What follows belongs to an exercise in optimizing a design on an open flow for small area and a short achievable clock period; a production flow would make more cautious choices.
RTL that was checked went through simulation tests only; none was proved equivalent to the original.
Not every run is shown, and edits may drop behaviour that the tests do not exercise.
No functional check of the RTL was part of runs 2 to 7.

**design/flow/design.v**
```verilog
module s_sat_13_12 #(
    parameter   WIN  = 13,
    parameter   WOUT = 12
)(
    input  signed     [WIN-1:0]  din,
    output reg signed [WOUT-1:0] dout
);
always  @(*) begin
    if ((din[WIN-1] == 1'b1) && (din[WIN-2:WOUT-1] != { {WIN-WOUT}{1'b1} })) begin
        dout = {1'b1,{{WOUT-1}{1'b0}}};
    end
    else if ((din[WIN-1] == 1'b0) && (din[WIN-2:WOUT-1] != { {WIN-WOUT}{1'b0} })) begin
        dout = {1'b0,{{WOUT-1}{1'b1}}};
    end
    else begin
        dout = din[WOUT-1:0];
    end
end
endmodule
module s_sat_22_12 #(
    parameter   WIN  = 22,
    parameter   WOUT = 12
)(
    input  signed     [WIN-1:0]  din,
    output reg signed [WOUT-1:0] dout
);
always  @(*) begin
    if ((din[WIN-1] == 1'b1) && (din[WIN-2:WIN-3] != { 2{1'b1} })) begin
        dout = {1'b1,{{WOUT-1}{1'b0}}};
    end
    else if ((din[WIN-1] == 1'b0) && (din[WIN-2:WIN-3] != { 2{1'b0} })) begin
        dout = {1'b0,{{WOUT-1}{1'b1}}};
    end
    else begin
        dout = din[19:8];
    end
end
endmodule
module butterfly #(
    parameter WD = 12
)(
    input  signed [WD-1:0] din_a_re,
    input  signed [WD-1:0] din_a_im,
    input  signed [WD-1:0] din_b_re,
    input  signed [WD-1:0] din_b_im,
    output signed [WD-1:0] dout_a_re,
    output signed [WD-1:0] dout_a_im,
    output signed [WD-1:0] dout_b_re,
    output signed [WD-1:0] dout_b_im
);
    wire signed [WD:0] add_re, add_im, sub_re, sub_im;
    assign add_re = din_a_re + din_b_re;
    assign add_im = din_a_im + din_b_im;
    assign sub_re = din_a_re - din_b_re;
    assign sub_im = din_a_im - din_b_im;
    s_sat_13_12 sa0 (
        .din(add_re),
        .dout(dout_a_re)
    );
    s_sat_13_12 sa1 (
        .din(add_im),
        .dout(dout_a_im)
    );
    s_sat_13_12 sa2 (
        .din(sub_re),
        .dout(dout_b_re)
    );
    s_sat_13_12 sa3 (
        .din(sub_im),
        .dout(dout_b_im)
    );
endmodule
module tf_multi #(
    parameter WD   = 12,
    parameter WNRD = 9
)(
    input  signed [WD-1:0]   din_re,
    input  signed [WD-1:0]   din_im,
    input  signed [WNRD-1:0] wnr_re,
    input  signed [WNRD-1:0] wnr_im,
    output signed [WD-1:0]   dout_re,
    output signed [WD-1:0]   dout_im
);
    wire signed [WD+WNRD-1:0] m0, m1, m2, m3;
    assign m0 = din_re * wnr_re;
    assign m1 = din_im * wnr_im;
    assign m2 = din_re * wnr_im;
    assign m3 = din_im * wnr_re;
    wire signed [WD+WNRD:0] s0, s1;
    assign s0 = m0 - m1;     
    assign s1 = m2 + m3;     
    s_sat_22_12 sat0
    (
        .din(s0),
        .dout(dout_re)
    );
    s_sat_22_12 sat1
    (
        .din(s1),
        .dout(dout_im)
    );
endmodule
module fft_16 #(
    parameter WD = 12,
    parameter WNRD = 9
)(
    input                  clk,
    input                  rst_n,
    input                  en,
    input  signed [WD-1:0] sin_re,
    input  signed [WD-1:0] sin_im,
    output signed [WD-1:0] sout_re,
    output signed [WD-1:0] sout_im
);
    localparam W16_1_RE = 9'b011101100;
    localparam W16_1_IM = 9'b110011110;
    localparam W16_2_RE = 9'b010110101;
    localparam W16_2_IM = 9'b101001010;
    localparam W16_3_RE = 9'b001100001;
    localparam W16_3_IM = 9'b100010011;
    localparam W16_4_RE = 9'b000000000;
    localparam W16_4_IM = 9'b100000000;
    localparam W16_5_RE = 9'b110011110;
    localparam W16_5_IM = 9'b100010011;
    localparam W16_6_RE = 9'b101001010;
    localparam W16_6_IM = 9'b101001010;
    localparam W16_7_RE = 9'b100010011;
    localparam W16_7_IM = 9'b110011110;
    reg [3:0] count;
    reg  signed [WNRD-1:0] w1_re, w1_im, w2_re, w2_im;
    wire signed [WNRD-1:0] w3_re, w3_im;
    reg  signed [WD-1:0] d1_re [0:7];
    reg  signed [WD-1:0] d1_im [0:7];
    wire signed [WD-1:0] bf1_a_re;
    wire signed [WD-1:0] bf1_a_im;
    wire signed [WD-1:0] bf1_b_re;
    wire signed [WD-1:0] bf1_b_im;
    wire signed [WD-1:0] mux1_a_re;
    wire signed [WD-1:0] mux1_a_im;
    wire signed [WD-1:0] mux1_b_re;
    wire signed [WD-1:0] mux1_b_im;
    wire signed [WD-1:0] tf1_re;
    wire signed [WD-1:0] tf1_im;
    wire signed [WD-1:0] mux1_out_re;
    wire signed [WD-1:0] mux1_out_im;
    reg signed  [WD-1:0] stage1_out_re;
    reg signed  [WD-1:0] stage1_out_im;
    reg  signed [WD-1:0] d2_re [0:3];
    reg  signed [WD-1:0] d2_im [0:3];
    wire signed [WD-1:0] bf2_a_re;
    wire signed [WD-1:0] bf2_a_im;
    wire signed [WD-1:0] bf2_b_re;
    wire signed [WD-1:0] bf2_b_im;
    wire signed [WD-1:0] mux2_a_re;
    wire signed [WD-1:0] mux2_a_im;
    wire signed [WD-1:0] mux2_b_re;
    wire signed [WD-1:0] mux2_b_im;
    wire signed [WD-1:0] tf2_re;
    wire signed [WD-1:0] tf2_im;
    wire signed [WD-1:0] mux2_out_re;
    wire signed [WD-1:0] mux2_out_im;
    reg signed  [WD-1:0] stage2_out_re;
    reg signed  [WD-1:0] stage2_out_im;
    reg  signed [WD-1:0] d3_re [0:1];
    reg  signed [WD-1:0] d3_im [0:1];
    wire signed [WD-1:0] bf3_a_re;
    wire signed [WD-1:0] bf3_a_im;
    wire signed [WD-1:0] bf3_b_re;
    wire signed [WD-1:0] bf3_b_im;
    wire signed [WD-1:0] mux3_a_re;
    wire signed [WD-1:0] mux3_a_im;
    wire signed [WD-1:0] mux3_b_re;
    wire signed [WD-1:0] mux3_b_im;
    wire signed [WD-1:0] tf3_re;
    wire signed [WD-1:0] tf3_im;
    wire signed [WD-1:0] mux3_out_re;
    wire signed [WD-1:0] mux3_out_im;
    reg signed  [WD-1:0] stage3_out_re;
    reg signed  [WD-1:0] stage3_out_im;
    reg  signed [WD-1:0] d4_re;
    reg  signed [WD-1:0] d4_im;
    wire signed [WD-1:0] bf4_a_re;
    wire signed [WD-1:0] bf4_a_im;
    wire signed [WD-1:0] bf4_b_re;
    wire signed [WD-1:0] bf4_b_im;
    wire signed [WD-1:0] mux4_a_re;
    wire signed [WD-1:0] mux4_a_im;
    wire signed [WD-1:0] mux4_b_re;
    wire signed [WD-1:0] mux4_b_im;
    reg signed  [WD-1:0] stage4_out_re;
    reg signed  [WD-1:0] stage4_out_im;
    always @(posedge clk) begin
        if (!rst_n)
            count <= 4'd0;
        else if (en)
            count <= count + 1'b1;
        else
            count <= 4'd0;
    end
    assign mux1_a_re = (count[3])? bf1_a_re : d1_re[7];
    assign mux1_a_im = (count[3])? bf1_a_im : d1_im[7];
    assign mux1_b_re = (count[3])? bf1_b_re : sin_re;
    assign mux1_b_im = (count[3])? bf1_b_im : sin_im;
    assign mux1_out_re = ((count > 4'd0) & (count < 4'd8))? tf1_re : mux1_a_re;      
    assign mux1_out_im = ((count > 4'd0) & (count < 4'd8))? tf1_im : mux1_a_im;
    always @(*) begin
        w1_re <= W16_1_RE;
        w1_im <= W16_1_IM;
        case(count)
            4'd2: begin
                w1_re <= W16_2_RE;
                w1_im <= W16_2_IM;
            end
            4'd3: begin
                w1_re <= W16_3_RE;
                w1_im <= W16_3_IM;
            end
            4'd4: begin
                w1_re <= W16_4_RE;
                w1_im <= W16_4_IM;
            end
            4'd5: begin
                w1_re <= W16_5_RE;
                w1_im <= W16_5_IM;
            end
            4'd6: begin
                w1_re <= W16_6_RE;
                w1_im <= W16_6_IM;
            end
            4'd7: begin
                w1_re <= W16_7_RE;
                w1_im <= W16_7_IM;
            end
            default: begin
                w1_re <= W16_1_RE;
                w1_im <= W16_1_IM;
            end
        endcase
    end
    assign mux2_a_re = ((count == 0) | (count > 12) | (count > 4 & count < 9))? bf2_a_re : d2_re[3];
    assign mux2_a_im = ((count == 0) | (count > 12) | (count > 4 & count < 9))? bf2_a_im : d2_im[3];
    assign mux2_b_re = ((count == 0) | (count > 12) | (count > 4 & count < 9))? bf2_b_re : stage1_out_re;
    assign mux2_b_im = ((count == 0) | (count > 12) | (count > 4 & count < 9))? bf2_b_im : stage1_out_im;
    assign mux2_out_re = ((count > 1 & count < 5) | (count > 9 & count < 13))? tf2_re : mux2_a_re;
    assign mux2_out_im = ((count > 1 & count < 5) | (count > 9 & count < 13))? tf2_im : mux2_a_im;
    always @(*) begin
        w2_re <= W16_2_RE;
        w2_im <= W16_2_IM;
        case(count)
            4'd3: begin
                w2_re <= W16_4_RE;
                w2_im <= W16_4_IM;
            end
            4'd4: begin
                w2_re <= W16_6_RE;
                w2_im <= W16_6_IM;
            end
            4'd11: begin
                w2_re <= W16_4_RE;
                w2_im <= W16_4_IM;
            end
            4'd12: begin
                w2_re <= W16_6_RE;
                w2_im <= W16_6_IM;
            end
            default: begin
                w2_re <= W16_2_RE;
                w2_im <= W16_2_IM;
            end
        endcase
    end
    assign mux3_a_re = (~count[1])?
                        bf3_a_re : d3_re[1];
    assign mux3_a_im = (~count[1])?
                        bf3_a_im : d3_im[1];
    assign mux3_b_re = (~count[1])?
                        bf3_b_re : stage2_out_re;
    assign mux3_b_im = (~count[1])?
                        bf3_b_im : stage2_out_im;
    assign mux3_out_re = ((count==3) | (count==7) | (count==11) | (count==15))? tf3_re : mux3_a_re;
    assign mux3_out_im = ((count==3) | (count==7) | (count==11) | (count==15))? tf3_im : mux3_a_im;
    assign w3_re = W16_4_RE;
    assign w3_im = W16_4_IM;
    assign mux4_a_re = (~count[0])? bf4_a_re : d4_re;
    assign mux4_a_im = (~count[0])? bf4_a_im : d4_im;
    assign mux4_b_re = (~count[0])? bf4_b_re : stage3_out_re;
    assign mux4_b_im = (~count[0])? bf4_b_im : stage3_out_im;
    always @(posedge clk) begin
        if (!rst_n) begin
            d1_re[0] <= 12'd0;
            d1_im[0] <= 12'd0;
            d1_re[1] <= 12'd0;
            d1_im[1] <= 12'd0;
            d1_re[2] <= 12'd0;
            d1_im[2] <= 12'd0;
            d1_re[3] <= 12'd0;
            d1_im[3] <= 12'd0;
            d1_re[4] <= 12'd0;
            d1_im[4] <= 12'd0;
            d1_re[5] <= 12'd0;
            d1_im[5] <= 12'd0;
            d1_re[6] <= 12'd0;
            d1_im[6] <= 12'd0;
            d1_re[7] <= 12'd0;
            d1_im[7] <= 12'd0;
        end
        else begin
            d1_re[0] <= mux1_b_re;
            d1_im[0] <= mux1_b_im;
            d1_re[1] <= d1_re[0];
            d1_im[1] <= d1_im[0];
            d1_re[2] <= d1_re[1];
            d1_im[2] <= d1_im[1];
            d1_re[3] <= d1_re[2];
            d1_im[3] <= d1_im[2];
            d1_re[4] <= d1_re[3];
            d1_im[4] <= d1_im[3];
            d1_re[5] <= d1_re[4];
            d1_im[5] <= d1_im[4];
            d1_re[6] <= d1_re[5];
            d1_im[6] <= d1_im[5];
            d1_re[7] <= d1_re[6];
            d1_im[7] <= d1_im[6];
        end
    end
    butterfly bf1
    (
    .din_a_re   (d1_re[7]),
    .din_a_im   (d1_im[7]),
    .din_b_re   (sin_re),
    .din_b_im   (sin_im),
    .dout_a_re  (bf1_a_re),
    .dout_a_im  (bf1_a_im),
    .dout_b_re  (bf1_b_re),
    .dout_b_im  (bf1_b_im)
    );
    tf_multi tf1
    (
    .din_re     (mux1_a_re),
    .din_im     (mux1_a_im),
    .wnr_re     (w1_re),
    .wnr_im     (w1_im),
    .dout_re    (tf1_re),
    .dout_im    (tf1_im)
    );
    always @(posedge clk) begin
        if (!rst_n) begin
            stage1_out_re <= 12'd0;
            stage1_out_im <= 12'd0;
        end
        else begin
            stage1_out_re <= mux1_out_re;
            stage1_out_im <= mux1_out_im;
        end
    end
    always @(posedge clk) begin
        if (!rst_n) begin
            d2_re[0] <= 12'd0;
            d2_im[0] <= 12'd0;
            d2_re[1] <= 12'd0;
            d2_im[1] <= 12'd0;
            d2_re[2] <= 12'd0;
            d2_im[2] <= 12'd0;
            d2_re[3] <= 12'd0;
            d2_im[3] <= 12'd0;
        end
        else begin
            d2_re[0] <= mux2_b_re;
            d2_im[0] <= mux2_b_im;
            d2_re[1] <= d2_re[0];
            d2_im[1] <= d2_im[0];
            d2_re[2] <= d2_re[1];
            d2_im[2] <= d2_im[1];
            d2_re[3] <= d2_re[2];
            d2_im[3] <= d2_im[2];
        end
    end
    butterfly bf2
    (
    .din_a_re   (d2_re[3]),
    .din_a_im   (d2_im[3]),
    .din_b_re   (stage1_out_re),
    .din_b_im   (stage1_out_im),
    .dout_a_re  (bf2_a_re),
    .dout_a_im  (bf2_a_im),
    .dout_b_re  (bf2_b_re),
    .dout_b_im  (bf2_b_im)
    );
    tf_multi tf2
    (
    .din_re     (mux2_a_re),
    .din_im     (mux2_a_im),
    .wnr_re     (w2_re),
    .wnr_im     (w2_im),
    .dout_re    (tf2_re),
    .dout_im    (tf2_im)
    );
    always @(posedge clk) begin
        if (!rst_n) begin
            stage2_out_re <= 12'd0;
            stage2_out_im <= 12'd0;
        end
        else begin
            stage2_out_re <= mux2_out_re;
            stage2_out_im <= mux2_out_im;
        end
    end
    always @(posedge clk) begin
        if (!rst_n) begin
            d3_re[0] <= 12'd0;
            d3_im[0] <= 12'd0;
            d3_re[1] <= 12'd0;
            d3_im[1] <= 12'd0;
        end
        else begin
            d3_re[0] <= mux3_b_re;
            d3_im[0] <= mux3_b_im;
            d3_re[1] <= d3_re[0];
            d3_im[1] <= d3_im[0];
        end
    end
    butterfly bf3
    (
    .din_a_re   (d3_re[1]),
    .din_a_im   (d3_im[1]),
    .din_b_re   (stage2_out_re),
    .din_b_im   (stage2_out_im),
    .dout_a_re  (bf3_a_re),
    .dout_a_im  (bf3_a_im),
    .dout_b_re  (bf3_b_re),
    .dout_b_im  (bf3_b_im)
    );
    tf_multi tf3
    (
    .din_re     (mux3_a_re),
    .din_im     (mux3_a_im),
    .wnr_re     (w3_re),
    .wnr_im     (w3_im),
    .dout_re    (tf3_re),
    .dout_im    (tf3_im)
    );
    always @(posedge clk) begin
        if (!rst_n) begin
            stage3_out_re <= 12'd0;
            stage3_out_im <= 12'd0;
        end
        else begin
            stage3_out_re <= mux3_out_re;
            stage3_out_im <= mux3_out_im;
        end
    end
    always @(posedge clk) begin
        if (!rst_n) begin
            d4_re <= 12'd0;
            d4_im <= 12'd0;
        end
        else begin
            d4_re <= mux4_b_re;
            d4_im <= mux4_b_im;
        end
    end
    butterfly bf4
    (
    .din_a_re   (d4_re),
    .din_a_im   (d4_im),
    .din_b_re   (stage3_out_re),
    .din_b_im   (stage3_out_im),
    .dout_a_re  (bf4_a_re),
    .dout_a_im  (bf4_a_im),
    .dout_b_re  (bf4_b_re),
    .dout_b_im  (bf4_b_im)
    );
    always @(posedge clk) begin
        if (!rst_n) begin
            stage4_out_re <= 12'd0;
            stage4_out_im <= 12'd0;
        end
        else begin
            stage4_out_re <= mux4_a_re;
            stage4_out_im <= mux4_a_im;
        end
    end
    assign sout_re = stage4_out_re;
    assign sout_im = stage4_out_im;
endmodule
```
**design/flow/run.sh**
```bash
#!/bin/bash
# synth_recipe.tcl (not shown) runs the flow's synth.tcl, then flattens the netlist and writes it again
# the make line also repeats each setting of config.mk as NAME=value (left out here)
make -C /OpenROAD-flow-scripts/flow DESIGN_CONFIG=/design/flow/config.mk WORK_HOME=/design/flow/orfs CLKGATE_MAP_FILE= SYNTH_SCRIPT=/design/flow/synth_recipe.tcl finish
```
**design/flow/config.mk**
```make
export PLATFORM = sky130hd
export DESIGN_NAME = fft_16
export DESIGN_NICKNAME = fft_16
export VERILOG_FILES = /design/flow/design.v
export SDC_FILE = /design/flow/constraint.sdc
export NUM_CORES = 4
export LEC_CHECK = 0
export CAP_MARGIN = 20
export CORE_MARGIN = 2
export CORE_UTILIZATION = 40
export SLEW_MARGIN = 20
```
**design/flow/constraint.sdc**
```tcl
create_clock -name core_clock -period 11.0 [get_ports {clk}]
set_input_delay 2.2000 -clock core_clock [delete_from_list [all_inputs] [get_ports {clk}]]
set_output_delay 2.2000 -clock core_clock [all_outputs]
set_load 0.01 [all_outputs]
```
**Run 1: signal wires on met1**

Supply wires on this layer in gray.
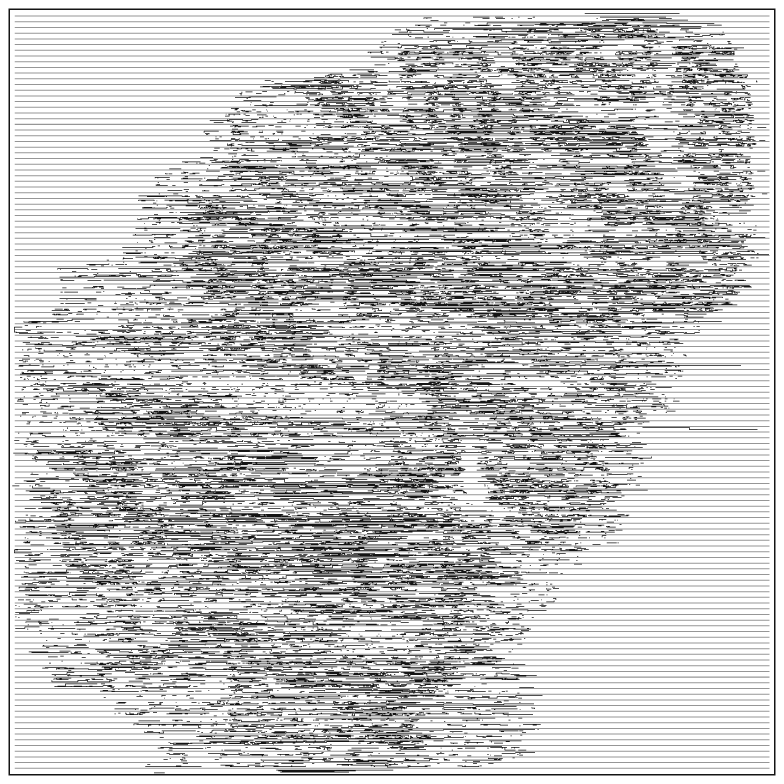
6,926 nets have wire on it. The longest straight run is 88.8 um. The layer carries 66.5 mm of wire. The wires run mostly horizontal. The layer holds 46% of the routed length.
met1 Use GR: 30.6%
via count: 39,500

**Run 1: signal wires on met2**

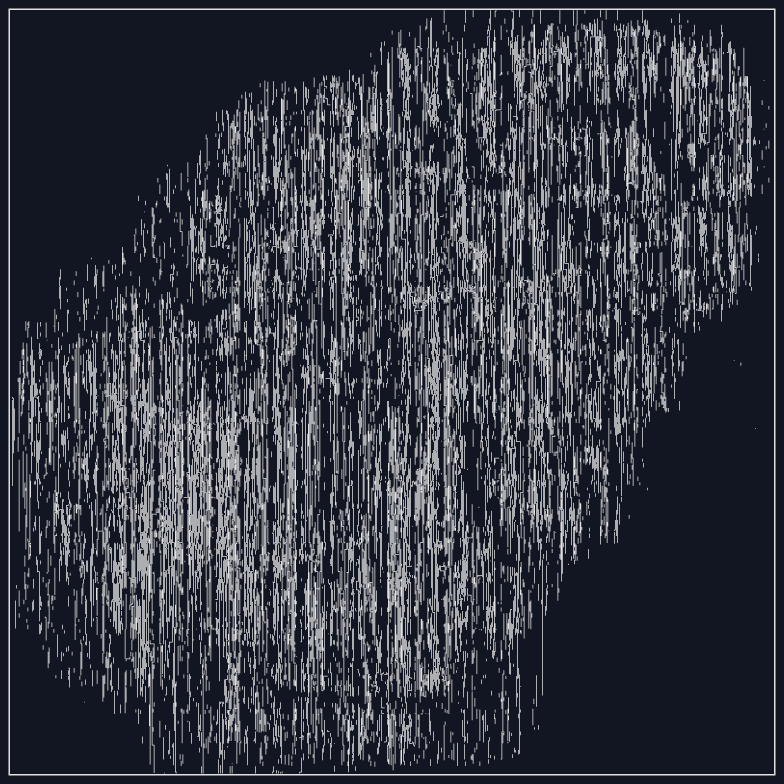
The wires run mostly vertical. The longest straight run is 79.6 um.

==> flow_metrics.py, run 1 <==
metrics = {
    "global_route": {
        "grt_pass1_wl_um": 230000,
        "busiest_layer": "met2",
        "grt-ovfl-total": 0,
        "grt.met3_usage_pct": 2.72,
        "track_usage_pct": 22.0,
        "grtUsageMet2_pct": 36.3,
        "antenna_found_initial": 1,
    },
    "sta": {
        "fin_ws_ns": 0.230,
        "period_share_pct": 97.9,
        "finClkSkew_ns": 0.0547,
        "relSlewSlack_pct": 23.6,
        "max_clock_freq_ghz": 0.0929,
        "hold_viol_final": 0,
        "tightest_slew_ns": 1.14,
        "setup_violations": 0,
        "slew_viol_final": 0,
    },
    "yosys": {
        "synth.mux.area_fraction_pct": 0.640,
        "syn_area_um2": 52000,
        "synthXorXnorAreaFrac_pct": 4.27,
        "synthSimpleGateAreaFrac_pct": 12.4,
        "syn_nets": 7089,
        "yosys_warnings": 15,
        "avgSynthCellArea_um2": 9.02,
        "synth_edf_count": 0,
        "yosysTopAreaCellShare_pct": 27.6,
        "synth_ff_type": "dfxtp_1",
        "yosys.area.top_type": "fa_1",
        "ys_ff_latch": 460,
        "synthAdderAreaFrac_pct": 42.8,
        "yosysSeqAreaShare_pct": 17.7,
        "async_flop_share_pct": 0,
        "synth_cell_types": 110,
    },
    "cts": {
        "ctsHtreeMaxLevel": 2,
        "cts_tree": "done",
        "cts.clk_slew.worst_paths_ns": 0.06,
        "insertion_delay_ns": 0.68,
        "holdBufCountCts": 0,
        "cts_buffers": 55,
        "clock_path_buffers": 3,
        "root_buffer": "clkbuf_16",
    },
    "layout": {
        "n_clock_buffer": 66,
        "buffers": 445,
        "mostFrequentLayoutCell": "inv_1",
        "seqCellArea_um2": 9220,
        "antenna_cells": 2,
        "layout.nets": 7359,
        "fill_cells": 12500,
        "buf_share_pct": 5.96,
        "mostFrequentLayoutCells": "inv_1, fa_1, ha_1, dfxtp_1, buf_4",
        "multi_input_area_share_pct": 64.7,
        "largest_class": "multi-input combinational cells",
        "inv_count": 1079,
        "seq_cell_count": 460,
        "num-multi-input-gates": 3998,
    },
    "route": {
        "antenna_violating_nets_post_route": 0,
        "wire_per_inst_um": 18.3,
        "drc": 0,
        "dr.first_iter.drc_count": 2591,
        "drtPass1Iterations": 5,
    },
    "setup_path": {
        "cp.required_ns": 11.52,
        "start_kind": "primary input",
        "r2r_cells": 36,
        "critical_path.most_common_cell": "fa_1",
        "end_kind": "flop",
        "slowest_delay_ns": 0.54,
        "worstPathArrival_ns": 11.29,
        "rrSetupSlack_ns": 0.56,
        "cp_max_fo": 5,
        "critPathKind": "primary input to flop",
        "cp_slowest_cell": "fa_1",
        "r2r_start": "d2_re[3][4]$_SDFF_PN0_",
    },
    "floorplan": {
        "die_w_um": 365,
        "rows": 132,
        "start_util_pct": 40.2,
        "die-area_um2": 133000,
        "core_region_area_um2": 129000,
        "ios": 51,
        "taps": 1742,
        "die_h_um": 365,
    },
    "placement": {
        "dp_hpwl_um": 116000,
        "gp_congestion": 0.917,
        "numPortBuffers": 50,
    },
    "worst_hold_path": {
        "min-delay-start": "d1_re[4][3]$_SDFF_PN0_",
        "min_path_cells": 1,
        "holdPathEnd": "d1_re[5][3]$_SDFF_PN0_",
    },
    "job": {
        "max_cap_violations": 0,
    },
    "outcome": {
        "outcome": "finished clean",
    },
}
**Run 1: metal 3**

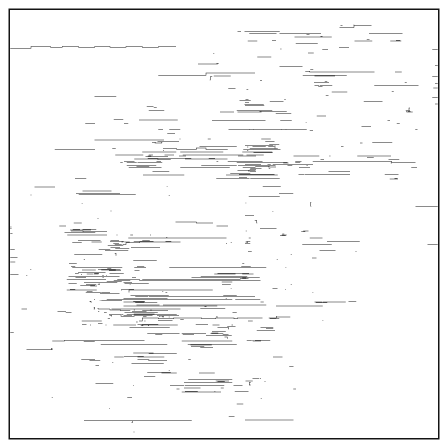
297 nets have wire on it. The longest straight run is 107 um. The layer carries 7,180 um of wire. The layer holds 5.0% of the routed length. The wires run mostly horizontal.

==> run 1: critical path: cells and delay by family <==
kind	cells	cell delay (ns)
buf+inv	9	1.29
mux	1	0.34
xor+xnor	1	0.07
fa+ha+maj	10	4.38
simple gates	4	0.65
compound gates	11	2.34
==> run 1: cells in the mapped netlist, types with 22 or more instances <==
master,instances
o21ai_0,273
nor3_1,47
maj3_1,68
nand3_1,37
a211oi_1,25
o21bai_1,45
inv_1,1068
a221oi_1,43
o21a_1,22
fa_1,718
o22ai_1,31
clkbuf_1,216
nand2_1,293
and2_1,281
a21o_1,42
nor2_1,389
xnor2_1,175
o211ai_1,22
a21oi_1,376
ha_1,575
dfxtp_1,460
nor2b_1,41
a31oi_1,27
xor2_1,70
nand2b_1,86
==> run 1: flip-flops by register name, summed over array words and instances (netlist names), 24 cells and up <==
signal / count
d2_re: 48
d3_im: 24
d2_im: 48
d1_re: 96
d3_re: 24
d1_im: 96
==> run 1: how the worst max path moves through the flow <==
stage / to / start / slack [ns] / cells after the start
2_1_floorplan: stage1_out_re[7]$_SDFF_PN0_ / sin_re[0] / -0.04 / 42
5_1_grt: stage1_out_re[0]$_SDFF_PN0_ / sin_im[0] / -0.05 / 41
6_report: stage1_out_re[5]$_SDFF_PN0_ / sin_re[5] / 0.23 / 36
3_5_place_dp: stage1_out_re[0]$_SDFF_PN0_ / sin_re[0] / -1.15 / 41
4_1_cts: stage1_out_im[5]$_SDFF_PN0_ / sin_re[0] / 0.01 / 42
3_3_place_gp: stage1_out_re[5]$_SDFF_PN0_ / sin_re[0] / -0.99 / 42
==> run 1: per-stage QoR <==
| step | TNS [ns] | std cells | hold WS [ns] | utilization (%) | cell area [um2] |
|---|---|---|---|---|---|
| 4_1_cts | 0 | 7811 | 0.427 | 45.6 | 58900 |
| 6_report | 0 | 7830 | 0.424 | 46.0 | 59500 |
| 3_5_place_dp | -25.04 | 7697 | 0.417 | 43.9 | 56800 |
| 3_3_place_gp | -20.67 | 7697 | 0.412 | 43.9 | 56800 |
| 2_1_floorplan | -0.221 | 5769 | 0.412 | - | 52100 |
| 5_1_grt | -0.314 | 7828 | 0.435 | 46.0 | 59500 |
==> run 1: routing by layer <==
| metal | up-vias | wire, um |
|---|---|---|
| li1 | 18900 | - |
| met1 | 19500 | 66500 |
| met2 | 907 | 66100 |
| met3 | 178 | 7180 |
| met4 | 2 | 3430 |
| met5 | - | 8 |
**Run 1: clock nets**

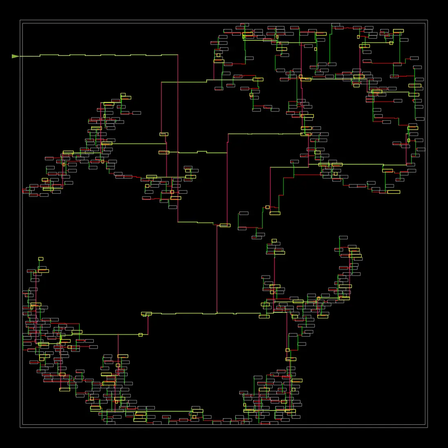

--- run 2 (changed files replaced; the others as in run 1) ---
==> design/flow/design.v <==
module s_sat_13_12 (
    input  signed [12:0] din,
    output signed [11:0] dout
);
    assign dout = (din[12] ^ din[11]) ? {din[12], {11{~din[12]}}} : din[11:0];
endmodule
module s_sat_22_12 (
    input  signed [21:0] din,
    output signed [11:0] dout
);
    wire ovf = (din[21] != din[20]) || (din[21] != din[19]);
    assign dout = ovf ? {din[21], {11{~din[21]}}} : din[19:8];
endmodule
module butterfly (
    input  signed [11:0] din_a_re,
    input  signed [11:0] din_a_im,
    input  signed [11:0] din_b_re,
    input  signed [11:0] din_b_im,
    output signed [11:0] dout_a_re,
    output signed [11:0] dout_a_im,
    output signed [11:0] dout_b_re,
    output signed [11:0] dout_b_im
);
    wire signed [12:0] add_re = din_a_re + din_b_re;
    wire signed [12:0] add_im = din_a_im + din_b_im;
    wire signed [12:0] sub_re = din_a_re - din_b_re;
    wire signed [12:0] sub_im = din_a_im - din_b_im;
    s_sat_13_12 sa0 (.din(add_re), .dout(dout_a_re));
    s_sat_13_12 sa1 (.din(add_im), .dout(dout_a_im));
    s_sat_13_12 sa2 (.din(sub_re), .dout(dout_b_re));
    s_sat_13_12 sa3 (.din(sub_im), .dout(dout_b_im));
endmodule
module tf_multi (
    input  signed [11:0] din_re,
    input  signed [11:0] din_im,
    input         [2:0]  k,
    output signed [11:0] dout_re,
    output signed [11:0] dout_im
);
    wire signed [11:0] a = din_re;
    wire signed [11:0] b = din_im;
    wire signed [20:0] a5   = (a <<< 2) + a;
    wire signed [20:0] a3   = (a <<< 1) + a;
    wire signed [20:0] a97  = (a3 <<< 5) + a;
    wire signed [20:0] a236 = (a <<< 8) - (a5 <<< 2);
    wire signed [20:0] a181 = (a5 <<< 5) + (a5 <<< 2) + a;
    wire signed [20:0] a256 = a <<< 8;
    wire signed [20:0] b5   = (b <<< 2) + b;
    wire signed [20:0] b3   = (b <<< 1) + b;
    wire signed [20:0] b97  = (b3 <<< 5) + b;
    wire signed [20:0] b236 = (b <<< 8) - (b5 <<< 2);
    wire signed [20:0] b181 = (b5 <<< 5) + (b5 <<< 2) + b;
    wire signed [20:0] b256 = b <<< 8;
    reg signed [20:0] re_a, re_b, im_a, im_b;
    reg ra_n, ea_re, eb_re, ia_n, ib_n, ea_im, eb_im;
    always @(*) begin
        re_a = 21'sd0; re_b = 21'sd0; im_a = 21'sd0; im_b = 21'sd0;
        ra_n = 1'b0; ea_re = 1'b0; eb_re = 1'b0;
        ia_n = 1'b0; ib_n = 1'b0; ea_im = 1'b0; eb_im = 1'b0;
        case (k)
            3'd1: begin re_a = a236; re_b = b97;  eb_re = 1'b1;
                        im_a = a97;  im_b = b236; ia_n = 1'b1; ea_im = 1'b1; end
            3'd2: begin re_a = a181; re_b = b181; eb_re = 1'b1;
                        im_a = a181; im_b = b181; ia_n = 1'b1; ea_im = 1'b1; end
            3'd3: begin re_a = a97;  re_b = b236; eb_re = 1'b1;
                        im_a = a236; im_b = b97;  ia_n = 1'b1; ea_im = 1'b1; end
            3'd4: begin re_a = 21'sd0; re_b = b256;
                        im_a = a256; im_b = 21'sd0; ia_n = 1'b1; end
            3'd5: begin re_a = a97;  re_b = b236; ra_n = 1'b1; ea_re = 1'b1; eb_re = 1'b1;
                        im_a = a236; im_b = b97;  ia_n = 1'b1; ib_n = 1'b1; ea_im = 1'b1; eb_im = 1'b1; end
            3'd6: begin re_a = a181; re_b = b181; ra_n = 1'b1; ea_re = 1'b1; eb_re = 1'b1;
                        im_a = a181; im_b = b181; ia_n = 1'b1; ib_n = 1'b1; ea_im = 1'b1; eb_im = 1'b1; end
            default: begin re_a = a236; re_b = b97; ra_n = 1'b1; ea_re = 1'b1; eb_re = 1'b1;
                        im_a = a97;  im_b = b236; ia_n = 1'b1; ib_n = 1'b1; ea_im = 1'b1; eb_im = 1'b1; end
        endcase
    end
    wire signed [20:0] ea = {{9{a[11]}}, a};
    wire signed [20:0] eb = {{9{b[11]}}, b};
    wire signed [21:0] s_re = (ra_n ? -re_a : re_a) + re_b
                            + (ea_re ? -ea : 21'sd0) + (eb_re ? eb : 21'sd0);
    wire signed [21:0] s_im = -im_a + (ib_n ? -im_b : im_b)
                            + (ea_im ? -ea : 21'sd0) + (eb_im ? -eb : 21'sd0);
    s_sat_22_12 sat0 (.din(s_re), .dout(dout_re));
    s_sat_22_12 sat1 (.din(s_im), .dout(dout_im));
endmodule
module tf_multi2 (
    input  signed [11:0] din_re,
    input  signed [11:0] din_im,
    input         [1:0]  k,        
    output signed [11:0] dout_re,
    output signed [11:0] dout_im
);
    wire signed [11:0] a = din_re;
    wire signed [11:0] b = din_im;
    wire signed [12:0] u = a + b;
    wire signed [12:0] v = b - a;
    wire signed [21:0] u5 = (u <<< 2) + u;
    wire signed [21:0] v5 = (v <<< 2) + v;
    wire signed [21:0] u181 = (u5 <<< 5) + (u5 <<< 2) + u;
    wire signed [21:0] v181 = (v5 <<< 5) + (v5 <<< 2) + v;
    wire signed [21:0] a256 = a <<< 8;
    wire signed [21:0] b256 = b <<< 8;
    reg signed [21:0] s_re, s_im;
    always @(*) begin
        case (k)
            2'd2:    begin s_re = b256;      s_im = -a256; end
            2'd3:    begin s_re = v181 + v;  s_im = -(u181 + u); end
            default: begin s_re = u181 + b;  s_im = v181 - a; end
        endcase
    end
    s_sat_22_12 sat0 (.din(s_re), .dout(dout_re));
    s_sat_22_12 sat1 (.din(s_im), .dout(dout_im));
endmodule
module fft_16 (
    input                clk,
    input                rst_n,
    input                en,
    input  signed [11:0] sin_re,
    input  signed [11:0] sin_im,
    output signed [11:0] sout_re,
    output signed [11:0] sout_im
);
    reg [3:0] count;
    always @(posedge clk) begin
        if (!rst_n || !en) count <= 4'd0;
        else               count <= count + 4'd1;
    end
    reg signed [11:0] d1_re [0:7];
    reg signed [11:0] d1_im [0:7];
    reg signed [11:0] s1_re, s1_im;
    reg signed [11:0] m1_re, m1_im;
    wire signed [11:0] bf1_a_re, bf1_a_im, bf1_b_re, bf1_b_im;
    wire signed [11:0] tf1_re, tf1_im;
    butterfly bf1 (.din_a_re(d1_re[7]), .din_a_im(d1_im[7]),
                   .din_b_re(sin_re),   .din_b_im(sin_im),
                   .dout_a_re(bf1_a_re), .dout_a_im(bf1_a_im),
                   .dout_b_re(bf1_b_re), .dout_b_im(bf1_b_im));
    tf_multi tf1 (.din_re(d1_re[6]), .din_im(d1_im[6]), .k(count[2:0] + 3'd1),
                  .dout_re(tf1_re), .dout_im(tf1_im));
    integer i;
    always @(posedge clk) begin
        m1_re <= tf1_re;
        m1_im <= tf1_im;
        if (!rst_n) begin
            for (i = 0; i < 8; i = i + 1) begin
                d1_re[i] <= 12'd0;
                d1_im[i] <= 12'd0;
            end
            s1_re <= 12'd0;
            s1_im <= 12'd0;
        end else begin
            d1_re[0] <= count[3] ? bf1_b_re : sin_re;
            d1_im[0] <= count[3] ? bf1_b_im : sin_im;
            for (i = 1; i < 8; i = i + 1) begin
                d1_re[i] <= d1_re[i-1];
                d1_im[i] <= d1_im[i-1];
            end
            s1_re <= count[3] ? bf1_a_re : (count[2:0] == 3'd0) ? d1_re[7] : m1_re;
            s1_im <= count[3] ? bf1_a_im : (count[2:0] == 3'd0) ? d1_im[7] : m1_im;
        end
    end
    wire bfly2 = (count[2:0] == 3'd0) | (count[2] & (count[1] | count[0]));
    reg signed [11:0] d2_re [0:3];
    reg signed [11:0] d2_im [0:3];
    reg signed [11:0] s2_re, s2_im;
    reg signed [11:0] m2_re, m2_im;
    wire signed [11:0] bf2_a_re, bf2_a_im, bf2_b_re, bf2_b_im;
    wire signed [11:0] tf2_re, tf2_im;
    butterfly bf2 (.din_a_re(d2_re[3]), .din_a_im(d2_im[3]),
                   .din_b_re(s1_re),    .din_b_im(s1_im),
                   .dout_a_re(bf2_a_re), .dout_a_im(bf2_a_im),
                   .dout_b_re(bf2_b_re), .dout_b_im(bf2_b_im));
    tf_multi2 tf2 (.din_re(d2_re[2]), .din_im(d2_im[2]), .k(count[1:0]),
                   .dout_re(tf2_re), .dout_im(tf2_im));
    always @(posedge clk) begin
        m2_re <= tf2_re;
        m2_im <= tf2_im;
        if (!rst_n) begin
            for (i = 0; i < 4; i = i + 1) begin
                d2_re[i] <= 12'd0;
                d2_im[i] <= 12'd0;
            end
            s2_re <= 12'd0;
            s2_im <= 12'd0;
        end else begin
            d2_re[0] <= bfly2 ? bf2_b_re : s1_re;
            d2_im[0] <= bfly2 ? bf2_b_im : s1_im;
            for (i = 1; i < 4; i = i + 1) begin
                d2_re[i] <= d2_re[i-1];
                d2_im[i] <= d2_im[i-1];
            end
            s2_re <= bfly2 ? bf2_a_re : (count[1:0] == 2'd1) ? d2_re[3] : m2_re;
            s2_im <= bfly2 ? bf2_a_im : (count[1:0] == 2'd1) ? d2_im[3] : m2_im;
        end
    end
    reg signed [11:0] d3_re [0:1];
    reg signed [11:0] d3_im [0:1];
    reg signed [11:0] s3_re, s3_im;
    wire signed [11:0] bf3_a_re, bf3_a_im, bf3_b_re, bf3_b_im;
    wire signed [11:0] neg3_re = (d3_re[1] == 12'h800) ? 12'sd2047 : -d3_re[1];
    butterfly bf3 (.din_a_re(d3_re[1]), .din_a_im(d3_im[1]),
                   .din_b_re(s2_re),    .din_b_im(s2_im),
                   .dout_a_re(bf3_a_re), .dout_a_im(bf3_a_im),
                   .dout_b_re(bf3_b_re), .dout_b_im(bf3_b_im));
    always @(posedge clk) begin
        if (!rst_n) begin
            d3_re[0] <= 12'd0; d3_im[0] <= 12'd0;
            d3_re[1] <= 12'd0; d3_im[1] <= 12'd0;
            s3_re <= 12'd0;    s3_im <= 12'd0;
        end else begin
            d3_re[0] <= count[1] ? s2_re : bf3_b_re;
            d3_im[0] <= count[1] ? s2_im : bf3_b_im;
            d3_re[1] <= d3_re[0];
            d3_im[1] <= d3_im[0];
            s3_re <= ~count[1] ? bf3_a_re : count[0] ? d3_im[1] : d3_re[1];
            s3_im <= ~count[1] ? bf3_a_im : count[0] ? neg3_re  : d3_im[1];
        end
    end
    reg signed [11:0] d4_re, d4_im;
    reg signed [11:0] s4_re, s4_im;
    wire signed [11:0] bf4_a_re, bf4_a_im, bf4_b_re, bf4_b_im;
    butterfly bf4 (.din_a_re(d4_re), .din_a_im(d4_im),
                   .din_b_re(s3_re), .din_b_im(s3_im),
                   .dout_a_re(bf4_a_re), .dout_a_im(bf4_a_im),
                   .dout_b_re(bf4_b_re), .dout_b_im(bf4_b_im));
    always @(posedge clk) begin
        if (!rst_n) begin
            d4_re <= 12'd0; d4_im <= 12'd0;
            s4_re <= 12'd0; s4_im <= 12'd0;
        end else begin
            d4_re <= count[0] ? s3_re : bf4_b_re;
            d4_im <= count[0] ? s3_im : bf4_b_im;
            s4_re <= count[0] ? d4_re : bf4_a_re;
            s4_im <= count[0] ? d4_im : bf4_a_im;
        end
    end
    assign sout_re = s4_re;
    assign sout_im = s4_im;
endmodule
**Run 2: clock nets**

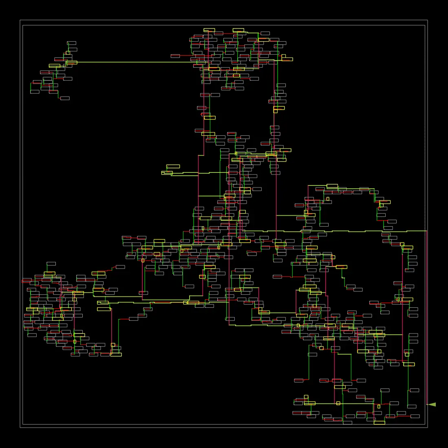
clk_skew: 0.0455 ns
Skew-Pair Late Insertion Delay: 0.69 ns
num sequential: 508

**Run 2: critical path on the layout**

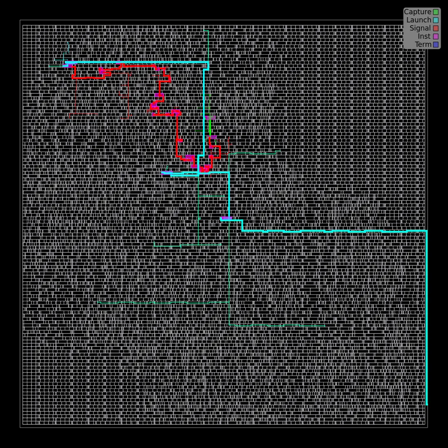
Tmin final: 9.61 ns
setup tns final: 0 ns
final non-filler cell total: 7,043
setup ws final: 1.39 ns

==> run 2 against run 1 <==
Effect of this change: still clean on timing, DRC and antenna; worst setup slack improved by 1.2 ns; wire length decreased by 7.0%; global-route usage increased by 0.51 points; design area decreased by 16%; clock skew decreased by 0.0092 ns; via count decreased by 3.2%; hold slack got worse by 0.017 ns; first-iteration DRC count increased by 10%; critical endpoint is now m1_re[2]$_DFF_P_; largest cell class unchanged; highest routed layer unchanged.
==> flow_metrics.py, run 2 <==
metrics = {
    "yosys": {
        "synth_common_cells": "inv_1, ha_1, a21oi_1, dfxtp_1, o21ai_0",
        "synthAdderAreaFrac_pct": 23.9,
        "avgSynthCellArea_um2": 8.25,
        "yosys_warnings": 15,
        "synth.mux.area_fraction_pct": 1.82,
        "synth_ff_type": "dfxtp_1",
        "syn_inst": 5530,
        "yosys.area.top_type": "dfxtp_1",
        "syn_area_um2": 45600,
        "synthXorXnorAreaFrac_pct": 8.45,
        "synthSimpleGateAreaFrac_pct": 14.8,
        "yosysTopAreaCellShare_pct": 22.3,
        "yosysSeqAreaShare_pct": 22.3,
        "async_flop_share_pct": 0,
        "synth_edf_count": 0,
        "synth_cell_types": 96,
        "ys_ff_latch": 508,
        "synth_top_family_by_area": "adder cells",
        "syn_nets": 6290,
        "yosysMostFrequentCell": "inv_1",
    },
    "layout": {
        "mostFrequentLayoutCells": "inv_1, ha_1, a21oi_1, dfxtp_1, o21ai_0",
        "areaGrowthSynthToFinish_pct": 8.91,
        "mostFrequentLayoutCell": "inv_1",
        "top_regs": "d1_im (96), d1_re (96)",
        "layout.nets": 6254,
        "final_util_pct": 44.0,
    },
    "sta": {
        "period_share_pct": 87.3,
        "relSlewSlack_pct": 20.5,
        "max_clock_freq_ghz": 0.104,
        "slew_viol_final": 0,
        "setup_violations": 0,
        "tightest_slew_ns": 1.16,
        "hold_viol_final": 0,
    },
    "setup_path": {
        "cp.required_ns": 11.49,
        "critPathKind": "flop to flop",
        "rrSetupSlack_ns": 1.39,
        "cp_max_fo": 18,
        "r2r_end": "m1_re[2]$_DFF_P_",
        "r2r_start": "d1_re[6][1]$_SDFF_PN0_",
        "cp_slowest_cell": "dfxtp_1",
        "end_kind": "flop",
        "slowest_delay_ns": 0.81,
        "r2r_cells": 34,
        "worstPathArrival_ns": 10.10,
        "start_kind": "flop",
    },
    "global_route": {
        "grt.met3_usage_pct": 2.97,
        "grt_pass1_wl_um": 209000,
        "use_met1_pct": 31.2,
        "track_usage_pct": 22.5,
        "grt_max_degree": 106,
        "antenna_found_initial": 6,
        "busiest_layer": "met2",
        "grt-ovfl-total": 0,
        "grtUsageMet2_pct": 36.7,
        "grt_pass1_vias": 36700,
    },
    "route": {
        "m1WireLength_um": 61600,
        "wire_per_inst_um": 18.9,
        "via_count": 38300,
        "wl_met3_um": 7920,
        "drc": 0,
        "dr.first_iter.drc_count": 2854,
        "wl_met2_um": 60200,
        "drtPass1Iterations": 6,
        "antenna_violating_nets_post_route": 0,
        "highest_layer": "met5",
    },
    "floorplan": {
        "rows": 123,
        "ios": 51,
        "start_util_pct": 40.4,
        "die_h_um": 342,
        "die_w_um": 342,
        "die-area_um2": 117000,
        "core_region_area_um2": 113000,
    },
    "cts": {
        "cts_buffers": 56,
        "root_buffer": "clkbuf_16",
        "cts_tree": "done",
        "cts_sinks": 508,
        "post-cts-setup-buffers": 0,
        "cts-resized-gates": 0,
        "clock_path_buffers": 3,
        "cts.clk_slew.worst_paths_ns": 0.06,
        "holdBufCountCts": 0,
        "ctsHtreeMaxLevel": 2,
    },
    "outcome": {
        "outcome": "finished clean",
    },
    "placement": {
        "numPortBuffers": 50,
        "dp_hpwl_um": 105000,
        "gp_congestion": 0.952,
    },
    "worst_hold_path": {
        "holdPathEnd": "d1_re[3][7]$_SDFF_PN0_",
        "hp-class": "flop to flop",
        "min_path_cells": 1,
        "min-delay-start": "d1_re[2][7]$_SDFF_PN0_",
    },
    "job": {
        "max_cap_violations": 0,
    },
}
-- run 2: changes by cell type in the layout (fill, tap and decap cells not counted), moves of 146 or more --
cell	before	now
inv_1	1055	593
buf_4	383	57
a21oi_1	362	542
xnor2_1	173	319
fa_1	711	157
o21ai_0	261	440
-- run 2: worst max-delay path, delay by kind of cell, from the launching register on --
family                   cells  cell delay [ns]
AND/OR/NAND/NOR              9             1.76
adder cells (fa/ha/maj)      6             2.55
XOR/XNOR                     3             0.79
AO/OA/AOI/OAI               13             3.35
buffers and inverters        3             0.18
flip-flops                   1             0.81
-- run 2: layout make-up --
type,count,area [um2]
Tap cell,1500,1880
Fill cell,11200,63100
Timing Repair Buffer,107,933
Clock buffer,68,1520
Sequential cell,508,10200
Inverter,597,2240
Clock inverter,33,413
Antenna cell,6,15.0
Multi-Input combinational cell,4224,32500
-- run 2: per-stage QoR --
stage | std cells | hold WS [ns] | worst slack, ns | instance area, um2
after floorplan | 5530 | 0.412 | 2.64 | 45600
after global placement | 6936 | 0.412 | 1.66 | 47700
after detailed placement | 6936 | 0.417 | 1.50 | 47700
after CTS | 7037 | 0.396 | 1.45 | 49700
after global routing | 7037 | 0.412 | 0.618 | 49700
final | 7043 | 0.407 | 1.39 | 49700
-- run 2: how the worst max path moves through the flow --
stage	start	cells past startpoint	slack, ns	to
floorplan	d1_re[6][11]$_SDFF_PN0_	33	2.64	m1_re[10]$_DFF_P_
finish	d1_re[6][1]$_SDFF_PN0_	34	1.39	m1_re[2]$_DFF_P_
detailed placement	d1_re[6][1]$_SDFF_PN0_	33	1.50	m1_re[10]$_DFF_P_
global route	d1_re[6][1]$_SDFF_PN0_	34	0.62	m1_re[2]$_DFF_P_
CTS	d1_re[6][1]$_SDFF_PN0_	33	1.45	m1_re[2]$_DFF_P_
global placement	d1_re[6][1]$_SDFF_PN0_	33	1.66	m1_re[7]$_DFF_P_
**Run 2: signal wires on met1**

Supply wires on this layer in gray.
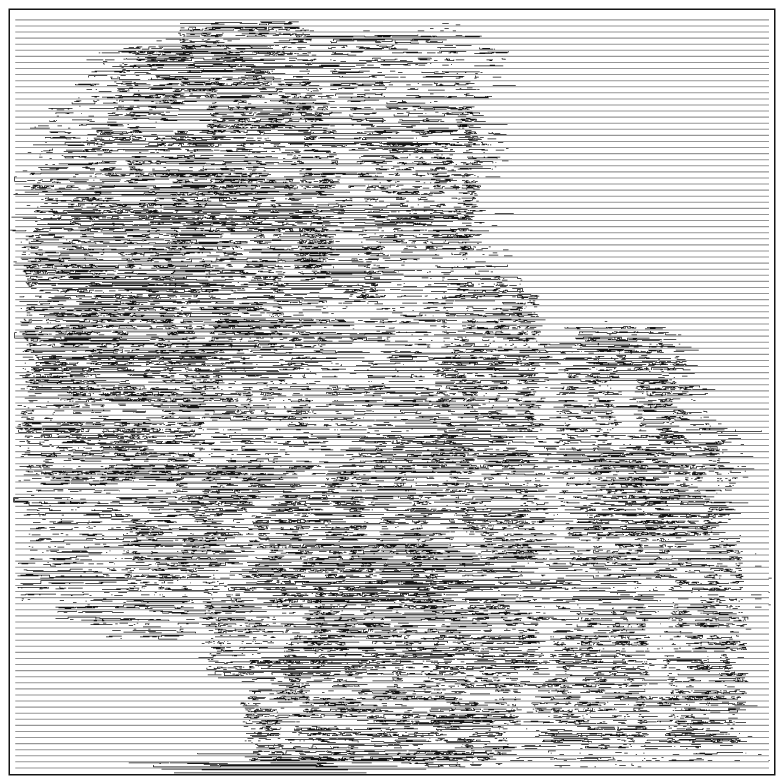

## Run 3: what changed since run 2
--- a/design/flow/config.mk
+++ b/design/flow/config.mk
@@ -7,2 +7,3 @@
 export LEC_CHECK = 0
+export ABC_CLOCK_PERIOD_IN_PS = 3000
 export CAP_MARGIN = 20
@@ -10,2 +11,3 @@
 export CORE_UTILIZATION = 40
+export SETUP_SLACK_MARGIN = 5
 export SLEW_MARGIN = 20
**Run 3: signal wires on met1**

Supply wires on this layer in gray.
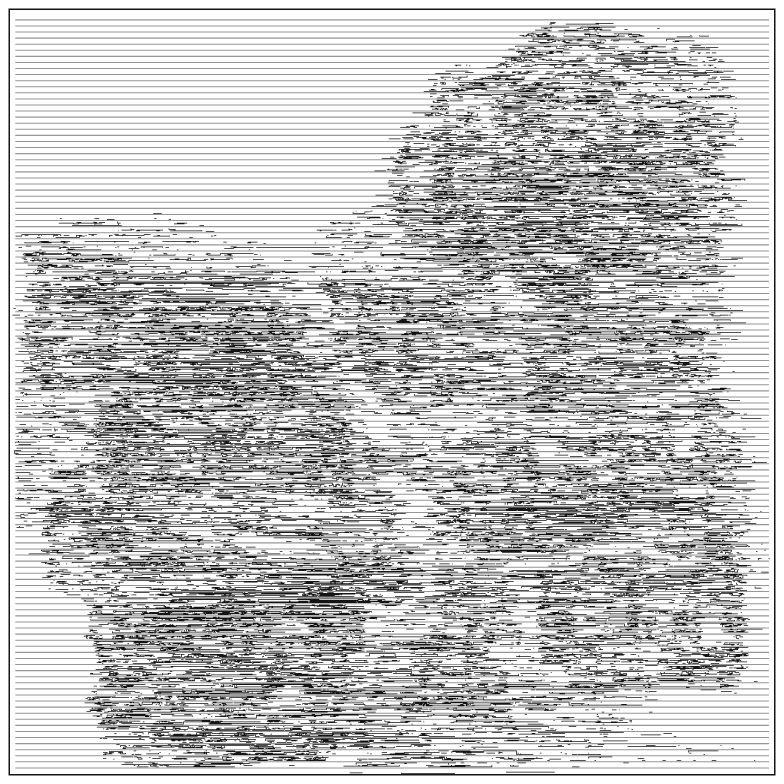
6,153 nets have wire on it. The wires run mostly horizontal.
met1 Use GR: 32.5%
final WL: 140,000 um
via count: 40,000

==> run 3 against run 2 <==
Effect of this change: hold slack got worse by 0.0016 ns; largest cell class unchanged; sequential share of layout area shrank 2.1 points; sequential cell count is the same; wire length grew 5.2%; final cell count increased by 3.6%; via count increased by 4.4%.
==> flow_metrics.py, run 3 <==
metrics = {
    "yosys": {
        "synth_top_family_by_area": "adder cells",
        "yosys_warnings": 15,
        "ys_ff_latch": 508,
        "synth_ff_type": "dfxtp_1",
        "synth.mux.area_fraction_pct": 1.82,
        "yosysMostFrequentCell": "inv_1",
        "async_flop_share_pct": 0,
        "avgSynthCellArea_um2": 8.25,
        "synthAdderAreaFrac_pct": 23.9,
        "synth_edf_count": 0,
        "synth_compound_gate_area_share_pct": 22.2,
        "synth_cell_types": 96,
        "syn_nets": 6290,
        "syn_area_um2": 45600,
        "synth_common_cells": "inv_1, ha_1, a21oi_1, dfxtp_1, o21ai_0",
        "yosysTopAreaCellShare_pct": 22.3,
        "yosysSeqAreaShare_pct": 22.3,
        "yosys.area.top_type": "dfxtp_1",
        "synthSimpleGateAreaFrac_pct": 14.8,
        "synthXorXnorAreaFrac_pct": 8.45,
        "syn_inst": 5530,
    },
    "global_route": {
        "grt-ovfl-total": 0,
        "grt_max_degree": 128,
        "track_usage_pct": 23.1,
        "grt_pass1_vias": 38300,
        "grt_pass1_wl_um": 217000,
        "antenna_found_initial": 2,
    },
    "route": {
        "dr.first_iter.drc_count": 3370,
        "drc": 0,
        "antenna_violating_nets_post_route": 0,
        "wire_per_inst_um": 19.2,
        "drtPass1Iterations": 7,
    },
    "worst_hold_path": {
        "holdPathEnd": "d2_im[2][7]$_SDFF_PN0_",
        "min-delay-start": "d2_im[1][7]$_SDFF_PN0_",
        "min_path_cells": 1,
        "hp-class": "flop to flop",
    },
    "floorplan": {
        "start_util_pct": 40.4,
        "die-area_um2": 117000,
        "ios": 51,
        "core_region_area_um2": 113000,
        "rows": 123,
    },
    "placement": {
        "numPortBuffers": 50,
        "gp_congestion": 0.944,
        "dpl.cell_count": 6924,
        "dp_hpwl_um": 101000,
        "place_area_um2": 48700,
    },
    "sta": {
        "finClkSkew_ns": 0.0337,
        "fin_crit_ns": 8.17,
        "slew_viol_final": 0,
        "hold_viol_final": 0,
        "setup_violations": 0,
        "tightest_slew_ns": 1.06,
        "period_share_pct": 74.3,
        "relSlewSlack_pct": 28.8,
        "tns_ns": 0,
    },
    "layout": {
        "mostFrequentLayoutCells": "inv_1, ha_1, dfxtp_1, a21oi_1, o21ai_0",
        "finalInstanceArea_um2": 55700,
        "areaGrowthSynthToFinish_pct": 22.1,
        "mostFrequentLayoutCell": "inv_1",
        "layoutNonFillerInstCount": 7295,
        "fill_cells": 10500,
        "top_regs": "d1_im (96), d1_re (96)",
        "layout.nets": 6512,
    },
    "setup_path": {
        "cp_max_fo": 4,
        "cp.required_ns": 11.49,
        "r2r_start": "d1_re[6][3]$_SDFF_PN0_",
        "r2r_end": "m1_re[4]$_DFF_P_",
        "rrSetupSlack_ns": 2.83,
        "start_kind": "flop",
        "path_delay_family": "compound AO/OA/AOI/OAI gates",
        "end_kind": "flop",
        "r2r_cells": 35,
        "critPathBufInv": 7,
        "cp_slowest_cell": "fa_1",
        "critPathKind": "flop to flop",
        "worstPathArrival_ns": 8.66,
        "slowest_delay_ns": 0.56,
    },
    "cts": {
        "insertion_delay_ns": 0.63,
        "cts_tree": "done",
        "clock_path_buffers": 3,
        "root_buffer": "clkbuf_16",
        "cts_buffers": 51,
        "ctsHtreeMaxLevel": 2,
        "post-cts-setup-buffers": 215,
        "cts-resized-gates": 383,
        "holdBufCountCts": 0,
        "cts_sinks": 508,
        "cts.clk_slew.worst_paths_ns": 0.07,
    },
    "job": {
        "max_cap_violations": 0,
    },
    "outcome": {
        "outcome": "finished clean",
    },
}
**Run 3: metal 3**

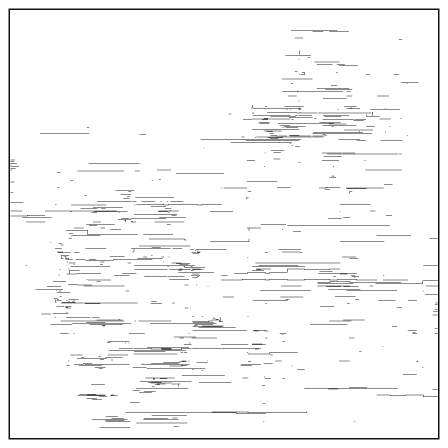
414 nets have wire on it. The longest straight run is 88.6 um.

[run 3: cell counts after synthesis]
Identical to the previous run, type by type.
[run 3: routing by layer]
metal / vias to the layer above / routed length (um) / track usage (%)
met1: 19100 / 65000 / 32.5
met5: - / 0 / 0
met4: 0 / 3430 / 5.21
met2: 1058 / 64400 / 38.1
met3: 207 / 7360 / 2.33
li1: 19600 / - / -
[run 3: worst max-delay path by stage]
stage | start | endpoint | slack [ns] | cells past startpoint
floorplan | d1_re[6][3]$_SDFF_PN0_ | m1_re[2]$_DFF_P_ | 3.74 | 34
global placement | d1_re[6][6]$_SDFF_PN0_ | m1_re[6]$_DFF_P_ | 2.25 | 27
detailed placement | d1_re[6][6]$_SDFF_PN0_ | m1_re[4]$_DFF_P_ | 2.12 | 27
CTS | d1_re[6][3]$_SDFF_PN0_ | m1_re[9]$_DFF_P_ | 3.19 | 37
global route | d1_re[6][8]$_SDFF_PN0_ | m1_re[4]$_DFF_P_ | 2.56 | 34
finish | d1_re[6][3]$_SDFF_PN0_ | m1_re[4]$_DFF_P_ | 2.83 | 35
[run 3: per-stage QoR]
| stage | utilization (%) | worst slack (ns) |
|---|---|---|
| 2_1_floorplan | - | 3.74 |
| 3_3_place_gp | 43.1 | 2.25 |
| 3_5_place_dp | 43.2 | 2.12 |
| 4_1_cts | 48.2 | 3.19 |
| 5_1_grt | 49.4 | 2.56 |
| 6_report | 49.4 | 2.83 |
[run 3: layout make-up]
cell class / instances / area, um2 / area share (%)
multi-input cells: 4229 / 36200 / 65.1
flip-flops and latches: 508 / 10300 / 18.4
repair buffers: 365 / 3270 / 5.87
inverters: 597 / 2270 / 4.08
well taps: 1500 / 1880 / 3.37
clock buffers: 73 / 1520 / 2.73
clock inverters: 22 / 239 / 0.429
diodes: 1 / 2.50 / 0.00449
[run 3: cell families (layout without fill, tap and decap cells)]
group	Yosys count	after routing
AND/OR/NAND/NOR	1312	1312
adder cells (fa/ha/maj)	786	786
other	0	1
XOR/XNOR	435	435
multiplexers	78	78
flip-flops	508	508
buffers and inverters	798	1057
AO/OA/AOI/OAI	1613	1618
**Run 3: signal wires on met2**

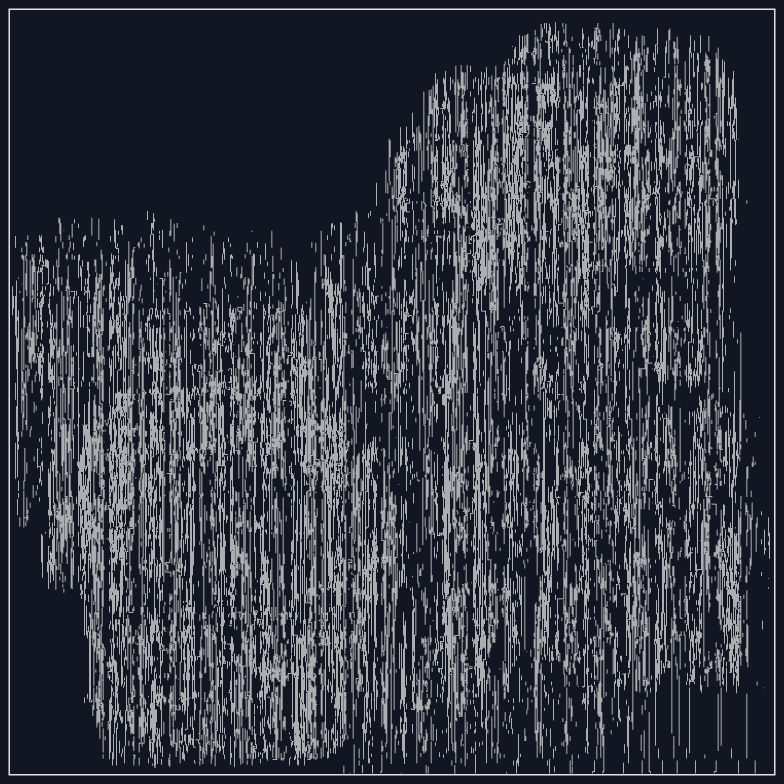

--- run 4 (changed files replaced; the others as in run 3) ---
==> design/flow/design.v <==
module tf_multi (
    input  signed [11:0] a,
    input  signed [11:0] b,
    input  signed [13:0] a3,       
    input  signed [13:0] b3,       
    input         [2:0]  k,
    output        [21:0] re_s,
    output        [21:0] re_c,
    output        [21:0] im_s,
    output        [21:0] im_c
);
    function [11:0] cdig(input [2:0] kk);
        case (kk)
            3'd1: cdig = {4'sd4, -4'sd2, -4'sd4};
            3'd2: cdig = {4'sd3, -4'sd1, -4'sd3};
            3'd3: cdig = {4'sd1,  4'sd4,  4'sd1};
            3'd5: cdig = {-4'sd1, -4'sd4, -4'sd2};
            3'd6: cdig = {-4'sd3, 4'sd1,  4'sd2};
            3'd7: cdig = {-4'sd4, 4'sd2,  4'sd3};
            default: cdig = 12'd0;
        endcase
    endfunction
    function [11:0] sdig(input [2:0] kk);
        case (kk)
            3'd1, 3'd7: sdig = {4'sd1, 4'sd4, 4'sd2};
            3'd2, 3'd6: sdig = {4'sd3, -4'sd1, -4'sd2};
            3'd3, 3'd5: sdig = {4'sd4, -4'sd2, -4'sd3};
            3'd4:       sdig = {4'sd4, 4'sd0, 4'sd0};
            default:    sdig = 12'd0;
        endcase
    endfunction
    function [11:0] negdig(input [11:0] d);
        negdig = {-d[11:8], -d[7:4], -d[3:0]};
    endfunction
    function [21:0] row(input signed [11:0] x, input signed [13:0] x3,
                        input [3:0] d, input integer p);
        reg [3:0] m;
        reg signed [21:0] mv;
        begin
            m = d[3] ? -d : d;
            case (m)
                4'd1: mv = x;
                4'd2: mv = x <<< 1;
                4'd3: mv = x3;
                4'd4: mv = x <<< 2;
                default: mv = 22'sd0;
            endcase
            row = d[3] ? (~mv) << p : mv << p;
        end
    endfunction
    function [21:0] corr(input [11:0] da, input [11:0] db);
        corr = (da[11] ? 22'd64 : 22'd0) + (da[7] ? 22'd8 : 22'd0) + (da[3] ? 22'd1 : 22'd0)
             + (db[11] ? 22'd64 : 22'd0) + (db[7] ? 22'd8 : 22'd0) + (db[3] ? 22'd1 : 22'd0);
    endfunction
    function [43:0] csa(input [21:0] x, input [21:0] y, input [21:0] z);
        csa = {x ^ y ^ z, ((x & y) | (x & z) | (y & z)) << 1};
    endfunction
    function [43:0] tree(input [21:0] r0, input [21:0] r1, input [21:0] r2,
                         input [21:0] r3, input [21:0] r4, input [21:0] r5,
                         input [21:0] kc);
        reg [43:0] l1a, l1b, l2, l3;
        begin
            l1a = csa(r0, r1, r2);
            l1b = csa(r3, r4, r5);
            l2  = csa(l1a[43:22], l1a[21:0], l1b[43:22]);
            l3  = csa(l2[43:22], l2[21:0], l1b[21:0]);
            tree = csa(l3[43:22], l3[21:0], kc);
        end
    endfunction
    wire [11:0] c_d  = cdig(k);
    wire [11:0] s_d  = sdig(k);
    wire [11:0] ns_d = negdig(s_d);
    wire [43:0] re_v = tree(row(a, a3, c_d[11:8], 6), row(a, a3, c_d[7:4], 3), row(a, a3, c_d[3:0], 0),
                            row(b, b3, s_d[11:8], 6), row(b, b3, s_d[7:4], 3), row(b, b3, s_d[3:0], 0),
                            corr(c_d, s_d));
    wire [43:0] im_v = tree(row(a, a3, ns_d[11:8], 6), row(a, a3, ns_d[7:4], 3), row(a, a3, ns_d[3:0], 0),
                            row(b, b3, c_d[11:8], 6), row(b, b3, c_d[7:4], 3), row(b, b3, c_d[3:0], 0),
                            corr(ns_d, c_d));
    assign re_s = re_v[43:22];
    assign re_c = re_v[21:0];
    assign im_s = im_v[43:22];
    assign im_c = im_v[21:0];
endmodule
module tf_multi2 (
    input  signed [11:0] a,
    input  signed [11:0] b,
    input  signed [12:0] u,
    input  signed [12:0] v,
    input         [1:0]  k,        
    output        [21:0] re_s,
    output        [21:0] re_c,
    output        [21:0] im_s,
    output        [21:0] im_c
);
    function [43:0] csa(input [21:0] x, input [21:0] y, input [21:0] z);
        csa = {x ^ y ^ z, ((x & y) | (x & z) | (y & z)) << 1};
    endfunction
    function [43:0] tree6(input [21:0] r0, input [21:0] r1, input [21:0] r2,
                          input [21:0] r3, input [21:0] r4, input [21:0] r5);
        reg [43:0] l1a, l1b, l2;
        begin
            l1a = csa(r0, r1, r2);
            l1b = csa(r3, r4, r5);
            l2  = csa(l1a[43:22], l1a[21:0], l1b[43:22]);
            tree6 = csa(l2[43:22], l2[21:0], l1b[21:0]);
        end
    endfunction
    wire w2 = (k == 2'd1);
    wire w4 = (k == 2'd2);
    wire w6 = (k == 2'd3);
    wire signed [21:0] xr = w6 ? v : w2 ? u : 22'sd0;
    wire signed [21:0] xi = w6 ? ~u : w2 ? v : 22'sd0;
    wire signed [21:0] nu = ~u;
    wire signed [21:0] na = ~a;
    wire signed [21:0] su = u;
    wire signed [21:0] sv = v;
    wire signed [21:0] sb = b;
    wire signed [21:0] re_r0 = w2 ? su : w6 ? (sv <<< 1) : 22'sd0;
    wire signed [21:0] re_r5 = w2 ? sb : w4 ? (sb <<< 8) : 22'sd0;
    wire signed [21:0] im_r0 = w2 ? sv : w6 ? (nu <<< 1) : 22'sd256;
    wire signed [21:0] im_r5 = w2 ? na : w4 ? (na <<< 8) : 22'sd182;
    wire [21:0] im_r2 = (xi <<< 2) | {21'd0, w2};
    wire [43:0] re_v = tree6(xr <<< 7, xr <<< 5, xr <<< 4, xr <<< 2, re_r0, re_r5);
    wire [43:0] im_v = tree6(xi <<< 7, xi <<< 5, xi <<< 4, im_r2, im_r0, im_r5);
    assign re_s = re_v[43:22];
    assign re_c = re_v[21:0];
    assign im_s = im_v[43:22];
    assign im_c = im_v[21:0];
endmodule
module fft_16 (
    input                clk,
    input                rst_n,
    input                en,
    input  signed [11:0] sin_re,
    input  signed [11:0] sin_im,
    output signed [11:0] sout_re,
    output signed [11:0] sout_im
);
    function signed [11:0] sat13(input signed [12:0] x);
        sat13 = (x[12] ^ x[11]) ? {x[12], {11{~x[12]}}} : x[11:0];
    endfunction
    function signed [11:0] sat14(input signed [13:0] x);
        sat14 = (x[13:11] == 3'b000 || x[13:11] == 3'b111) ? x[11:0]
                                                         : {x[13], {11{~x[13]}}};
    endfunction
    reg [3:0] count;
    always @(posedge clk) begin
        if (!rst_n || !en) count <= 4'd0;
        else               count <= count + 4'd1;
    end
    integer i;
    reg signed [12:0] d1r0_re, d1r0_im;           
    reg signed [11:0] d1_re [1:7];
    reg signed [11:0] d1_im [1:7];
    reg signed [13:0] s1_re, s1_im;               
    reg signed [13:0] p3_re, p3_im;               
    reg        [21:0] v1rs, v1rc, v1is, v1ic;      
    wire signed [11:0] a1_re = d1_re[7];
    wire signed [11:0] a1_im = d1_im[7];
    wire signed [12:0] add1_re = a1_re + sin_re;
    wire signed [12:0] add1_im = a1_im + sin_im;
    wire signed [12:0] sub1_re = a1_re - sin_re;
    wire signed [12:0] sub1_im = a1_im - sin_im;
    wire [21:0] t1rs, t1rc, t1is, t1ic;
    tf_multi tf1 (.a(d1_re[6]), .b(d1_im[6]), .a3(p3_re), .b3(p3_im),
                  .k(count[2:0] + 3'd1),
                  .re_s(t1rs), .re_c(t1rc), .im_s(t1is), .im_c(t1ic));
    wire [21:0] m1_re_full = v1rs + v1rc;
    wire [21:0] m1_im_full = v1is + v1ic;
    wire signed [13:0] m1_re = m1_re_full[21:8];
    wire signed [13:0] m1_im = m1_im_full[21:8];
    always @(posedge clk) begin
        v1rs <= t1rs; v1rc <= t1rc; v1is <= t1is; v1ic <= t1ic;
        if (!rst_n) begin
            d1r0_re <= 13'd0; d1r0_im <= 13'd0;
            for (i = 1; i < 8; i = i + 1) begin
                d1_re[i] <= 12'd0;
                d1_im[i] <= 12'd0;
            end
            s1_re <= 14'd0; s1_im <= 14'd0;
            p3_re <= 14'd0; p3_im <= 14'd0;
        end else begin
            d1r0_re <= count[3] ? sub1_re : {sin_re[11], sin_re};
            d1r0_im <= count[3] ? sub1_im : {sin_im[11], sin_im};
            d1_re[1] <= sat13(d1r0_re);
            d1_im[1] <= sat13(d1r0_im);
            for (i = 2; i < 8; i = i + 1) begin
                d1_re[i] <= d1_re[i-1];
                d1_im[i] <= d1_im[i-1];
            end
            p3_re <= (d1_re[5] <<< 1) + d1_re[5];
            p3_im <= (d1_im[5] <<< 1) + d1_im[5];
            s1_re <= count[3] ? add1_re : (count[2:0] == 3'd0) ? a1_re : m1_re;
            s1_im <= count[3] ? add1_im : (count[2:0] == 3'd0) ? a1_im : m1_im;
        end
    end
    wire bfly2 = (count[2:0] == 3'd0) | (count[2] & (count[1] | count[0]));
    wire signed [11:0] y1_re = sat14(s1_re);
    wire signed [11:0] y1_im = sat14(s1_im);
    reg signed [12:0] d2r0_re, d2r0_im;
    reg signed [11:0] d2_re [1:3];
    reg signed [11:0] d2_im [1:3];
    reg signed [13:0] s2_re, s2_im;
    reg signed [12:0] u2, v2;                     
    reg        [21:0] v2rs, v2rc, v2is, v2ic;
    wire signed [12:0] add2_re = d2_re[3] + y1_re;
    wire signed [12:0] add2_im = d2_im[3] + y1_im;
    wire signed [12:0] sub2_re = d2_re[3] - y1_re;
    wire signed [12:0] sub2_im = d2_im[3] - y1_im;
    wire [21:0] t2rs, t2rc, t2is, t2ic;
    tf_multi2 tf2 (.a(d2_re[2]), .b(d2_im[2]), .u(u2), .v(v2), .k(count[1:0]),
                   .re_s(t2rs), .re_c(t2rc), .im_s(t2is), .im_c(t2ic));
    wire [21:0] m2_re_full = v2rs + v2rc;
    wire [21:0] m2_im_full = v2is + v2ic;
    wire signed [13:0] m2_re = m2_re_full[21:8];
    wire signed [13:0] m2_im = m2_im_full[21:8];
    always @(posedge clk) begin
        v2rs <= t2rs; v2rc <= t2rc; v2is <= t2is; v2ic <= t2ic;
        if (!rst_n) begin
            d2r0_re <= 13'd0; d2r0_im <= 13'd0;
            for (i = 1; i < 4; i = i + 1) begin
                d2_re[i] <= 12'd0;
                d2_im[i] <= 12'd0;
            end
            s2_re <= 14'd0; s2_im <= 14'd0;
            u2 <= 13'd0; v2 <= 13'd0;
        end else begin
            d2r0_re <= bfly2 ? sub2_re : {y1_re[11], y1_re};
            d2r0_im <= bfly2 ? sub2_im : {y1_im[11], y1_im};
            d2_re[1] <= sat13(d2r0_re);
            d2_im[1] <= sat13(d2r0_im);
            d2_re[2] <= d2_re[1]; d2_im[2] <= d2_im[1];
            d2_re[3] <= d2_re[2]; d2_im[3] <= d2_im[2];
            u2 <= d2_re[1] + d2_im[1];
            v2 <= d2_im[1] - d2_re[1];
            s2_re <= bfly2 ? add2_re : (count[1:0] == 2'd1) ? d2_re[3] : m2_re;
            s2_im <= bfly2 ? add2_im : (count[1:0] == 2'd1) ? d2_im[3] : m2_im;
        end
    end
    wire signed [11:0] y2_re = sat14(s2_re);
    wire signed [11:0] y2_im = sat14(s2_im);
    reg signed [12:0] d3r0_re, d3r0_im;
    reg signed [11:0] d3_re, d3_im;
    reg signed [12:0] s3_re, s3_im;
    wire signed [12:0] add3_re = d3_re + y2_re;
    wire signed [12:0] add3_im = d3_im + y2_im;
    wire signed [12:0] sub3_re = d3_re - y2_re;
    wire signed [12:0] sub3_im = d3_im - y2_im;
    wire signed [12:0] neg3_re = -d3_re;
    always @(posedge clk) begin
        if (!rst_n) begin
            d3r0_re <= 13'd0; d3r0_im <= 13'd0;
            d3_re <= 12'd0;   d3_im <= 12'd0;
            s3_re <= 13'd0;   s3_im <= 13'd0;
        end else begin
            d3r0_re <= count[1] ? {y2_re[11], y2_re} : sub3_re;
            d3r0_im <= count[1] ? {y2_im[11], y2_im} : sub3_im;
            d3_re <= sat13(d3r0_re);
            d3_im <= sat13(d3r0_im);
            s3_re <= ~count[1] ? add3_re : count[0] ? {d3_im[11], d3_im} : {d3_re[11], d3_re};
            s3_im <= ~count[1] ? add3_im : count[0] ? neg3_re : {d3_im[11], d3_im};
        end
    end
    wire signed [11:0] y3_re = sat13(s3_re);
    wire signed [11:0] y3_im = sat13(s3_im);
    reg signed [12:0] d4r_re, d4r_im;
    reg signed [11:0] s4_re, s4_im;
    wire signed [11:0] a4_re = sat13(d4r_re);
    wire signed [11:0] a4_im = sat13(d4r_im);
    wire signed [12:0] add4_re = a4_re + y3_re;
    wire signed [12:0] add4_im = a4_im + y3_im;
    wire signed [12:0] sub4_re = a4_re - y3_re;
    wire signed [12:0] sub4_im = a4_im - y3_im;
    always @(posedge clk) begin
        if (!rst_n) begin
            d4r_re <= 13'd0; d4r_im <= 13'd0;
            s4_re <= 12'd0;  s4_im <= 12'd0;
        end else begin
            d4r_re <= count[0] ? {y3_re[11], y3_re} : sub4_re;
            d4r_im <= count[0] ? {y3_im[11], y3_im} : sub4_im;
            s4_re <= count[0] ? a4_re : sat13(add4_re);
            s4_im <= count[0] ? a4_im : sat13(add4_im);
        end
    end
    assign sout_re = s4_re;
    assign sout_im = s4_im;
endmodule
==> design/flow/config.mk <==
export PLATFORM = sky130hd
export DESIGN_NAME = fft_16
export DESIGN_NICKNAME = fft_16
export VERILOG_FILES = /design/flow/design.v
export SDC_FILE = /design/flow/constraint.sdc
export NUM_CORES = 4
export LEC_CHECK = 0
export ABC_CLOCK_PERIOD_IN_PS = 2500
export CAP_MARGIN = 20
export CORE_MARGIN = 2
export CORE_UTILIZATION = 40
export SETUP_SLACK_MARGIN = 5
export SLEW_MARGIN = 20
**Run 4: signal wires on met2**

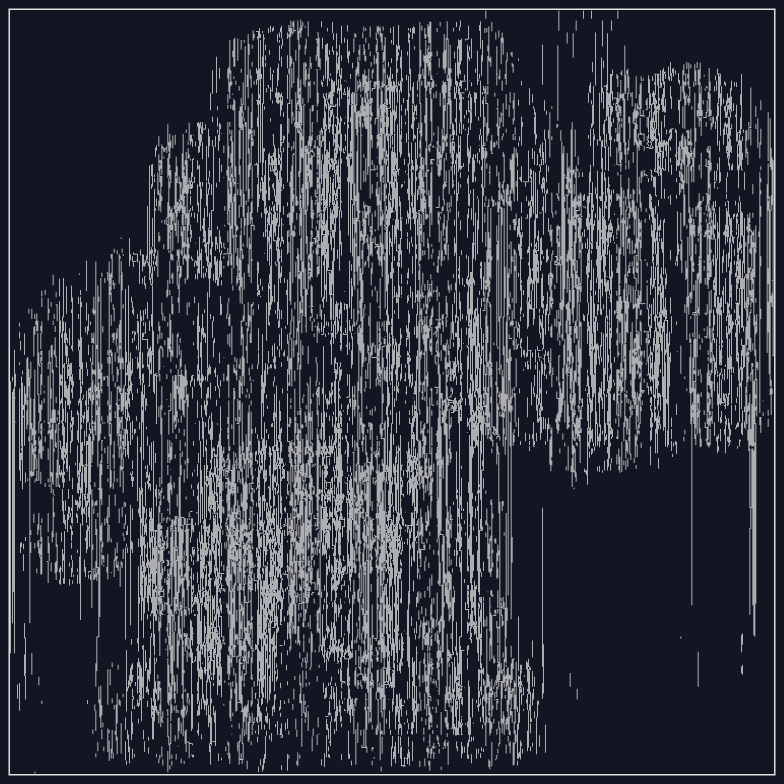
The longest straight run is 137 um. 4,764 nets have wire on it.
met2 Use GR: 35.6%
via count: 38,000
final WL: 137,000 um

==> run 4 against run 3 <==
Effect of this change: still clean; hold slack gained 0.021 ns; clock-buffer cell count grew 33; critical endpoint is now v1is[6]$_DFF_P_.
==> flow_metrics.py, run 4 <==
metrics = {
    "setup_path": {
        "cp.required_ns": 11.53,
        "slowest_delay_ns": 0.49,
        "critical_path.most_common_cell": "fa_1",
        "r2r_start": "count[1]$_SDFF_PP0_",
        "path_delay_family": "adder cells",
        "r2r_cells": 21,
    },
    "sta": {
        "tightest_slew_ns": 1.15,
        "finClkSkew_ns": 0.0316,
        "hold_viol_final": 0,
        "setup_violations": 0,
        "max_clock_freq_ghz": 0.172,
        "tns_ns": 0,
    },
    "yosys": {
        "synthXorXnorAreaFrac_pct": 6.23,
        "syn_nets": 6279,
        "synth_ff_type": "dfxtp_1",
        "yosysTopAreaCellShare_pct": 29.5,
        "syn_area_um2": 46800,
        "synth_common_cells": "dfxtp_1, a21oi_1, nor2_1, nand2_1, inv_1",
        "yosys.area.top_type": "dfxtp_1",
        "synth_top_family_by_area": "adder cells",
        "synth_cell_types": 80,
        "ys_ff_latch": 689,
        "async_flop_share_pct": 0,
        "synthSimpleGateAreaFrac_pct": 15.7,
        "synthAdderAreaFrac_pct": 22.6,
        "synth.mux.area_fraction_pct": 1.12,
    },
    "outcome": {
        "outcome": "finished clean",
    },
    "global_route": {
        "antenna_found_initial": 12,
        "grt_pass1_wl_um": 212000,
        "track_usage_pct": 22.3,
        "use_met1_pct": 30.6,
        "grt_pass1_vias": 36300,
        "grt_max_degree": 125,
    },
    "floorplan": {
        "die_h_um": 346,
        "die-area_um2": 120000,
        "rows": 125,
        "ios": 51,
    },
    "job": {
        "max_cap_violations": 0,
    },
    "route": {
        "drc": 0,
        "wl_met3_um": 9970,
        "dr.first_iter.drc_count": 3782,
        "wl_met2_um": 61100,
        "wire_per_inst_um": 19.6,
    },
    "cts": {
        "cts_buffers": 81,
        "cts_tree": "done",
        "clock_path_buffers": 3,
    },
    "worst_hold_path": {
        "min-delay-start": "d1_im[4][4]$_SDFF_PN0_",
    },
    "layout": {
        "layoutNonFillerInstCount": 6998,
        "mostFrequentLayoutCells": "dfxtp_1, a21oi_1, nor2_1, nand2_1, inv_1",
    },
    "placement": {
        "dpl.cell_count": 6829,
        "gp_congestion": 0.923,
        "numPortBuffers": 50,
    },
}
**Run 4: met4 routing**

The bar under the picture is 100 um long. Supply wires on this layer in gray.
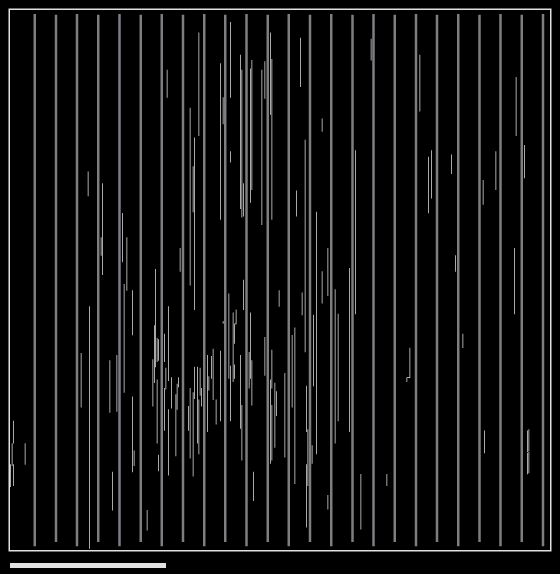
The wires run mostly vertical. The layer carries 4,880 um of wire. The layer holds 3.6% of the routed length. 93 nets have wire on it. The longest straight run is 155 um.

run 4: changes by cell type after synthesis, sizes merged, moves of 49 or more:
cell | before | now
o21ai | 448 | 236
a222oi | 13 | 66
maj3 | 53 | 2
nand2 | 267 | 516
nor2 | 274 | 530
inv | 594 | 506
xnor2 | 324 | 275
ha | 576 | 428
clkbuf | 184 | 293
xor2 | 110 | 58
and2 | 300 | 195
dfxtp | 508 | 689
fa | 157 | 259
run 4: timing repair:
item	in CTS	in global routing
gates resized for setup	34	26
setup buffers	10	7
setup endpoints to repair	76	55
pin swaps	5	6
cloned	0	4
run 4: worst max-delay path by stage:
stage                        startpoint                to  slack (ns)  depth (start not counted)
global placement    count[1]$_SDFF_PP0_  v1is[16]$_DFF_P_        2.60                         21
global route        count[1]$_SDFF_PP0_   v1is[6]$_DFF_P_        4.97                         18
detailed placement  count[1]$_SDFF_PP0_  v1is[16]$_DFF_P_        2.54                         21
finish              count[1]$_SDFF_PP0_   v1is[6]$_DFF_P_        5.17                         21
floorplan           count[0]$_SDFF_PP0_  v1is[16]$_DFF_P_        5.07                         25
CTS                 count[1]$_SDFF_PP0_  v1rs[20]$_DFF_P_        4.97                         18
run 4: cells by family after synthesis:
| logic type | count (synthesis) |
|---|---|
| AND/OR/NAND/NOR | 1604 |
| AO/OA/AOI/OAI | 1331 |
| buffers and inverters | 868 |
| adder cells (fa/ha/maj) | 689 |
| flip-flops | 689 |
| XOR/XNOR | 333 |
| multiplexers | 51 |
run 4: cell type report:
type                       instances  area [um2]  area share (%)
multi-input combinational       4009       30000            58.1
sequential                       689       13800            26.7
clock buffer                     106        2230            4.33
inverter                         510        1940            3.76
tap                             1524        1910            3.70
timing repair buffer             118        1190            2.31
clock inverter                    41         522            1.01
antenna                            1        2.50         0.00485
run 4: metrics by stage:
stage	cell area (um2)	worst slack, ns	util (%)	hold WS, ns
after floorplan	46800	5.07	-	0.412
after global placement	48300	2.60	41.6	0.414
after detailed placement	48300	2.54	41.6	0.417
after CTS	51300	4.97	44.2	0.428
after global routing	51600	4.97	44.5	0.436
final	51600	5.17	44.5	0.427
## Run 5: what changed since run 4
--- a/design/flow/config.mk
+++ b/design/flow/config.mk
@@ -7,3 +7,2 @@
 export LEC_CHECK = 0
-export ABC_CLOCK_PERIOD_IN_PS = 2500
 export CAP_MARGIN = 20
@@ -11,3 +10,2 @@
 export CORE_UTILIZATION = 40
-export SETUP_SLACK_MARGIN = 5
 export SLEW_MARGIN = 20
**Run 5: clock nets**

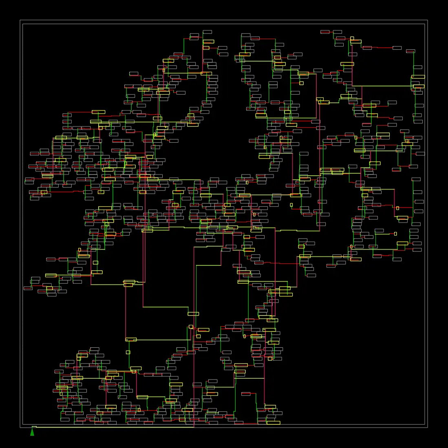
total CTS buffers: 80
CTS Sinks: 689
num sequential: 689

**Run 5: signal wires on met2**

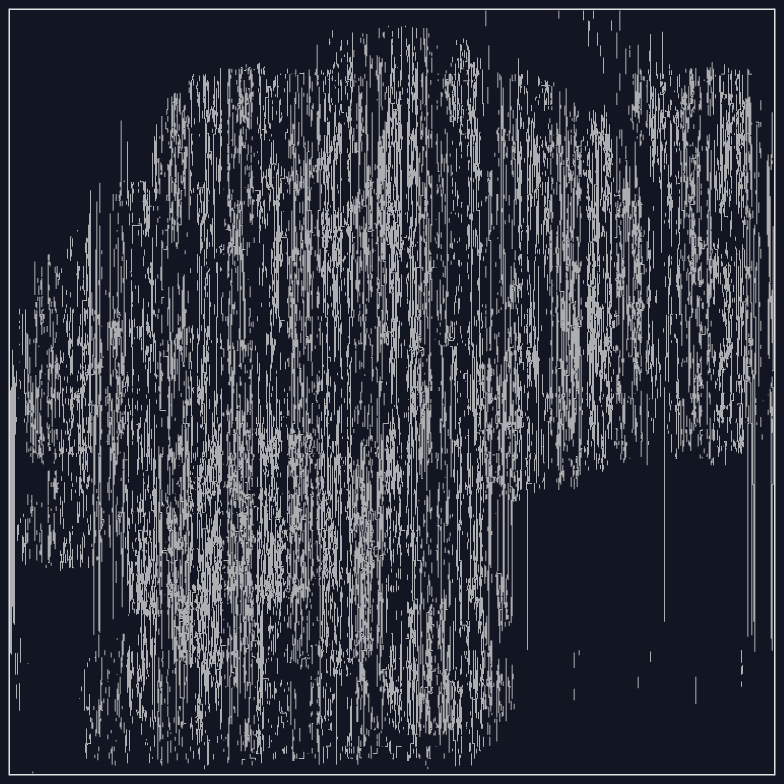
4,731 nets have wire on it. The longest straight run is 135 um. The layer carries 60.7 mm of wire. The wires run mostly vertical. The layer holds 45% of the routed length.

==> run 5 against run 4 <==
Effect of this change: still clean; design area down 0.66%; critical path depth down 1; clock skew rose by 0.020 ns; sequential cell count is the same; first-iteration DRC count shrank 13%; wire length fell by 1.8%; non-clock buffer count down 19; worst setup slack worse by 2.5 ns; register-to-register slack got worse by 2.5 ns.
==> flow_metrics.py, run 5 <==
metrics = {
    "sta": {
        "hold_slack_ns": 0.430,
        "fin_crit_ns": 8.30,
        "finClkSkew_ns": 0.0520,
        "setup_violations": 0,
        "tightest_slew_ns": 1.10,
        "fin_ws_ns": 2.70,
        "slew_viol_final": 0,
        "tns_ns": 0,
        "max_clock_freq_ghz": 0.120,
        "period_share_pct": 75.5,
    },
    "layout": {
        "finalInstanceArea_um2": 51300,
        "mostFrequentLayoutCells": "dfxtp_1, a21oi_1, nor2_1, nand2_1, inv_1",
        "final_util_pct": 44.2,
        "layout.nets": 6102,
        "mostFrequentLayoutCell": "dfxtp_1",
        "top_regs": "d1_im (82), d1_re (82)",
    },
    "placement": {
        "gp_congestion": 0.926,
        "numPortBuffers": 50,
        "dp_hpwl_um": 100000,
        "place_area_um2": 48300,
    },
    "yosys": {
        "synth_compound_gate_area_share_pct": 17.9,
        "synthXorXnorAreaFrac_pct": 6.23,
        "synthSimpleGateAreaFrac_pct": 15.7,
        "avgSynthCellArea_um2": 8.41,
        "synth_edf_count": 0,
        "synth_top_family_by_area": "adder cells",
        "synthAdderAreaFrac_pct": 22.6,
        "syn_area_um2": 46800,
        "yosysMostFrequentCell": "dfxtp_1",
        "synth_cell_types": 80,
        "yosysTopAreaCellShare_pct": 29.5,
        "yosys.area.top_type": "dfxtp_1",
        "syn_nets": 6279,
        "yosys_warnings": 11,
        "synth_ff_type": "dfxtp_1",
        "yosysSeqAreaShare_pct": 29.5,
        "syn_inst": 5565,
    },
    "global_route": {
        "grt_pass1_wl_um": 210000,
    },
    "route": {
        "via_count": 37600,
        "routed_wl_um": 135000,
        "drtPass1Iterations": 13,
        "wire_per_inst_um": 19.3,
        "antenna_violating_nets_post_route": 0,
        "dr.first_iter.drc_count": 3297,
    },
    "setup_path": {
        "worstPathArrival_ns": 8.85,
        "r2r_cells": 20,
        "r2r_start": "count[0]$_SDFF_PP0_",
        "start_kind": "flop",
        "cp.required_ns": 11.55,
        "cp_max_fo": 39,
        "rrSetupSlack_ns": 2.70,
        "r2r_end": "v1is[16]$_DFF_P_",
    },
    "job": {
        "max_cap_violations": 0,
    },
    "floorplan": {
        "ios": 51,
        "die-area_um2": 120000,
        "die_w_um": 346,
        "rows": 125,
        "start_util_pct": 40.3,
        "core_region_area_um2": 116000,
    },
    "worst_hold_path": {
        "min_path_cells": 1,
    },
    "cts": {
        "ctsHtreeMaxLevel": 3,
        "cts.clk_slew.worst_paths_ns": 0.07,
        "clock_path_buffers": 3,
        "insertion_delay_ns": 0.68,
        "post-cts-setup-buffers": 0,
    },
    "outcome": {
        "outcome": "finished clean",
    },
}
==> run 5: changes by cell type in the layout (fill, tap and decap cells not counted), sizes merged <==
cell      before  now
buf           66   50
clkinvlp       9    2
bufinv         7   13
clkbuf       109  104
diode          1    2
inv          513  512
o211a         10    9
==> run 5: cells by family (layout without fill, tap and decap cells) <==
| kind of cell | after synthesis | in the layout |
|---|---|---|
| muxes | 51 | 51 |
| AOI/OAI and AO/OA | 1331 | 1331 |
| adders and majority gates | 689 | 689 |
| and+or+nand+nor | 1604 | 1604 |
| other | 0 | 2 |
| xor gates and xnor gates | 333 | 333 |
| DFF | 689 | 689 |
| buffers and inverters | 868 | 752 |
==> run 5: critical path, delay by kind of cell (launching register included) <==
family,cells,cell delay (ns)
compound gates,2,1.06
xor+xnor,1,0.47
fa+ha+maj,6,3.46
buf+inv,8,2.48
flops,1,0.35
simple gates,3,0.30
==> run 5: final cells by class <==
type	instances	area, um2
well taps	1524	1910
clock inverters	39	653
clock buffers	104	2260
diodes	2	5.00
repair buffers	99	870
fillers	11400	64800
inverters	510	1930
multi-input cells	4008	29800
flip-flops and latches	689	13800
==> run 5: worst max-delay path by stage <==
stage,from,to,cells past startpoint
2_1_floorplan,count[0]$_SDFF_PP0_,v1is[16]$_DFF_P_,25
3_3_place_gp,count[0]$_SDFF_PP0_,v1is[16]$_DFF_P_,20
3_5_place_dp,count[0]$_SDFF_PP0_,v1is[16]$_DFF_P_,20
4_1_cts,count[0]$_SDFF_PP0_,v1is[16]$_DFF_P_,20
5_1_grt,count[0]$_SDFF_PP0_,v1is[16]$_DFF_P_,20
6_report,count[0]$_SDFF_PP0_,v1is[16]$_DFF_P_,20
==> run 5: metal layers <==
layer  up-vias  global-route usage, %  share of wire, %
li1      18300                      -                 -
met1     17800                   30.1                45
met2      1226                   35.8                45
met3       288                   3.81               6.9
met4         2                   7.34               3.2
met5         -                      0             0.015
**Run 5: critical path on the layout**

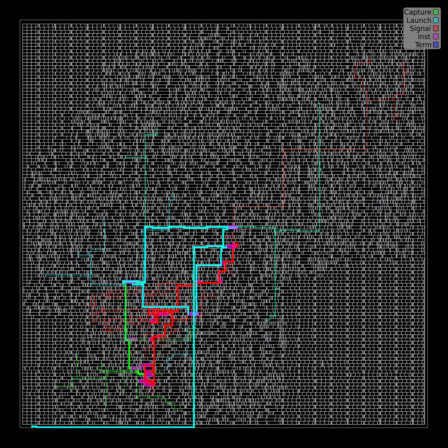

## Run 6: files that changed since run 5, shown whole
==> design/flow/design.v <==
module tf_multi (
    input  signed [11:0] a,
    input  signed [11:0] b,
    input  signed [13:0] a3,       
    input  signed [13:0] b3,       
    input         [47:0] sel,      
    output        [21:0] re_s,
    output        [21:0] re_c,
    output        [21:0] im_s,
    output        [21:0] im_c
);
    wire [4:0] c6 = sel[47:43], c3 = sel[42:38], c0 = sel[37:33];
    wire [4:0] s6 = sel[32:28], s3 = sel[27:23], s0 = sel[22:18];
    wire [2:0] ns = sel[17:15];
    wire [2:0] k_ra6 = sel[14:12], k_rb6 = sel[11:9], k_ib6 = sel[8:6],
               k_ia3 = sel[5:3],   k_ib3 = sel[2:0];
    function [21:0] row(input signed [11:0] x, input signed [13:0] x3,
                        input [3:0] m, input neg, input integer p, input [2:0] kc);
        reg signed [21:0] mv, xs, x3s;
        begin
            xs = x;
            x3s = x3;
            mv = ({22{m[0]}} & xs) | ({22{m[1]}} & (xs << 1))
               | ({22{m[2]}} & x3s) | ({22{m[3]}} & (xs << 2));
            row = neg ? ~(mv << p) : ((mv << p) | kc);
        end
    endfunction
    function [43:0] csa(input [21:0] x, input [21:0] y, input [21:0] z);
        csa = {x ^ y ^ z, ((x & y) | (x & z) | (y & z)) << 1};
    endfunction
    function [43:0] tree6(input [21:0] r0, input [21:0] r1, input [21:0] r2,
                          input [21:0] r3, input [21:0] r4, input [21:0] r5);
        reg [43:0] l1a, l1b, l2;
        begin
            l1a = csa(r0, r1, r2);
            l1b = csa(r3, r4, r5);
            l2  = csa(l1a[43:22], l1a[21:0], l1b[43:22]);
            tree6 = csa(l2[43:22], l2[21:0], l1b[21:0]);
        end
    endfunction
    wire [43:0] re_v = tree6(row(a, a3, c6[3:0], c6[4], 6, k_ra6),
                             row(a, a3, c3[3:0], c3[4], 3, 3'd0),
                             row(a, a3, c0[3:0], c0[4], 0, 3'd0),
                             row(b, b3, s6[3:0], s6[4], 6, k_rb6),
                             row(b, b3, s3[3:0], s3[4], 3, 3'd0),
                             row(b, b3, s0[3:0], s0[4], 0, 3'd0));
    wire [43:0] im_v = tree6(row(a, a3, s6[3:0], ns[2], 6, 3'd0),
                             row(a, a3, s3[3:0], ns[1], 3, k_ia3),
                             row(a, a3, s0[3:0], ns[0], 0, 3'd0),
                             row(b, b3, c6[3:0], c6[4], 6, k_ib6),
                             row(b, b3, c3[3:0], c3[4], 3, k_ib3),
                             row(b, b3, c0[3:0], c0[4], 0, 3'd0));
    assign re_s = re_v[43:22];
    assign re_c = re_v[21:0];
    assign im_s = im_v[43:22];
    assign im_c = im_v[21:0];
endmodule
module tf_dec (
    input  [2:0]  k,
    output [47:0] sel
);
    function [4:0] dg(input integer d);
        dg = {d < 0, (d == 4 || d == -4), (d == 3 || d == -3),
              (d == 2 || d == -2), (d == 1 || d == -1)};
    endfunction
    reg [47:0] t;
    always @(*) begin
        case (k)
            3'd1: t = {dg( 4), dg(-2), dg(-4), dg(1), dg( 4), dg( 2), 3'b111, 3'd2, 3'd0, 3'd5, 3'd0, 3'd0};
            3'd2: t = {dg( 3), dg(-1), dg(-3), dg(3), dg(-1), dg(-2), 3'b100, 3'd4, 3'd0, 3'd3, 3'd0, 3'd0};
            3'd3: t = {dg( 1), dg( 4), dg( 1), dg(4), dg(-2), dg(-3), 3'b100, 3'd2, 3'd0, 3'd1, 3'd0, 3'd0};
            3'd4: t = {dg( 0), dg( 0), dg( 0), dg(4), dg( 0), dg( 0), 3'b100, 3'd0, 3'd0, 3'd1, 3'd0, 3'd0};
            3'd5: t = {dg(-1), dg(-4), dg(-2), dg(4), dg(-2), dg(-3), 3'b100, 3'd0, 3'd5, 3'd0, 3'd4, 3'd0};
            3'd6: t = {dg(-3), dg( 1), dg( 2), dg(3), dg(-1), dg(-2), 3'b100, 3'd0, 3'd3, 3'd0, 3'd2, 3'd0};
            3'd7: t = {dg(-4), dg( 2), dg( 3), dg(1), dg( 4), dg( 2), 3'b111, 3'd0, 3'd1, 3'd0, 3'd0, 3'd4};
            default: t = 48'd0;
        endcase
    end
    assign sel = t;
endmodule
module tf_multi2 (
    input  signed [11:0] a,
    input  signed [11:0] b,
    input  signed [12:0] u,
    input  signed [12:0] v,
    input                w2,       
    input                w4,
    input                w6,
    output        [21:0] re_s,
    output        [21:0] re_c,
    output        [21:0] im_s,
    output        [21:0] im_c
);
    function [43:0] csa(input [21:0] x, input [21:0] y, input [21:0] z);
        csa = {x ^ y ^ z, ((x & y) | (x & z) | (y & z)) << 1};
    endfunction
    function [43:0] tree6(input [21:0] r0, input [21:0] r1, input [21:0] r2,
                          input [21:0] r3, input [21:0] r4, input [21:0] r5);
        reg [43:0] l1a, l1b, l2;
        begin
            l1a = csa(r0, r1, r2);
            l1b = csa(r3, r4, r5);
            l2  = csa(l1a[43:22], l1a[21:0], l1b[43:22]);
            tree6 = csa(l2[43:22], l2[21:0], l1b[21:0]);
        end
    endfunction
    wire signed [21:0] xr = w6 ? v : w2 ? u : 22'sd0;
    wire signed [21:0] xi = w6 ? ~u : w2 ? v : 22'sd0;
    wire signed [21:0] nu = ~u;
    wire signed [21:0] na = ~a;
    wire signed [21:0] su = u;
    wire signed [21:0] sv = v;
    wire signed [21:0] sb = b;
    wire signed [21:0] re_r0 = w2 ? su : w6 ? (sv <<< 1) : 22'sd0;
    wire signed [21:0] re_r5 = w2 ? sb : w4 ? (sb <<< 8) : 22'sd0;
    wire signed [21:0] im_r0 = w2 ? sv : w6 ? (nu <<< 1) : 22'sd256;
    wire signed [21:0] im_r5 = w2 ? na : w4 ? (na <<< 8) : 22'sd182;
    wire [21:0] im_r2 = (xi <<< 2) | {21'd0, w2};
    wire [43:0] re_v = tree6(xr <<< 7, xr <<< 5, xr <<< 4, xr <<< 2, re_r0, re_r5);
    wire [43:0] im_v = tree6(xi <<< 7, xi <<< 5, xi <<< 4, im_r2, im_r0, im_r5);
    assign re_s = re_v[43:22];
    assign re_c = re_v[21:0];
    assign im_s = im_v[43:22];
    assign im_c = im_v[21:0];
endmodule
module fft_16 (
    input                clk,
    input                rst_n,
    input                en,
    input  signed [11:0] sin_re,
    input  signed [11:0] sin_im,
    output signed [11:0] sout_re,
    output signed [11:0] sout_im
);
    function signed [11:0] sat13(input signed [12:0] x);
        sat13 = (x[12] ^ x[11]) ? {x[12], {11{~x[12]}}} : x[11:0];
    endfunction
    function signed [11:0] sat14(input signed [13:0] x);
        sat14 = (x[13:11] == 3'b000 || x[13:11] == 3'b111) ? x[11:0]
                                                         : {x[13], {11{~x[13]}}};
    endfunction
    reg [3:0] count;
    wire [3:0] count_n = (!rst_n || !en) ? 4'd0 : count + 4'd1;
    always @(posedge clk) count <= count_n;
    wire [47:0] sel1_n;
    tf_dec dec1 (.k(count_n[2:0] + 3'd1), .sel(sel1_n));
    reg [47:0] sel1;
    reg w2r, w4r, w6r;
    always @(posedge clk) begin
        sel1 <= sel1_n;
        w2r <= (count_n[1:0] == 2'd1);
        w4r <= (count_n[1:0] == 2'd2);
        w6r <= (count_n[1:0] == 2'd3);
    end
    integer i;
    reg signed [12:0] d1r0_re, d1r0_im;           
    reg signed [11:0] d1_re [1:7];
    reg signed [11:0] d1_im [1:7];
    reg signed [13:0] s1_re, s1_im;               
    reg signed [13:0] p3_re, p3_im;               
    reg        [21:0] v1rs, v1rc, v1is, v1ic;      
    wire signed [11:0] a1_re = d1_re[7];
    wire signed [11:0] a1_im = d1_im[7];
    wire signed [12:0] add1_re = a1_re + sin_re;
    wire signed [12:0] add1_im = a1_im + sin_im;
    wire signed [12:0] sub1_re = a1_re - sin_re;
    wire signed [12:0] sub1_im = a1_im - sin_im;
    wire [21:0] t1rs, t1rc, t1is, t1ic;
    tf_multi tf1 (.a(d1_re[6]), .b(d1_im[6]), .a3(p3_re), .b3(p3_im),
                  .sel(sel1),
                  .re_s(t1rs), .re_c(t1rc), .im_s(t1is), .im_c(t1ic));
    wire [21:0] m1_re_full = v1rs + v1rc;
    wire [21:0] m1_im_full = v1is + v1ic;
    wire signed [13:0] m1_re = m1_re_full[21:8];
    wire signed [13:0] m1_im = m1_im_full[21:8];
    always @(posedge clk) begin
        v1rs <= t1rs; v1rc <= t1rc; v1is <= t1is; v1ic <= t1ic;
        if (!rst_n) begin
            d1r0_re <= 13'd0; d1r0_im <= 13'd0;
            for (i = 1; i < 8; i = i + 1) begin
                d1_re[i] <= 12'd0;
                d1_im[i] <= 12'd0;
            end
            s1_re <= 14'd0; s1_im <= 14'd0;
            p3_re <= 14'd0; p3_im <= 14'd0;
        end else begin
            d1r0_re <= count[3] ? sub1_re : {sin_re[11], sin_re};
            d1r0_im <= count[3] ? sub1_im : {sin_im[11], sin_im};
            d1_re[1] <= sat13(d1r0_re);
            d1_im[1] <= sat13(d1r0_im);
            for (i = 2; i < 8; i = i + 1) begin
                d1_re[i] <= d1_re[i-1];
                d1_im[i] <= d1_im[i-1];
            end
            p3_re <= (d1_re[5] <<< 1) + d1_re[5];
            p3_im <= (d1_im[5] <<< 1) + d1_im[5];
            s1_re <= count[3] ? add1_re : (count[2:0] == 3'd0) ? a1_re : m1_re;
            s1_im <= count[3] ? add1_im : (count[2:0] == 3'd0) ? a1_im : m1_im;
        end
    end
    wire bfly2 = (count[2:0] == 3'd0) | (count[2] & (count[1] | count[0]));
    wire signed [11:0] y1_re = sat14(s1_re);
    wire signed [11:0] y1_im = sat14(s1_im);
    reg signed [12:0] d2r0_re, d2r0_im;
    reg signed [11:0] d2_re [1:3];
    reg signed [11:0] d2_im [1:3];
    reg signed [13:0] s2_re, s2_im;
    reg signed [12:0] u2, v2;                     
    reg        [21:0] v2rs, v2rc, v2is, v2ic;
    wire signed [12:0] add2_re = d2_re[3] + y1_re;
    wire signed [12:0] add2_im = d2_im[3] + y1_im;
    wire signed [12:0] sub2_re = d2_re[3] - y1_re;
    wire signed [12:0] sub2_im = d2_im[3] - y1_im;
    wire [21:0] t2rs, t2rc, t2is, t2ic;
    tf_multi2 tf2 (.a(d2_re[2]), .b(d2_im[2]), .u(u2), .v(v2),
                   .w2(w2r), .w4(w4r), .w6(w6r),
                   .re_s(t2rs), .re_c(t2rc), .im_s(t2is), .im_c(t2ic));
    wire [21:0] m2_re_full = v2rs + v2rc;
    wire [21:0] m2_im_full = v2is + v2ic;
    wire signed [13:0] m2_re = m2_re_full[21:8];
    wire signed [13:0] m2_im = m2_im_full[21:8];
    always @(posedge clk) begin
        v2rs <= t2rs; v2rc <= t2rc; v2is <= t2is; v2ic <= t2ic;
        if (!rst_n) begin
            d2r0_re <= 13'd0; d2r0_im <= 13'd0;
            for (i = 1; i < 4; i = i + 1) begin
                d2_re[i] <= 12'd0;
                d2_im[i] <= 12'd0;
            end
            s2_re <= 14'd0; s2_im <= 14'd0;
            u2 <= 13'd0; v2 <= 13'd0;
        end else begin
            d2r0_re <= bfly2 ? sub2_re : {y1_re[11], y1_re};
            d2r0_im <= bfly2 ? sub2_im : {y1_im[11], y1_im};
            d2_re[1] <= sat13(d2r0_re);
            d2_im[1] <= sat13(d2r0_im);
            d2_re[2] <= d2_re[1]; d2_im[2] <= d2_im[1];
            d2_re[3] <= d2_re[2]; d2_im[3] <= d2_im[2];
            u2 <= d2_re[1] + d2_im[1];
            v2 <= d2_im[1] - d2_re[1];
            s2_re <= bfly2 ? add2_re : (count[1:0] == 2'd1) ? d2_re[3] : m2_re;
            s2_im <= bfly2 ? add2_im : (count[1:0] == 2'd1) ? d2_im[3] : m2_im;
        end
    end
    wire signed [11:0] y2_re = sat14(s2_re);
    wire signed [11:0] y2_im = sat14(s2_im);
    reg signed [12:0] d3r0_re, d3r0_im;
    reg signed [11:0] d3_re, d3_im;
    reg signed [12:0] s3_re, s3_im;
    wire signed [12:0] add3_re = d3_re + y2_re;
    wire signed [12:0] add3_im = d3_im + y2_im;
    wire signed [12:0] sub3_re = d3_re - y2_re;
    wire signed [12:0] sub3_im = d3_im - y2_im;
    wire signed [12:0] neg3_re = -d3_re;
    always @(posedge clk) begin
        if (!rst_n) begin
            d3r0_re <= 13'd0; d3r0_im <= 13'd0;
            d3_re <= 12'd0;   d3_im <= 12'd0;
            s3_re <= 13'd0;   s3_im <= 13'd0;
        end else begin
            d3r0_re <= count[1] ? {y2_re[11], y2_re} : sub3_re;
            d3r0_im <= count[1] ? {y2_im[11], y2_im} : sub3_im;
            d3_re <= sat13(d3r0_re);
            d3_im <= sat13(d3r0_im);
            s3_re <= ~count[1] ? add3_re : count[0] ? {d3_im[11], d3_im} : {d3_re[11], d3_re};
            s3_im <= ~count[1] ? add3_im : count[0] ? neg3_re : {d3_im[11], d3_im};
        end
    end
    wire signed [11:0] y3_re = sat13(s3_re);
    wire signed [11:0] y3_im = sat13(s3_im);
    reg signed [12:0] d4r_re, d4r_im;
    reg signed [11:0] s4_re, s4_im;
    wire signed [11:0] a4_re = sat13(d4r_re);
    wire signed [11:0] a4_im = sat13(d4r_im);
    wire signed [12:0] add4_re = a4_re + y3_re;
    wire signed [12:0] add4_im = a4_im + y3_im;
    wire signed [12:0] sub4_re = a4_re - y3_re;
    wire signed [12:0] sub4_im = a4_im - y3_im;
    always @(posedge clk) begin
        if (!rst_n) begin
            d4r_re <= 13'd0; d4r_im <= 13'd0;
            s4_re <= 12'd0;  s4_im <= 12'd0;
        end else begin
            d4r_re <= count[0] ? {y3_re[11], y3_re} : sub4_re;
            d4r_im <= count[0] ? {y3_im[11], y3_im} : sub4_im;
            s4_re <= count[0] ? a4_re : sat13(add4_re);
            s4_im <= count[0] ? a4_im : sat13(add4_im);
        end
    end
    assign sout_re = s4_re;
    assign sout_im = s4_im;
endmodule
==> design/flow/config.mk <==
export PLATFORM = sky130hd
export DESIGN_NAME = fft_16
export DESIGN_NICKNAME = fft_16
export VERILOG_FILES = /design/flow/design.v
export SDC_FILE = /design/flow/constraint.sdc
export NUM_CORES = 4
export LEC_CHECK = 0
export ABC_CLOCK_PERIOD_IN_PS = 2500
export CAP_MARGIN = 20
export CORE_MARGIN = 2
export CORE_UTILIZATION = 40
export SETUP_SLACK_MARGIN = 5
export SLEW_MARGIN = 20
**Run 6: critical path on the layout**

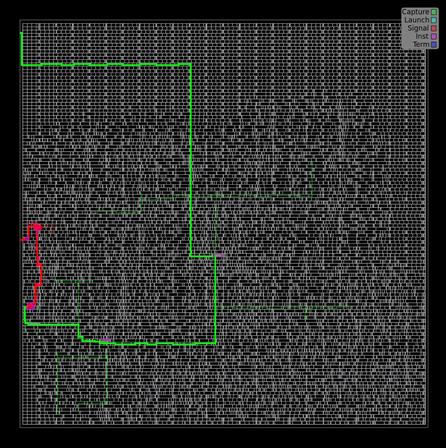
post-route core utilization: 44.1%
final non-filler cell total: 6,397
Tmin final: 4.61 ns
setup ws final: 6.39 ns

**Run 6: signal wires on met2**

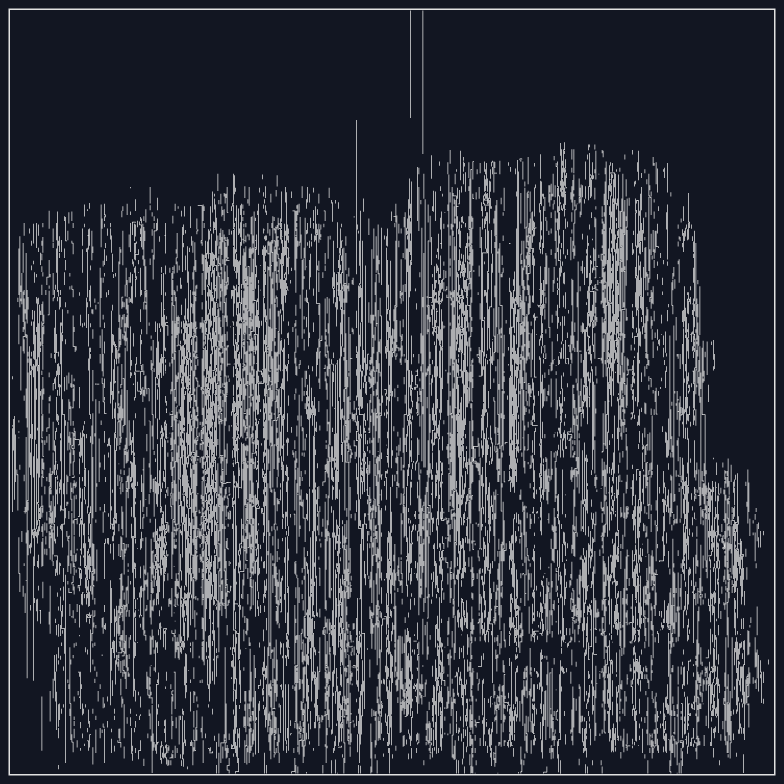
The wires run mostly vertical. The layer holds 46% of the routed length. The longest straight run is 128 um. 4,359 nets have wire on it. The layer carries 54.9 mm of wire.

==> run 6 against run 5 <==
Effect of this change: critical path depth is 8 lower; sequential share of layout area up 2.1 points; clock skew shrank 0.029 ns; register-to-register slack better by 3.7 ns; via count fell by 10%; die area fell by 4.9%; fmax grew 80%; global-route usage decreased by 1.3 points; design area is 4.9% lower; non-clock buffer count is 15 lower; critical endpoint is now d1r0_re[12]$_SDFF_PN0_.
==> flow_metrics.py, run 6 <==
metrics = {
    "outcome": {
        "outcome": "finished clean",
    },
    "cts": {
        "post-cts-setup-buffers": 0,
        "ctsHtreeMaxLevel": 3,
        "root_buffer": "clkbuf_16",
        "cts_sinks": 706,
        "cts-resized-gates": 0,
        "cts_tree": "done",
        "clock_path_buffers": 3,
        "cts_buffers": 77,
        "cts.clk_slew.worst_paths_ns": 0.06,
    },
    "sta": {
        "hold_viol_final": 0,
        "slew_viol_final": 0,
        "period_share_pct": 41.9,
        "relSlewSlack_pct": 31.3,
        "finClkSkew_ns": 0.0231,
    },
    "floorplan": {
        "ios": 51,
        "rows": 122,
        "die-area_um2": 114000,
        "die_h_um": 337,
        "core_region_area_um2": 111000,
    },
    "setup_path": {
        "cp.required_ns": 11.58,
        "cp_slowest_cell": "or4b_2",
        "slowest_delay_ns": 0.61,
        "start_kind": "primary input",
        "critPathBufInv": 2,
        "end_kind": "flop",
        "rrSetupSlack_ns": 6.42,
        "cp_max_fo": 6,
    },
    "yosys": {
        "yosys_warnings": 12,
        "synthSimpleGateAreaFrac_pct": 12.8,
        "yosys.area.top_type": "dfxtp_1",
        "synthXorXnorAreaFrac_pct": 7.09,
        "synth_common_cells": "dfxtp_1, inv_1, a21oi_1, ha_1, nor2_1",
        "synth_top_family_by_area": "adder cells",
        "synth_cell_types": 82,
        "synth_compound_gate_area_share_pct": 17.8,
        "ys_ff_latch": 706,
        "synth.mux.area_fraction_pct": 1.34,
        "synth_ff_type": "dfxtp_1",
        "avgSynthCellArea_um2": 8.95,
        "syn_area_um2": 44500,
        "yosysTopAreaCellShare_pct": 31.8,
        "synthAdderAreaFrac_pct": 22.4,
        "syn_inst": 4968,
    },
    "layout": {
        "mostFrequentLayoutCell": "dfxtp_1",
        "layout.nets": 5505,
        "top_regs": "d1_im (82), d1_re (82)",
        "areaGrowthSynthToFinish_pct": 9.62,
    },
    "placement": {
        "dp_hpwl_um": 87700,
        "gp_congestion": 0.928,
    },
    "route": {
        "drtPass1Iterations": 11,
        "routed_wl_um": 120000,
        "via_count": 33900,
        "wire_per_inst_um": 18.7,
        "drc": 0,
        "antenna_violating_nets_post_route": 0,
    },
    "global_route": {
        "grt_pass1_vias": 33000,
        "track_usage_pct": 21.0,
        "grt_pass1_wl_um": 188000,
        "antenna_found_initial": 2,
    },
}
[run 6: changes by cell type after synthesis, sizes merged, moves of 20 or more]
cell / before / now
a211oi: 49 / 81
a21oi: 544 / 385
clkbuf: 293 / 232
ha: 428 / 364
nand2: 516 / 337
nor2: 530 / 360
nor3: 83 / 62
o21a: 47 / 27
o31ai: 14 / 35
xnor2: 275 / 246
xor2: 58 / 114
[run 6: path summary, 6_finish.rpt]
kind	cells after the start	end	startpoint
worst max-delay path	12	d1r0_re[12]$_SDFF_PN0_	sin_re[2]
worst min register to register	1	d1_re[5][9]$_SDFF_PN0_	d1_re[4][9]$_SDFF_PN0_
worst min-delay path	1	d1_re[5][9]$_SDFF_PN0_	d1_re[4][9]$_SDFF_PN0_
worst max register to register	17	s2_im[10]$_SDFF_PN0_	s1_im[13]$_SDFF_PN0_
[run 6: stage by stage]
stage / hold WS (ns) / setup slack, ns / instances / cell area [um2]
2_1_floorplan: 0.412 / 6.58 / 4968 / 44500
3_3_place_gp: 0.413 / 5.68 / 6257 / 46100
3_5_place_dp: 0.417 / 5.73 / 6257 / 46100
4_1_cts: 0.426 / 6.42 / 6396 / 48700
5_1_grt: 0.438 / 6.00 / 6396 / 48800
6_report: 0.419 / 6.39 / 6397 / 48800
[run 6: cell type report]
type | count | area [um2]
Fill cell | 10800 | 61800
Sequential cell | 706 | 14200
Multi-Input combinational cell | 3461 | 27300
Inverter | 518 | 1950
Clock buffer | 102 | 2110
Timing Repair Buffer | 84 | 772
Antenna cell | 1 | 2.50
Clock inverter | 37 | 568
Tap cell | 1488 | 1860
[run 6: cells by family (layout without fill, tap and decap cells)]
group	Yosys count	after routing
adders and majority gates	638	638
muxes	58	58
AOI/OAI and AO/OA	1201	1201
DFF	706	706
buffers and inverters	801	741
xor gates and xnor gates	360	360
other	0	1
and+or+nand+nor	1204	1204
[run 6: metal layers]
metal	part of all wire [%]	vias up	GRT usage, %
met5	0	-	0
met4	3.2	0	6.87
met3	5.2	214	2.92
met2	46	858	34.4
met1	46	16300	28.4
li1	-	16500	-
## Run 7: what changed since run 6
==> design/flow/flow/run.sh (new file) <==
#!/bin/bash
set -euo pipefail
export SETUP_SLACK_MARGIN=7
bash standard.sh > make_standard.log 2>&1
==> design/flow/standard.sh (new file) <==
#!/bin/bash
# synth_recipe.tcl (not shown) runs the flow's synth.tcl, then flattens the netlist and writes it again
# the make line also repeats each setting of config.mk as NAME=value (left out here)
make -C /OpenROAD-flow-scripts/flow DESIGN_CONFIG=/design/flow/config.mk WORK_HOME=/design/flow/orfs CLKGATE_MAP_FILE= SYNTH_SCRIPT=/design/flow/synth_recipe.tcl "${@:-finish}"
--- a/design/flow/config.mk
+++ b/design/flow/config.mk
@@ -11,3 +11,2 @@
 export CORE_UTILIZATION = 40
-export SETUP_SLACK_MARGIN = 5
 export SLEW_MARGIN = 20
removed: design/flow/run.sh
==> run 7 against run 6 <==
Effect of this change: wire length rose by 1.3%; still clean; worst setup slack improved by 0.68 ns; final cell count up 0.31%; sequential share of layout area is 0.28 points lower; non-clock buffer count grew 18; critical endpoint unchanged; clock skew up 0.012 ns; highest routed layer unchanged.
==> flow_metrics.py, run 7 <==
metrics = {
    "setup_path": {
        "r2r_end": "s2_im[10]$_SDFF_PN0_",
        "start_kind": "primary input",
        "critPathKind": "primary input to flop",
        "worstPathArrival_ns": 4.51,
        "critPathLaunch": "sin_re[3]",
        "r2r_start": "s1_im[13]$_SDFF_PN0_",
        "critPathBufInv": 2,
        "slowest_delay_ns": 0.51,
        "path_delay_family": "compound AO/OA/AOI/OAI gates",
        "rrSetupSlack_ns": 7.14,
        "cp.required_ns": 11.58,
        "cp_slowest_cell": "clkdlybuf4s50_1",
        "end_kind": "flop",
        "r2r_cells": 17,
    },
    "cts": {
        "root_buffer": "clkbuf_16",
        "ctsHtreeMaxLevel": 3,
        "cts_tree": "done",
        "cts_buffers": 77,
    },
    "layout": {
        "areaGrowthSynthToFinish_pct": 10.8,
        "antenna_cells": 0,
        "final_util_pct": 44.6,
        "finalInstanceArea_um2": 49300,
        "mostFrequentLayoutCell": "dfxtp_1",
        "mostFrequentLayoutCells": "dfxtp_1, inv_1, a21oi_1, nor2_1, ha_1",
        "layout.nets": 5525,
    },
    "global_route": {
        "grt_pass1_vias": 33600,
        "antenna_found_initial": 3,
        "grt-ovfl-total": 0,
        "grt_pass1_wl_um": 190000,
        "track_usage_pct": 21.2,
        "grt_max_degree": 104,
    },
    "yosys": {
        "synth_cell_types": 82,
        "yosysMostFrequentCell": "dfxtp_1",
        "async_flop_share_pct": 0,
        "avgSynthCellArea_um2": 8.95,
        "synth_common_cells": "dfxtp_1, inv_1, a21oi_1, ha_1, nor2_1",
        "yosysSeqAreaShare_pct": 31.8,
        "yosys_warnings": 12,
        "synth_edf_count": 0,
        "syn_area_um2": 44500,
        "syn_inst": 4968,
        "yosysTopAreaCellShare_pct": 31.8,
        "synth_ff_type": "dfxtp_1",
    },
    "route": {
        "wire_per_inst_um": 18.9,
        "drc": 0,
        "routed_wl_um": 121000,
        "antenna_violating_nets_post_route": 0,
    },
    "worst_hold_path": {
        "min-delay-start": "d1_im[4][9]$_SDFF_PN0_",
        "holdPathEnd": "d1_im[5][9]$_SDFF_PN0_",
    },
    "sta": {
        "slew_viol_final": 0,
        "setup_violations": 0,
        "period_share_pct": 35.7,
        "tightest_slew_ns": 0.947,
        "tns_ns": 0,
        "fin_crit_ns": 3.93,
        "max_clock_freq_ghz": 0.254,
        "relSlewSlack_pct": 36.8,
        "hold_viol_final": 0,
    },
    "floorplan": {
        "die_w_um": 337,
        "ios": 51,
        "start_util_pct": 40.2,
        "core_region_area_um2": 111000,
        "die_h_um": 337,
        "rows": 122,
        "die-area_um2": 114000,
    },
    "placement": {
        "place_area_um2": 46200,
        "numPortBuffers": 50,
        "dp_hpwl_um": 87800,
        "gp_congestion": 0.889,
    },
    "outcome": {
        "outcome": "finished clean",
    },
    "job": {
        "max_cap_violations": 0,
    },
}
-- run 7: cell counts after synthesis --
No cell type changed its count.
-- run 7: per-stage QoR --
step / cells / worst slack (ns)
floorplan: 4968 / 6.92
global placement: 6257 / 6.07
detailed placement: 6258 / 6.05
CTS: 6405 / 6.85
global route: 6417 / 6.85
finish: 6417 / 7.07
-- run 7: routing by layer --
layer / routed length, um / GRT usage (%)
met1: 55300 / 28.6
met2: 54800 / 34.3
met3: 6700 / 2.96
met4: 4540 / 7.93
met5: 0 / 0
-- run 7: final cells by class --
type	instances	area, um2
inverters	518	1960
clock inverters	31	345
repair buffers	102	923
multi-input cells	3463	27800
clock buffers	109	2240
well taps	1488	1860
fillers	10900	61300
flip-flops and latches	706	14200
-- run 7: kinds of logic (layout without fill, tap and decap cells) --
group	Yosys count	count (layout)	synth area share, %
xor gates and xnor gates	360	360	7.09
DFF	706	706	31.8
adders and majority gates	638	638	22.4
muxes	58	58	1.34
and+or+nand+nor	1204	1204	12.8
AOI/OAI and AO/OA	1201	1203	17.8
buffers and inverters	801	760	6.78
-- run 7: worst max path at each step --
stage,endpoint,cells after the start,slack [ns]
finish,d1r0_re[12]$_SDFF_PN0_,11,7.07
floorplan,d1r0_im[10]$_SDFF_PN0_,11,6.92
global route,s2_im[10]$_SDFF_PN0_,17,6.85
CTS,s3_im[10]$_SDFF_PN0_,6,6.85
detailed placement,s1_im[13]$_SDFF_PN0_,13,6.05
global placement,d1r0_im[11]$_SDFF_PN0_,12,6.07
-- run 7: timing repair --
action	CTS	global route
setup endpoints to repair	98	128
hold buffers	0	0
resized for setup	35	71
buffers inserted	6	11
cloned	1	1
pin swaps	8	17
**Run 7: clock nets**

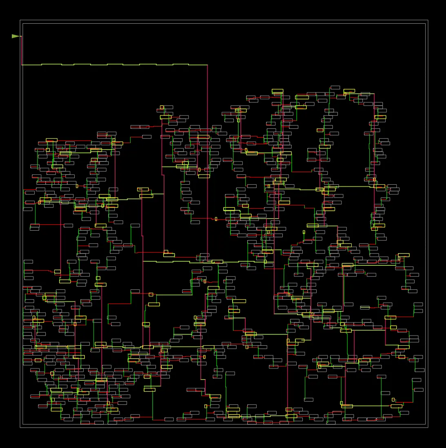
clk_skew: 0.0353 ns
CTS Sinks: 706
Skew-Pair Late Insertion Delay: 0.66 ns

**Run 7: signal wires on met2**

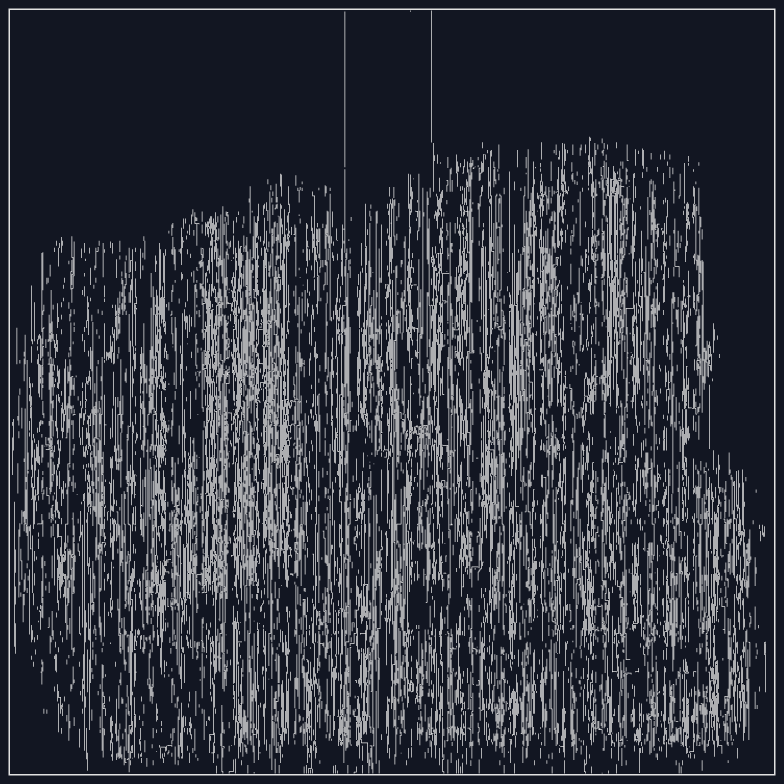
4,417 nets have wire on it. The wires run mostly vertical. The longest straight run is 110 um. The layer carries 54.8 mm of wire. The layer holds 45% of the routed length.
met2 Use GR: 34.3%
via count: 34,100

[port drivers added, routing unchanged]
The flow's constraints put no driver on any port. The routed layouts listed below were extracted and timed again, unchanged, in two steps. Step 1: set_driving_cell puts a clkbuf_16 on clk and a buf_2 on each other input, an assumption about the parent block. Step 2 adds t to the input delays and takes it off the output delays; t is the mean of the earliest and latest rising clock arrival at the registers after step 1. Input paths then give back, and output paths get back, about the clock's delay inside the block. Three values: ideal, step 1, step 2; two values: the first two.
run | shift t [ns] | setup WS [ns] | hold WS [ns]
run 1 | 0.728 | 0.230 / 0.269 / -0.458 | 0.424 / 0.424 / 0.424
run 2 | 0.738 | 1.393 / 1.393 / 1.393 | 0.407 / 0.407 / 0.407
run 3 | 0.683 | 2.829 / 2.829 / 2.829 | 0.406 / 0.406 / 0.406
run 4 | 0.739 | 5.171 / 5.171 / 5.171 | 0.427 / 0.427 / 0.427
run 5 | 0.726 | 2.696 / 2.696 / 2.696 | 0.430 / 0.430 / 0.430
run 6 | 0.724 | 6.391 / 6.423 / 5.716 | 0.419 / 0.419 / 0.419
run 7 | 0.716 | 7.068 / 7.094 / 6.378 | 0.428 / 0.428 / 0.428
With both steps, setup timing fails in run 1, where it was met with ideal ports. For run 7, which loses most, drivers alone change the setup slack by +0.026 ns; drivers and shift together by -0.690 ns.
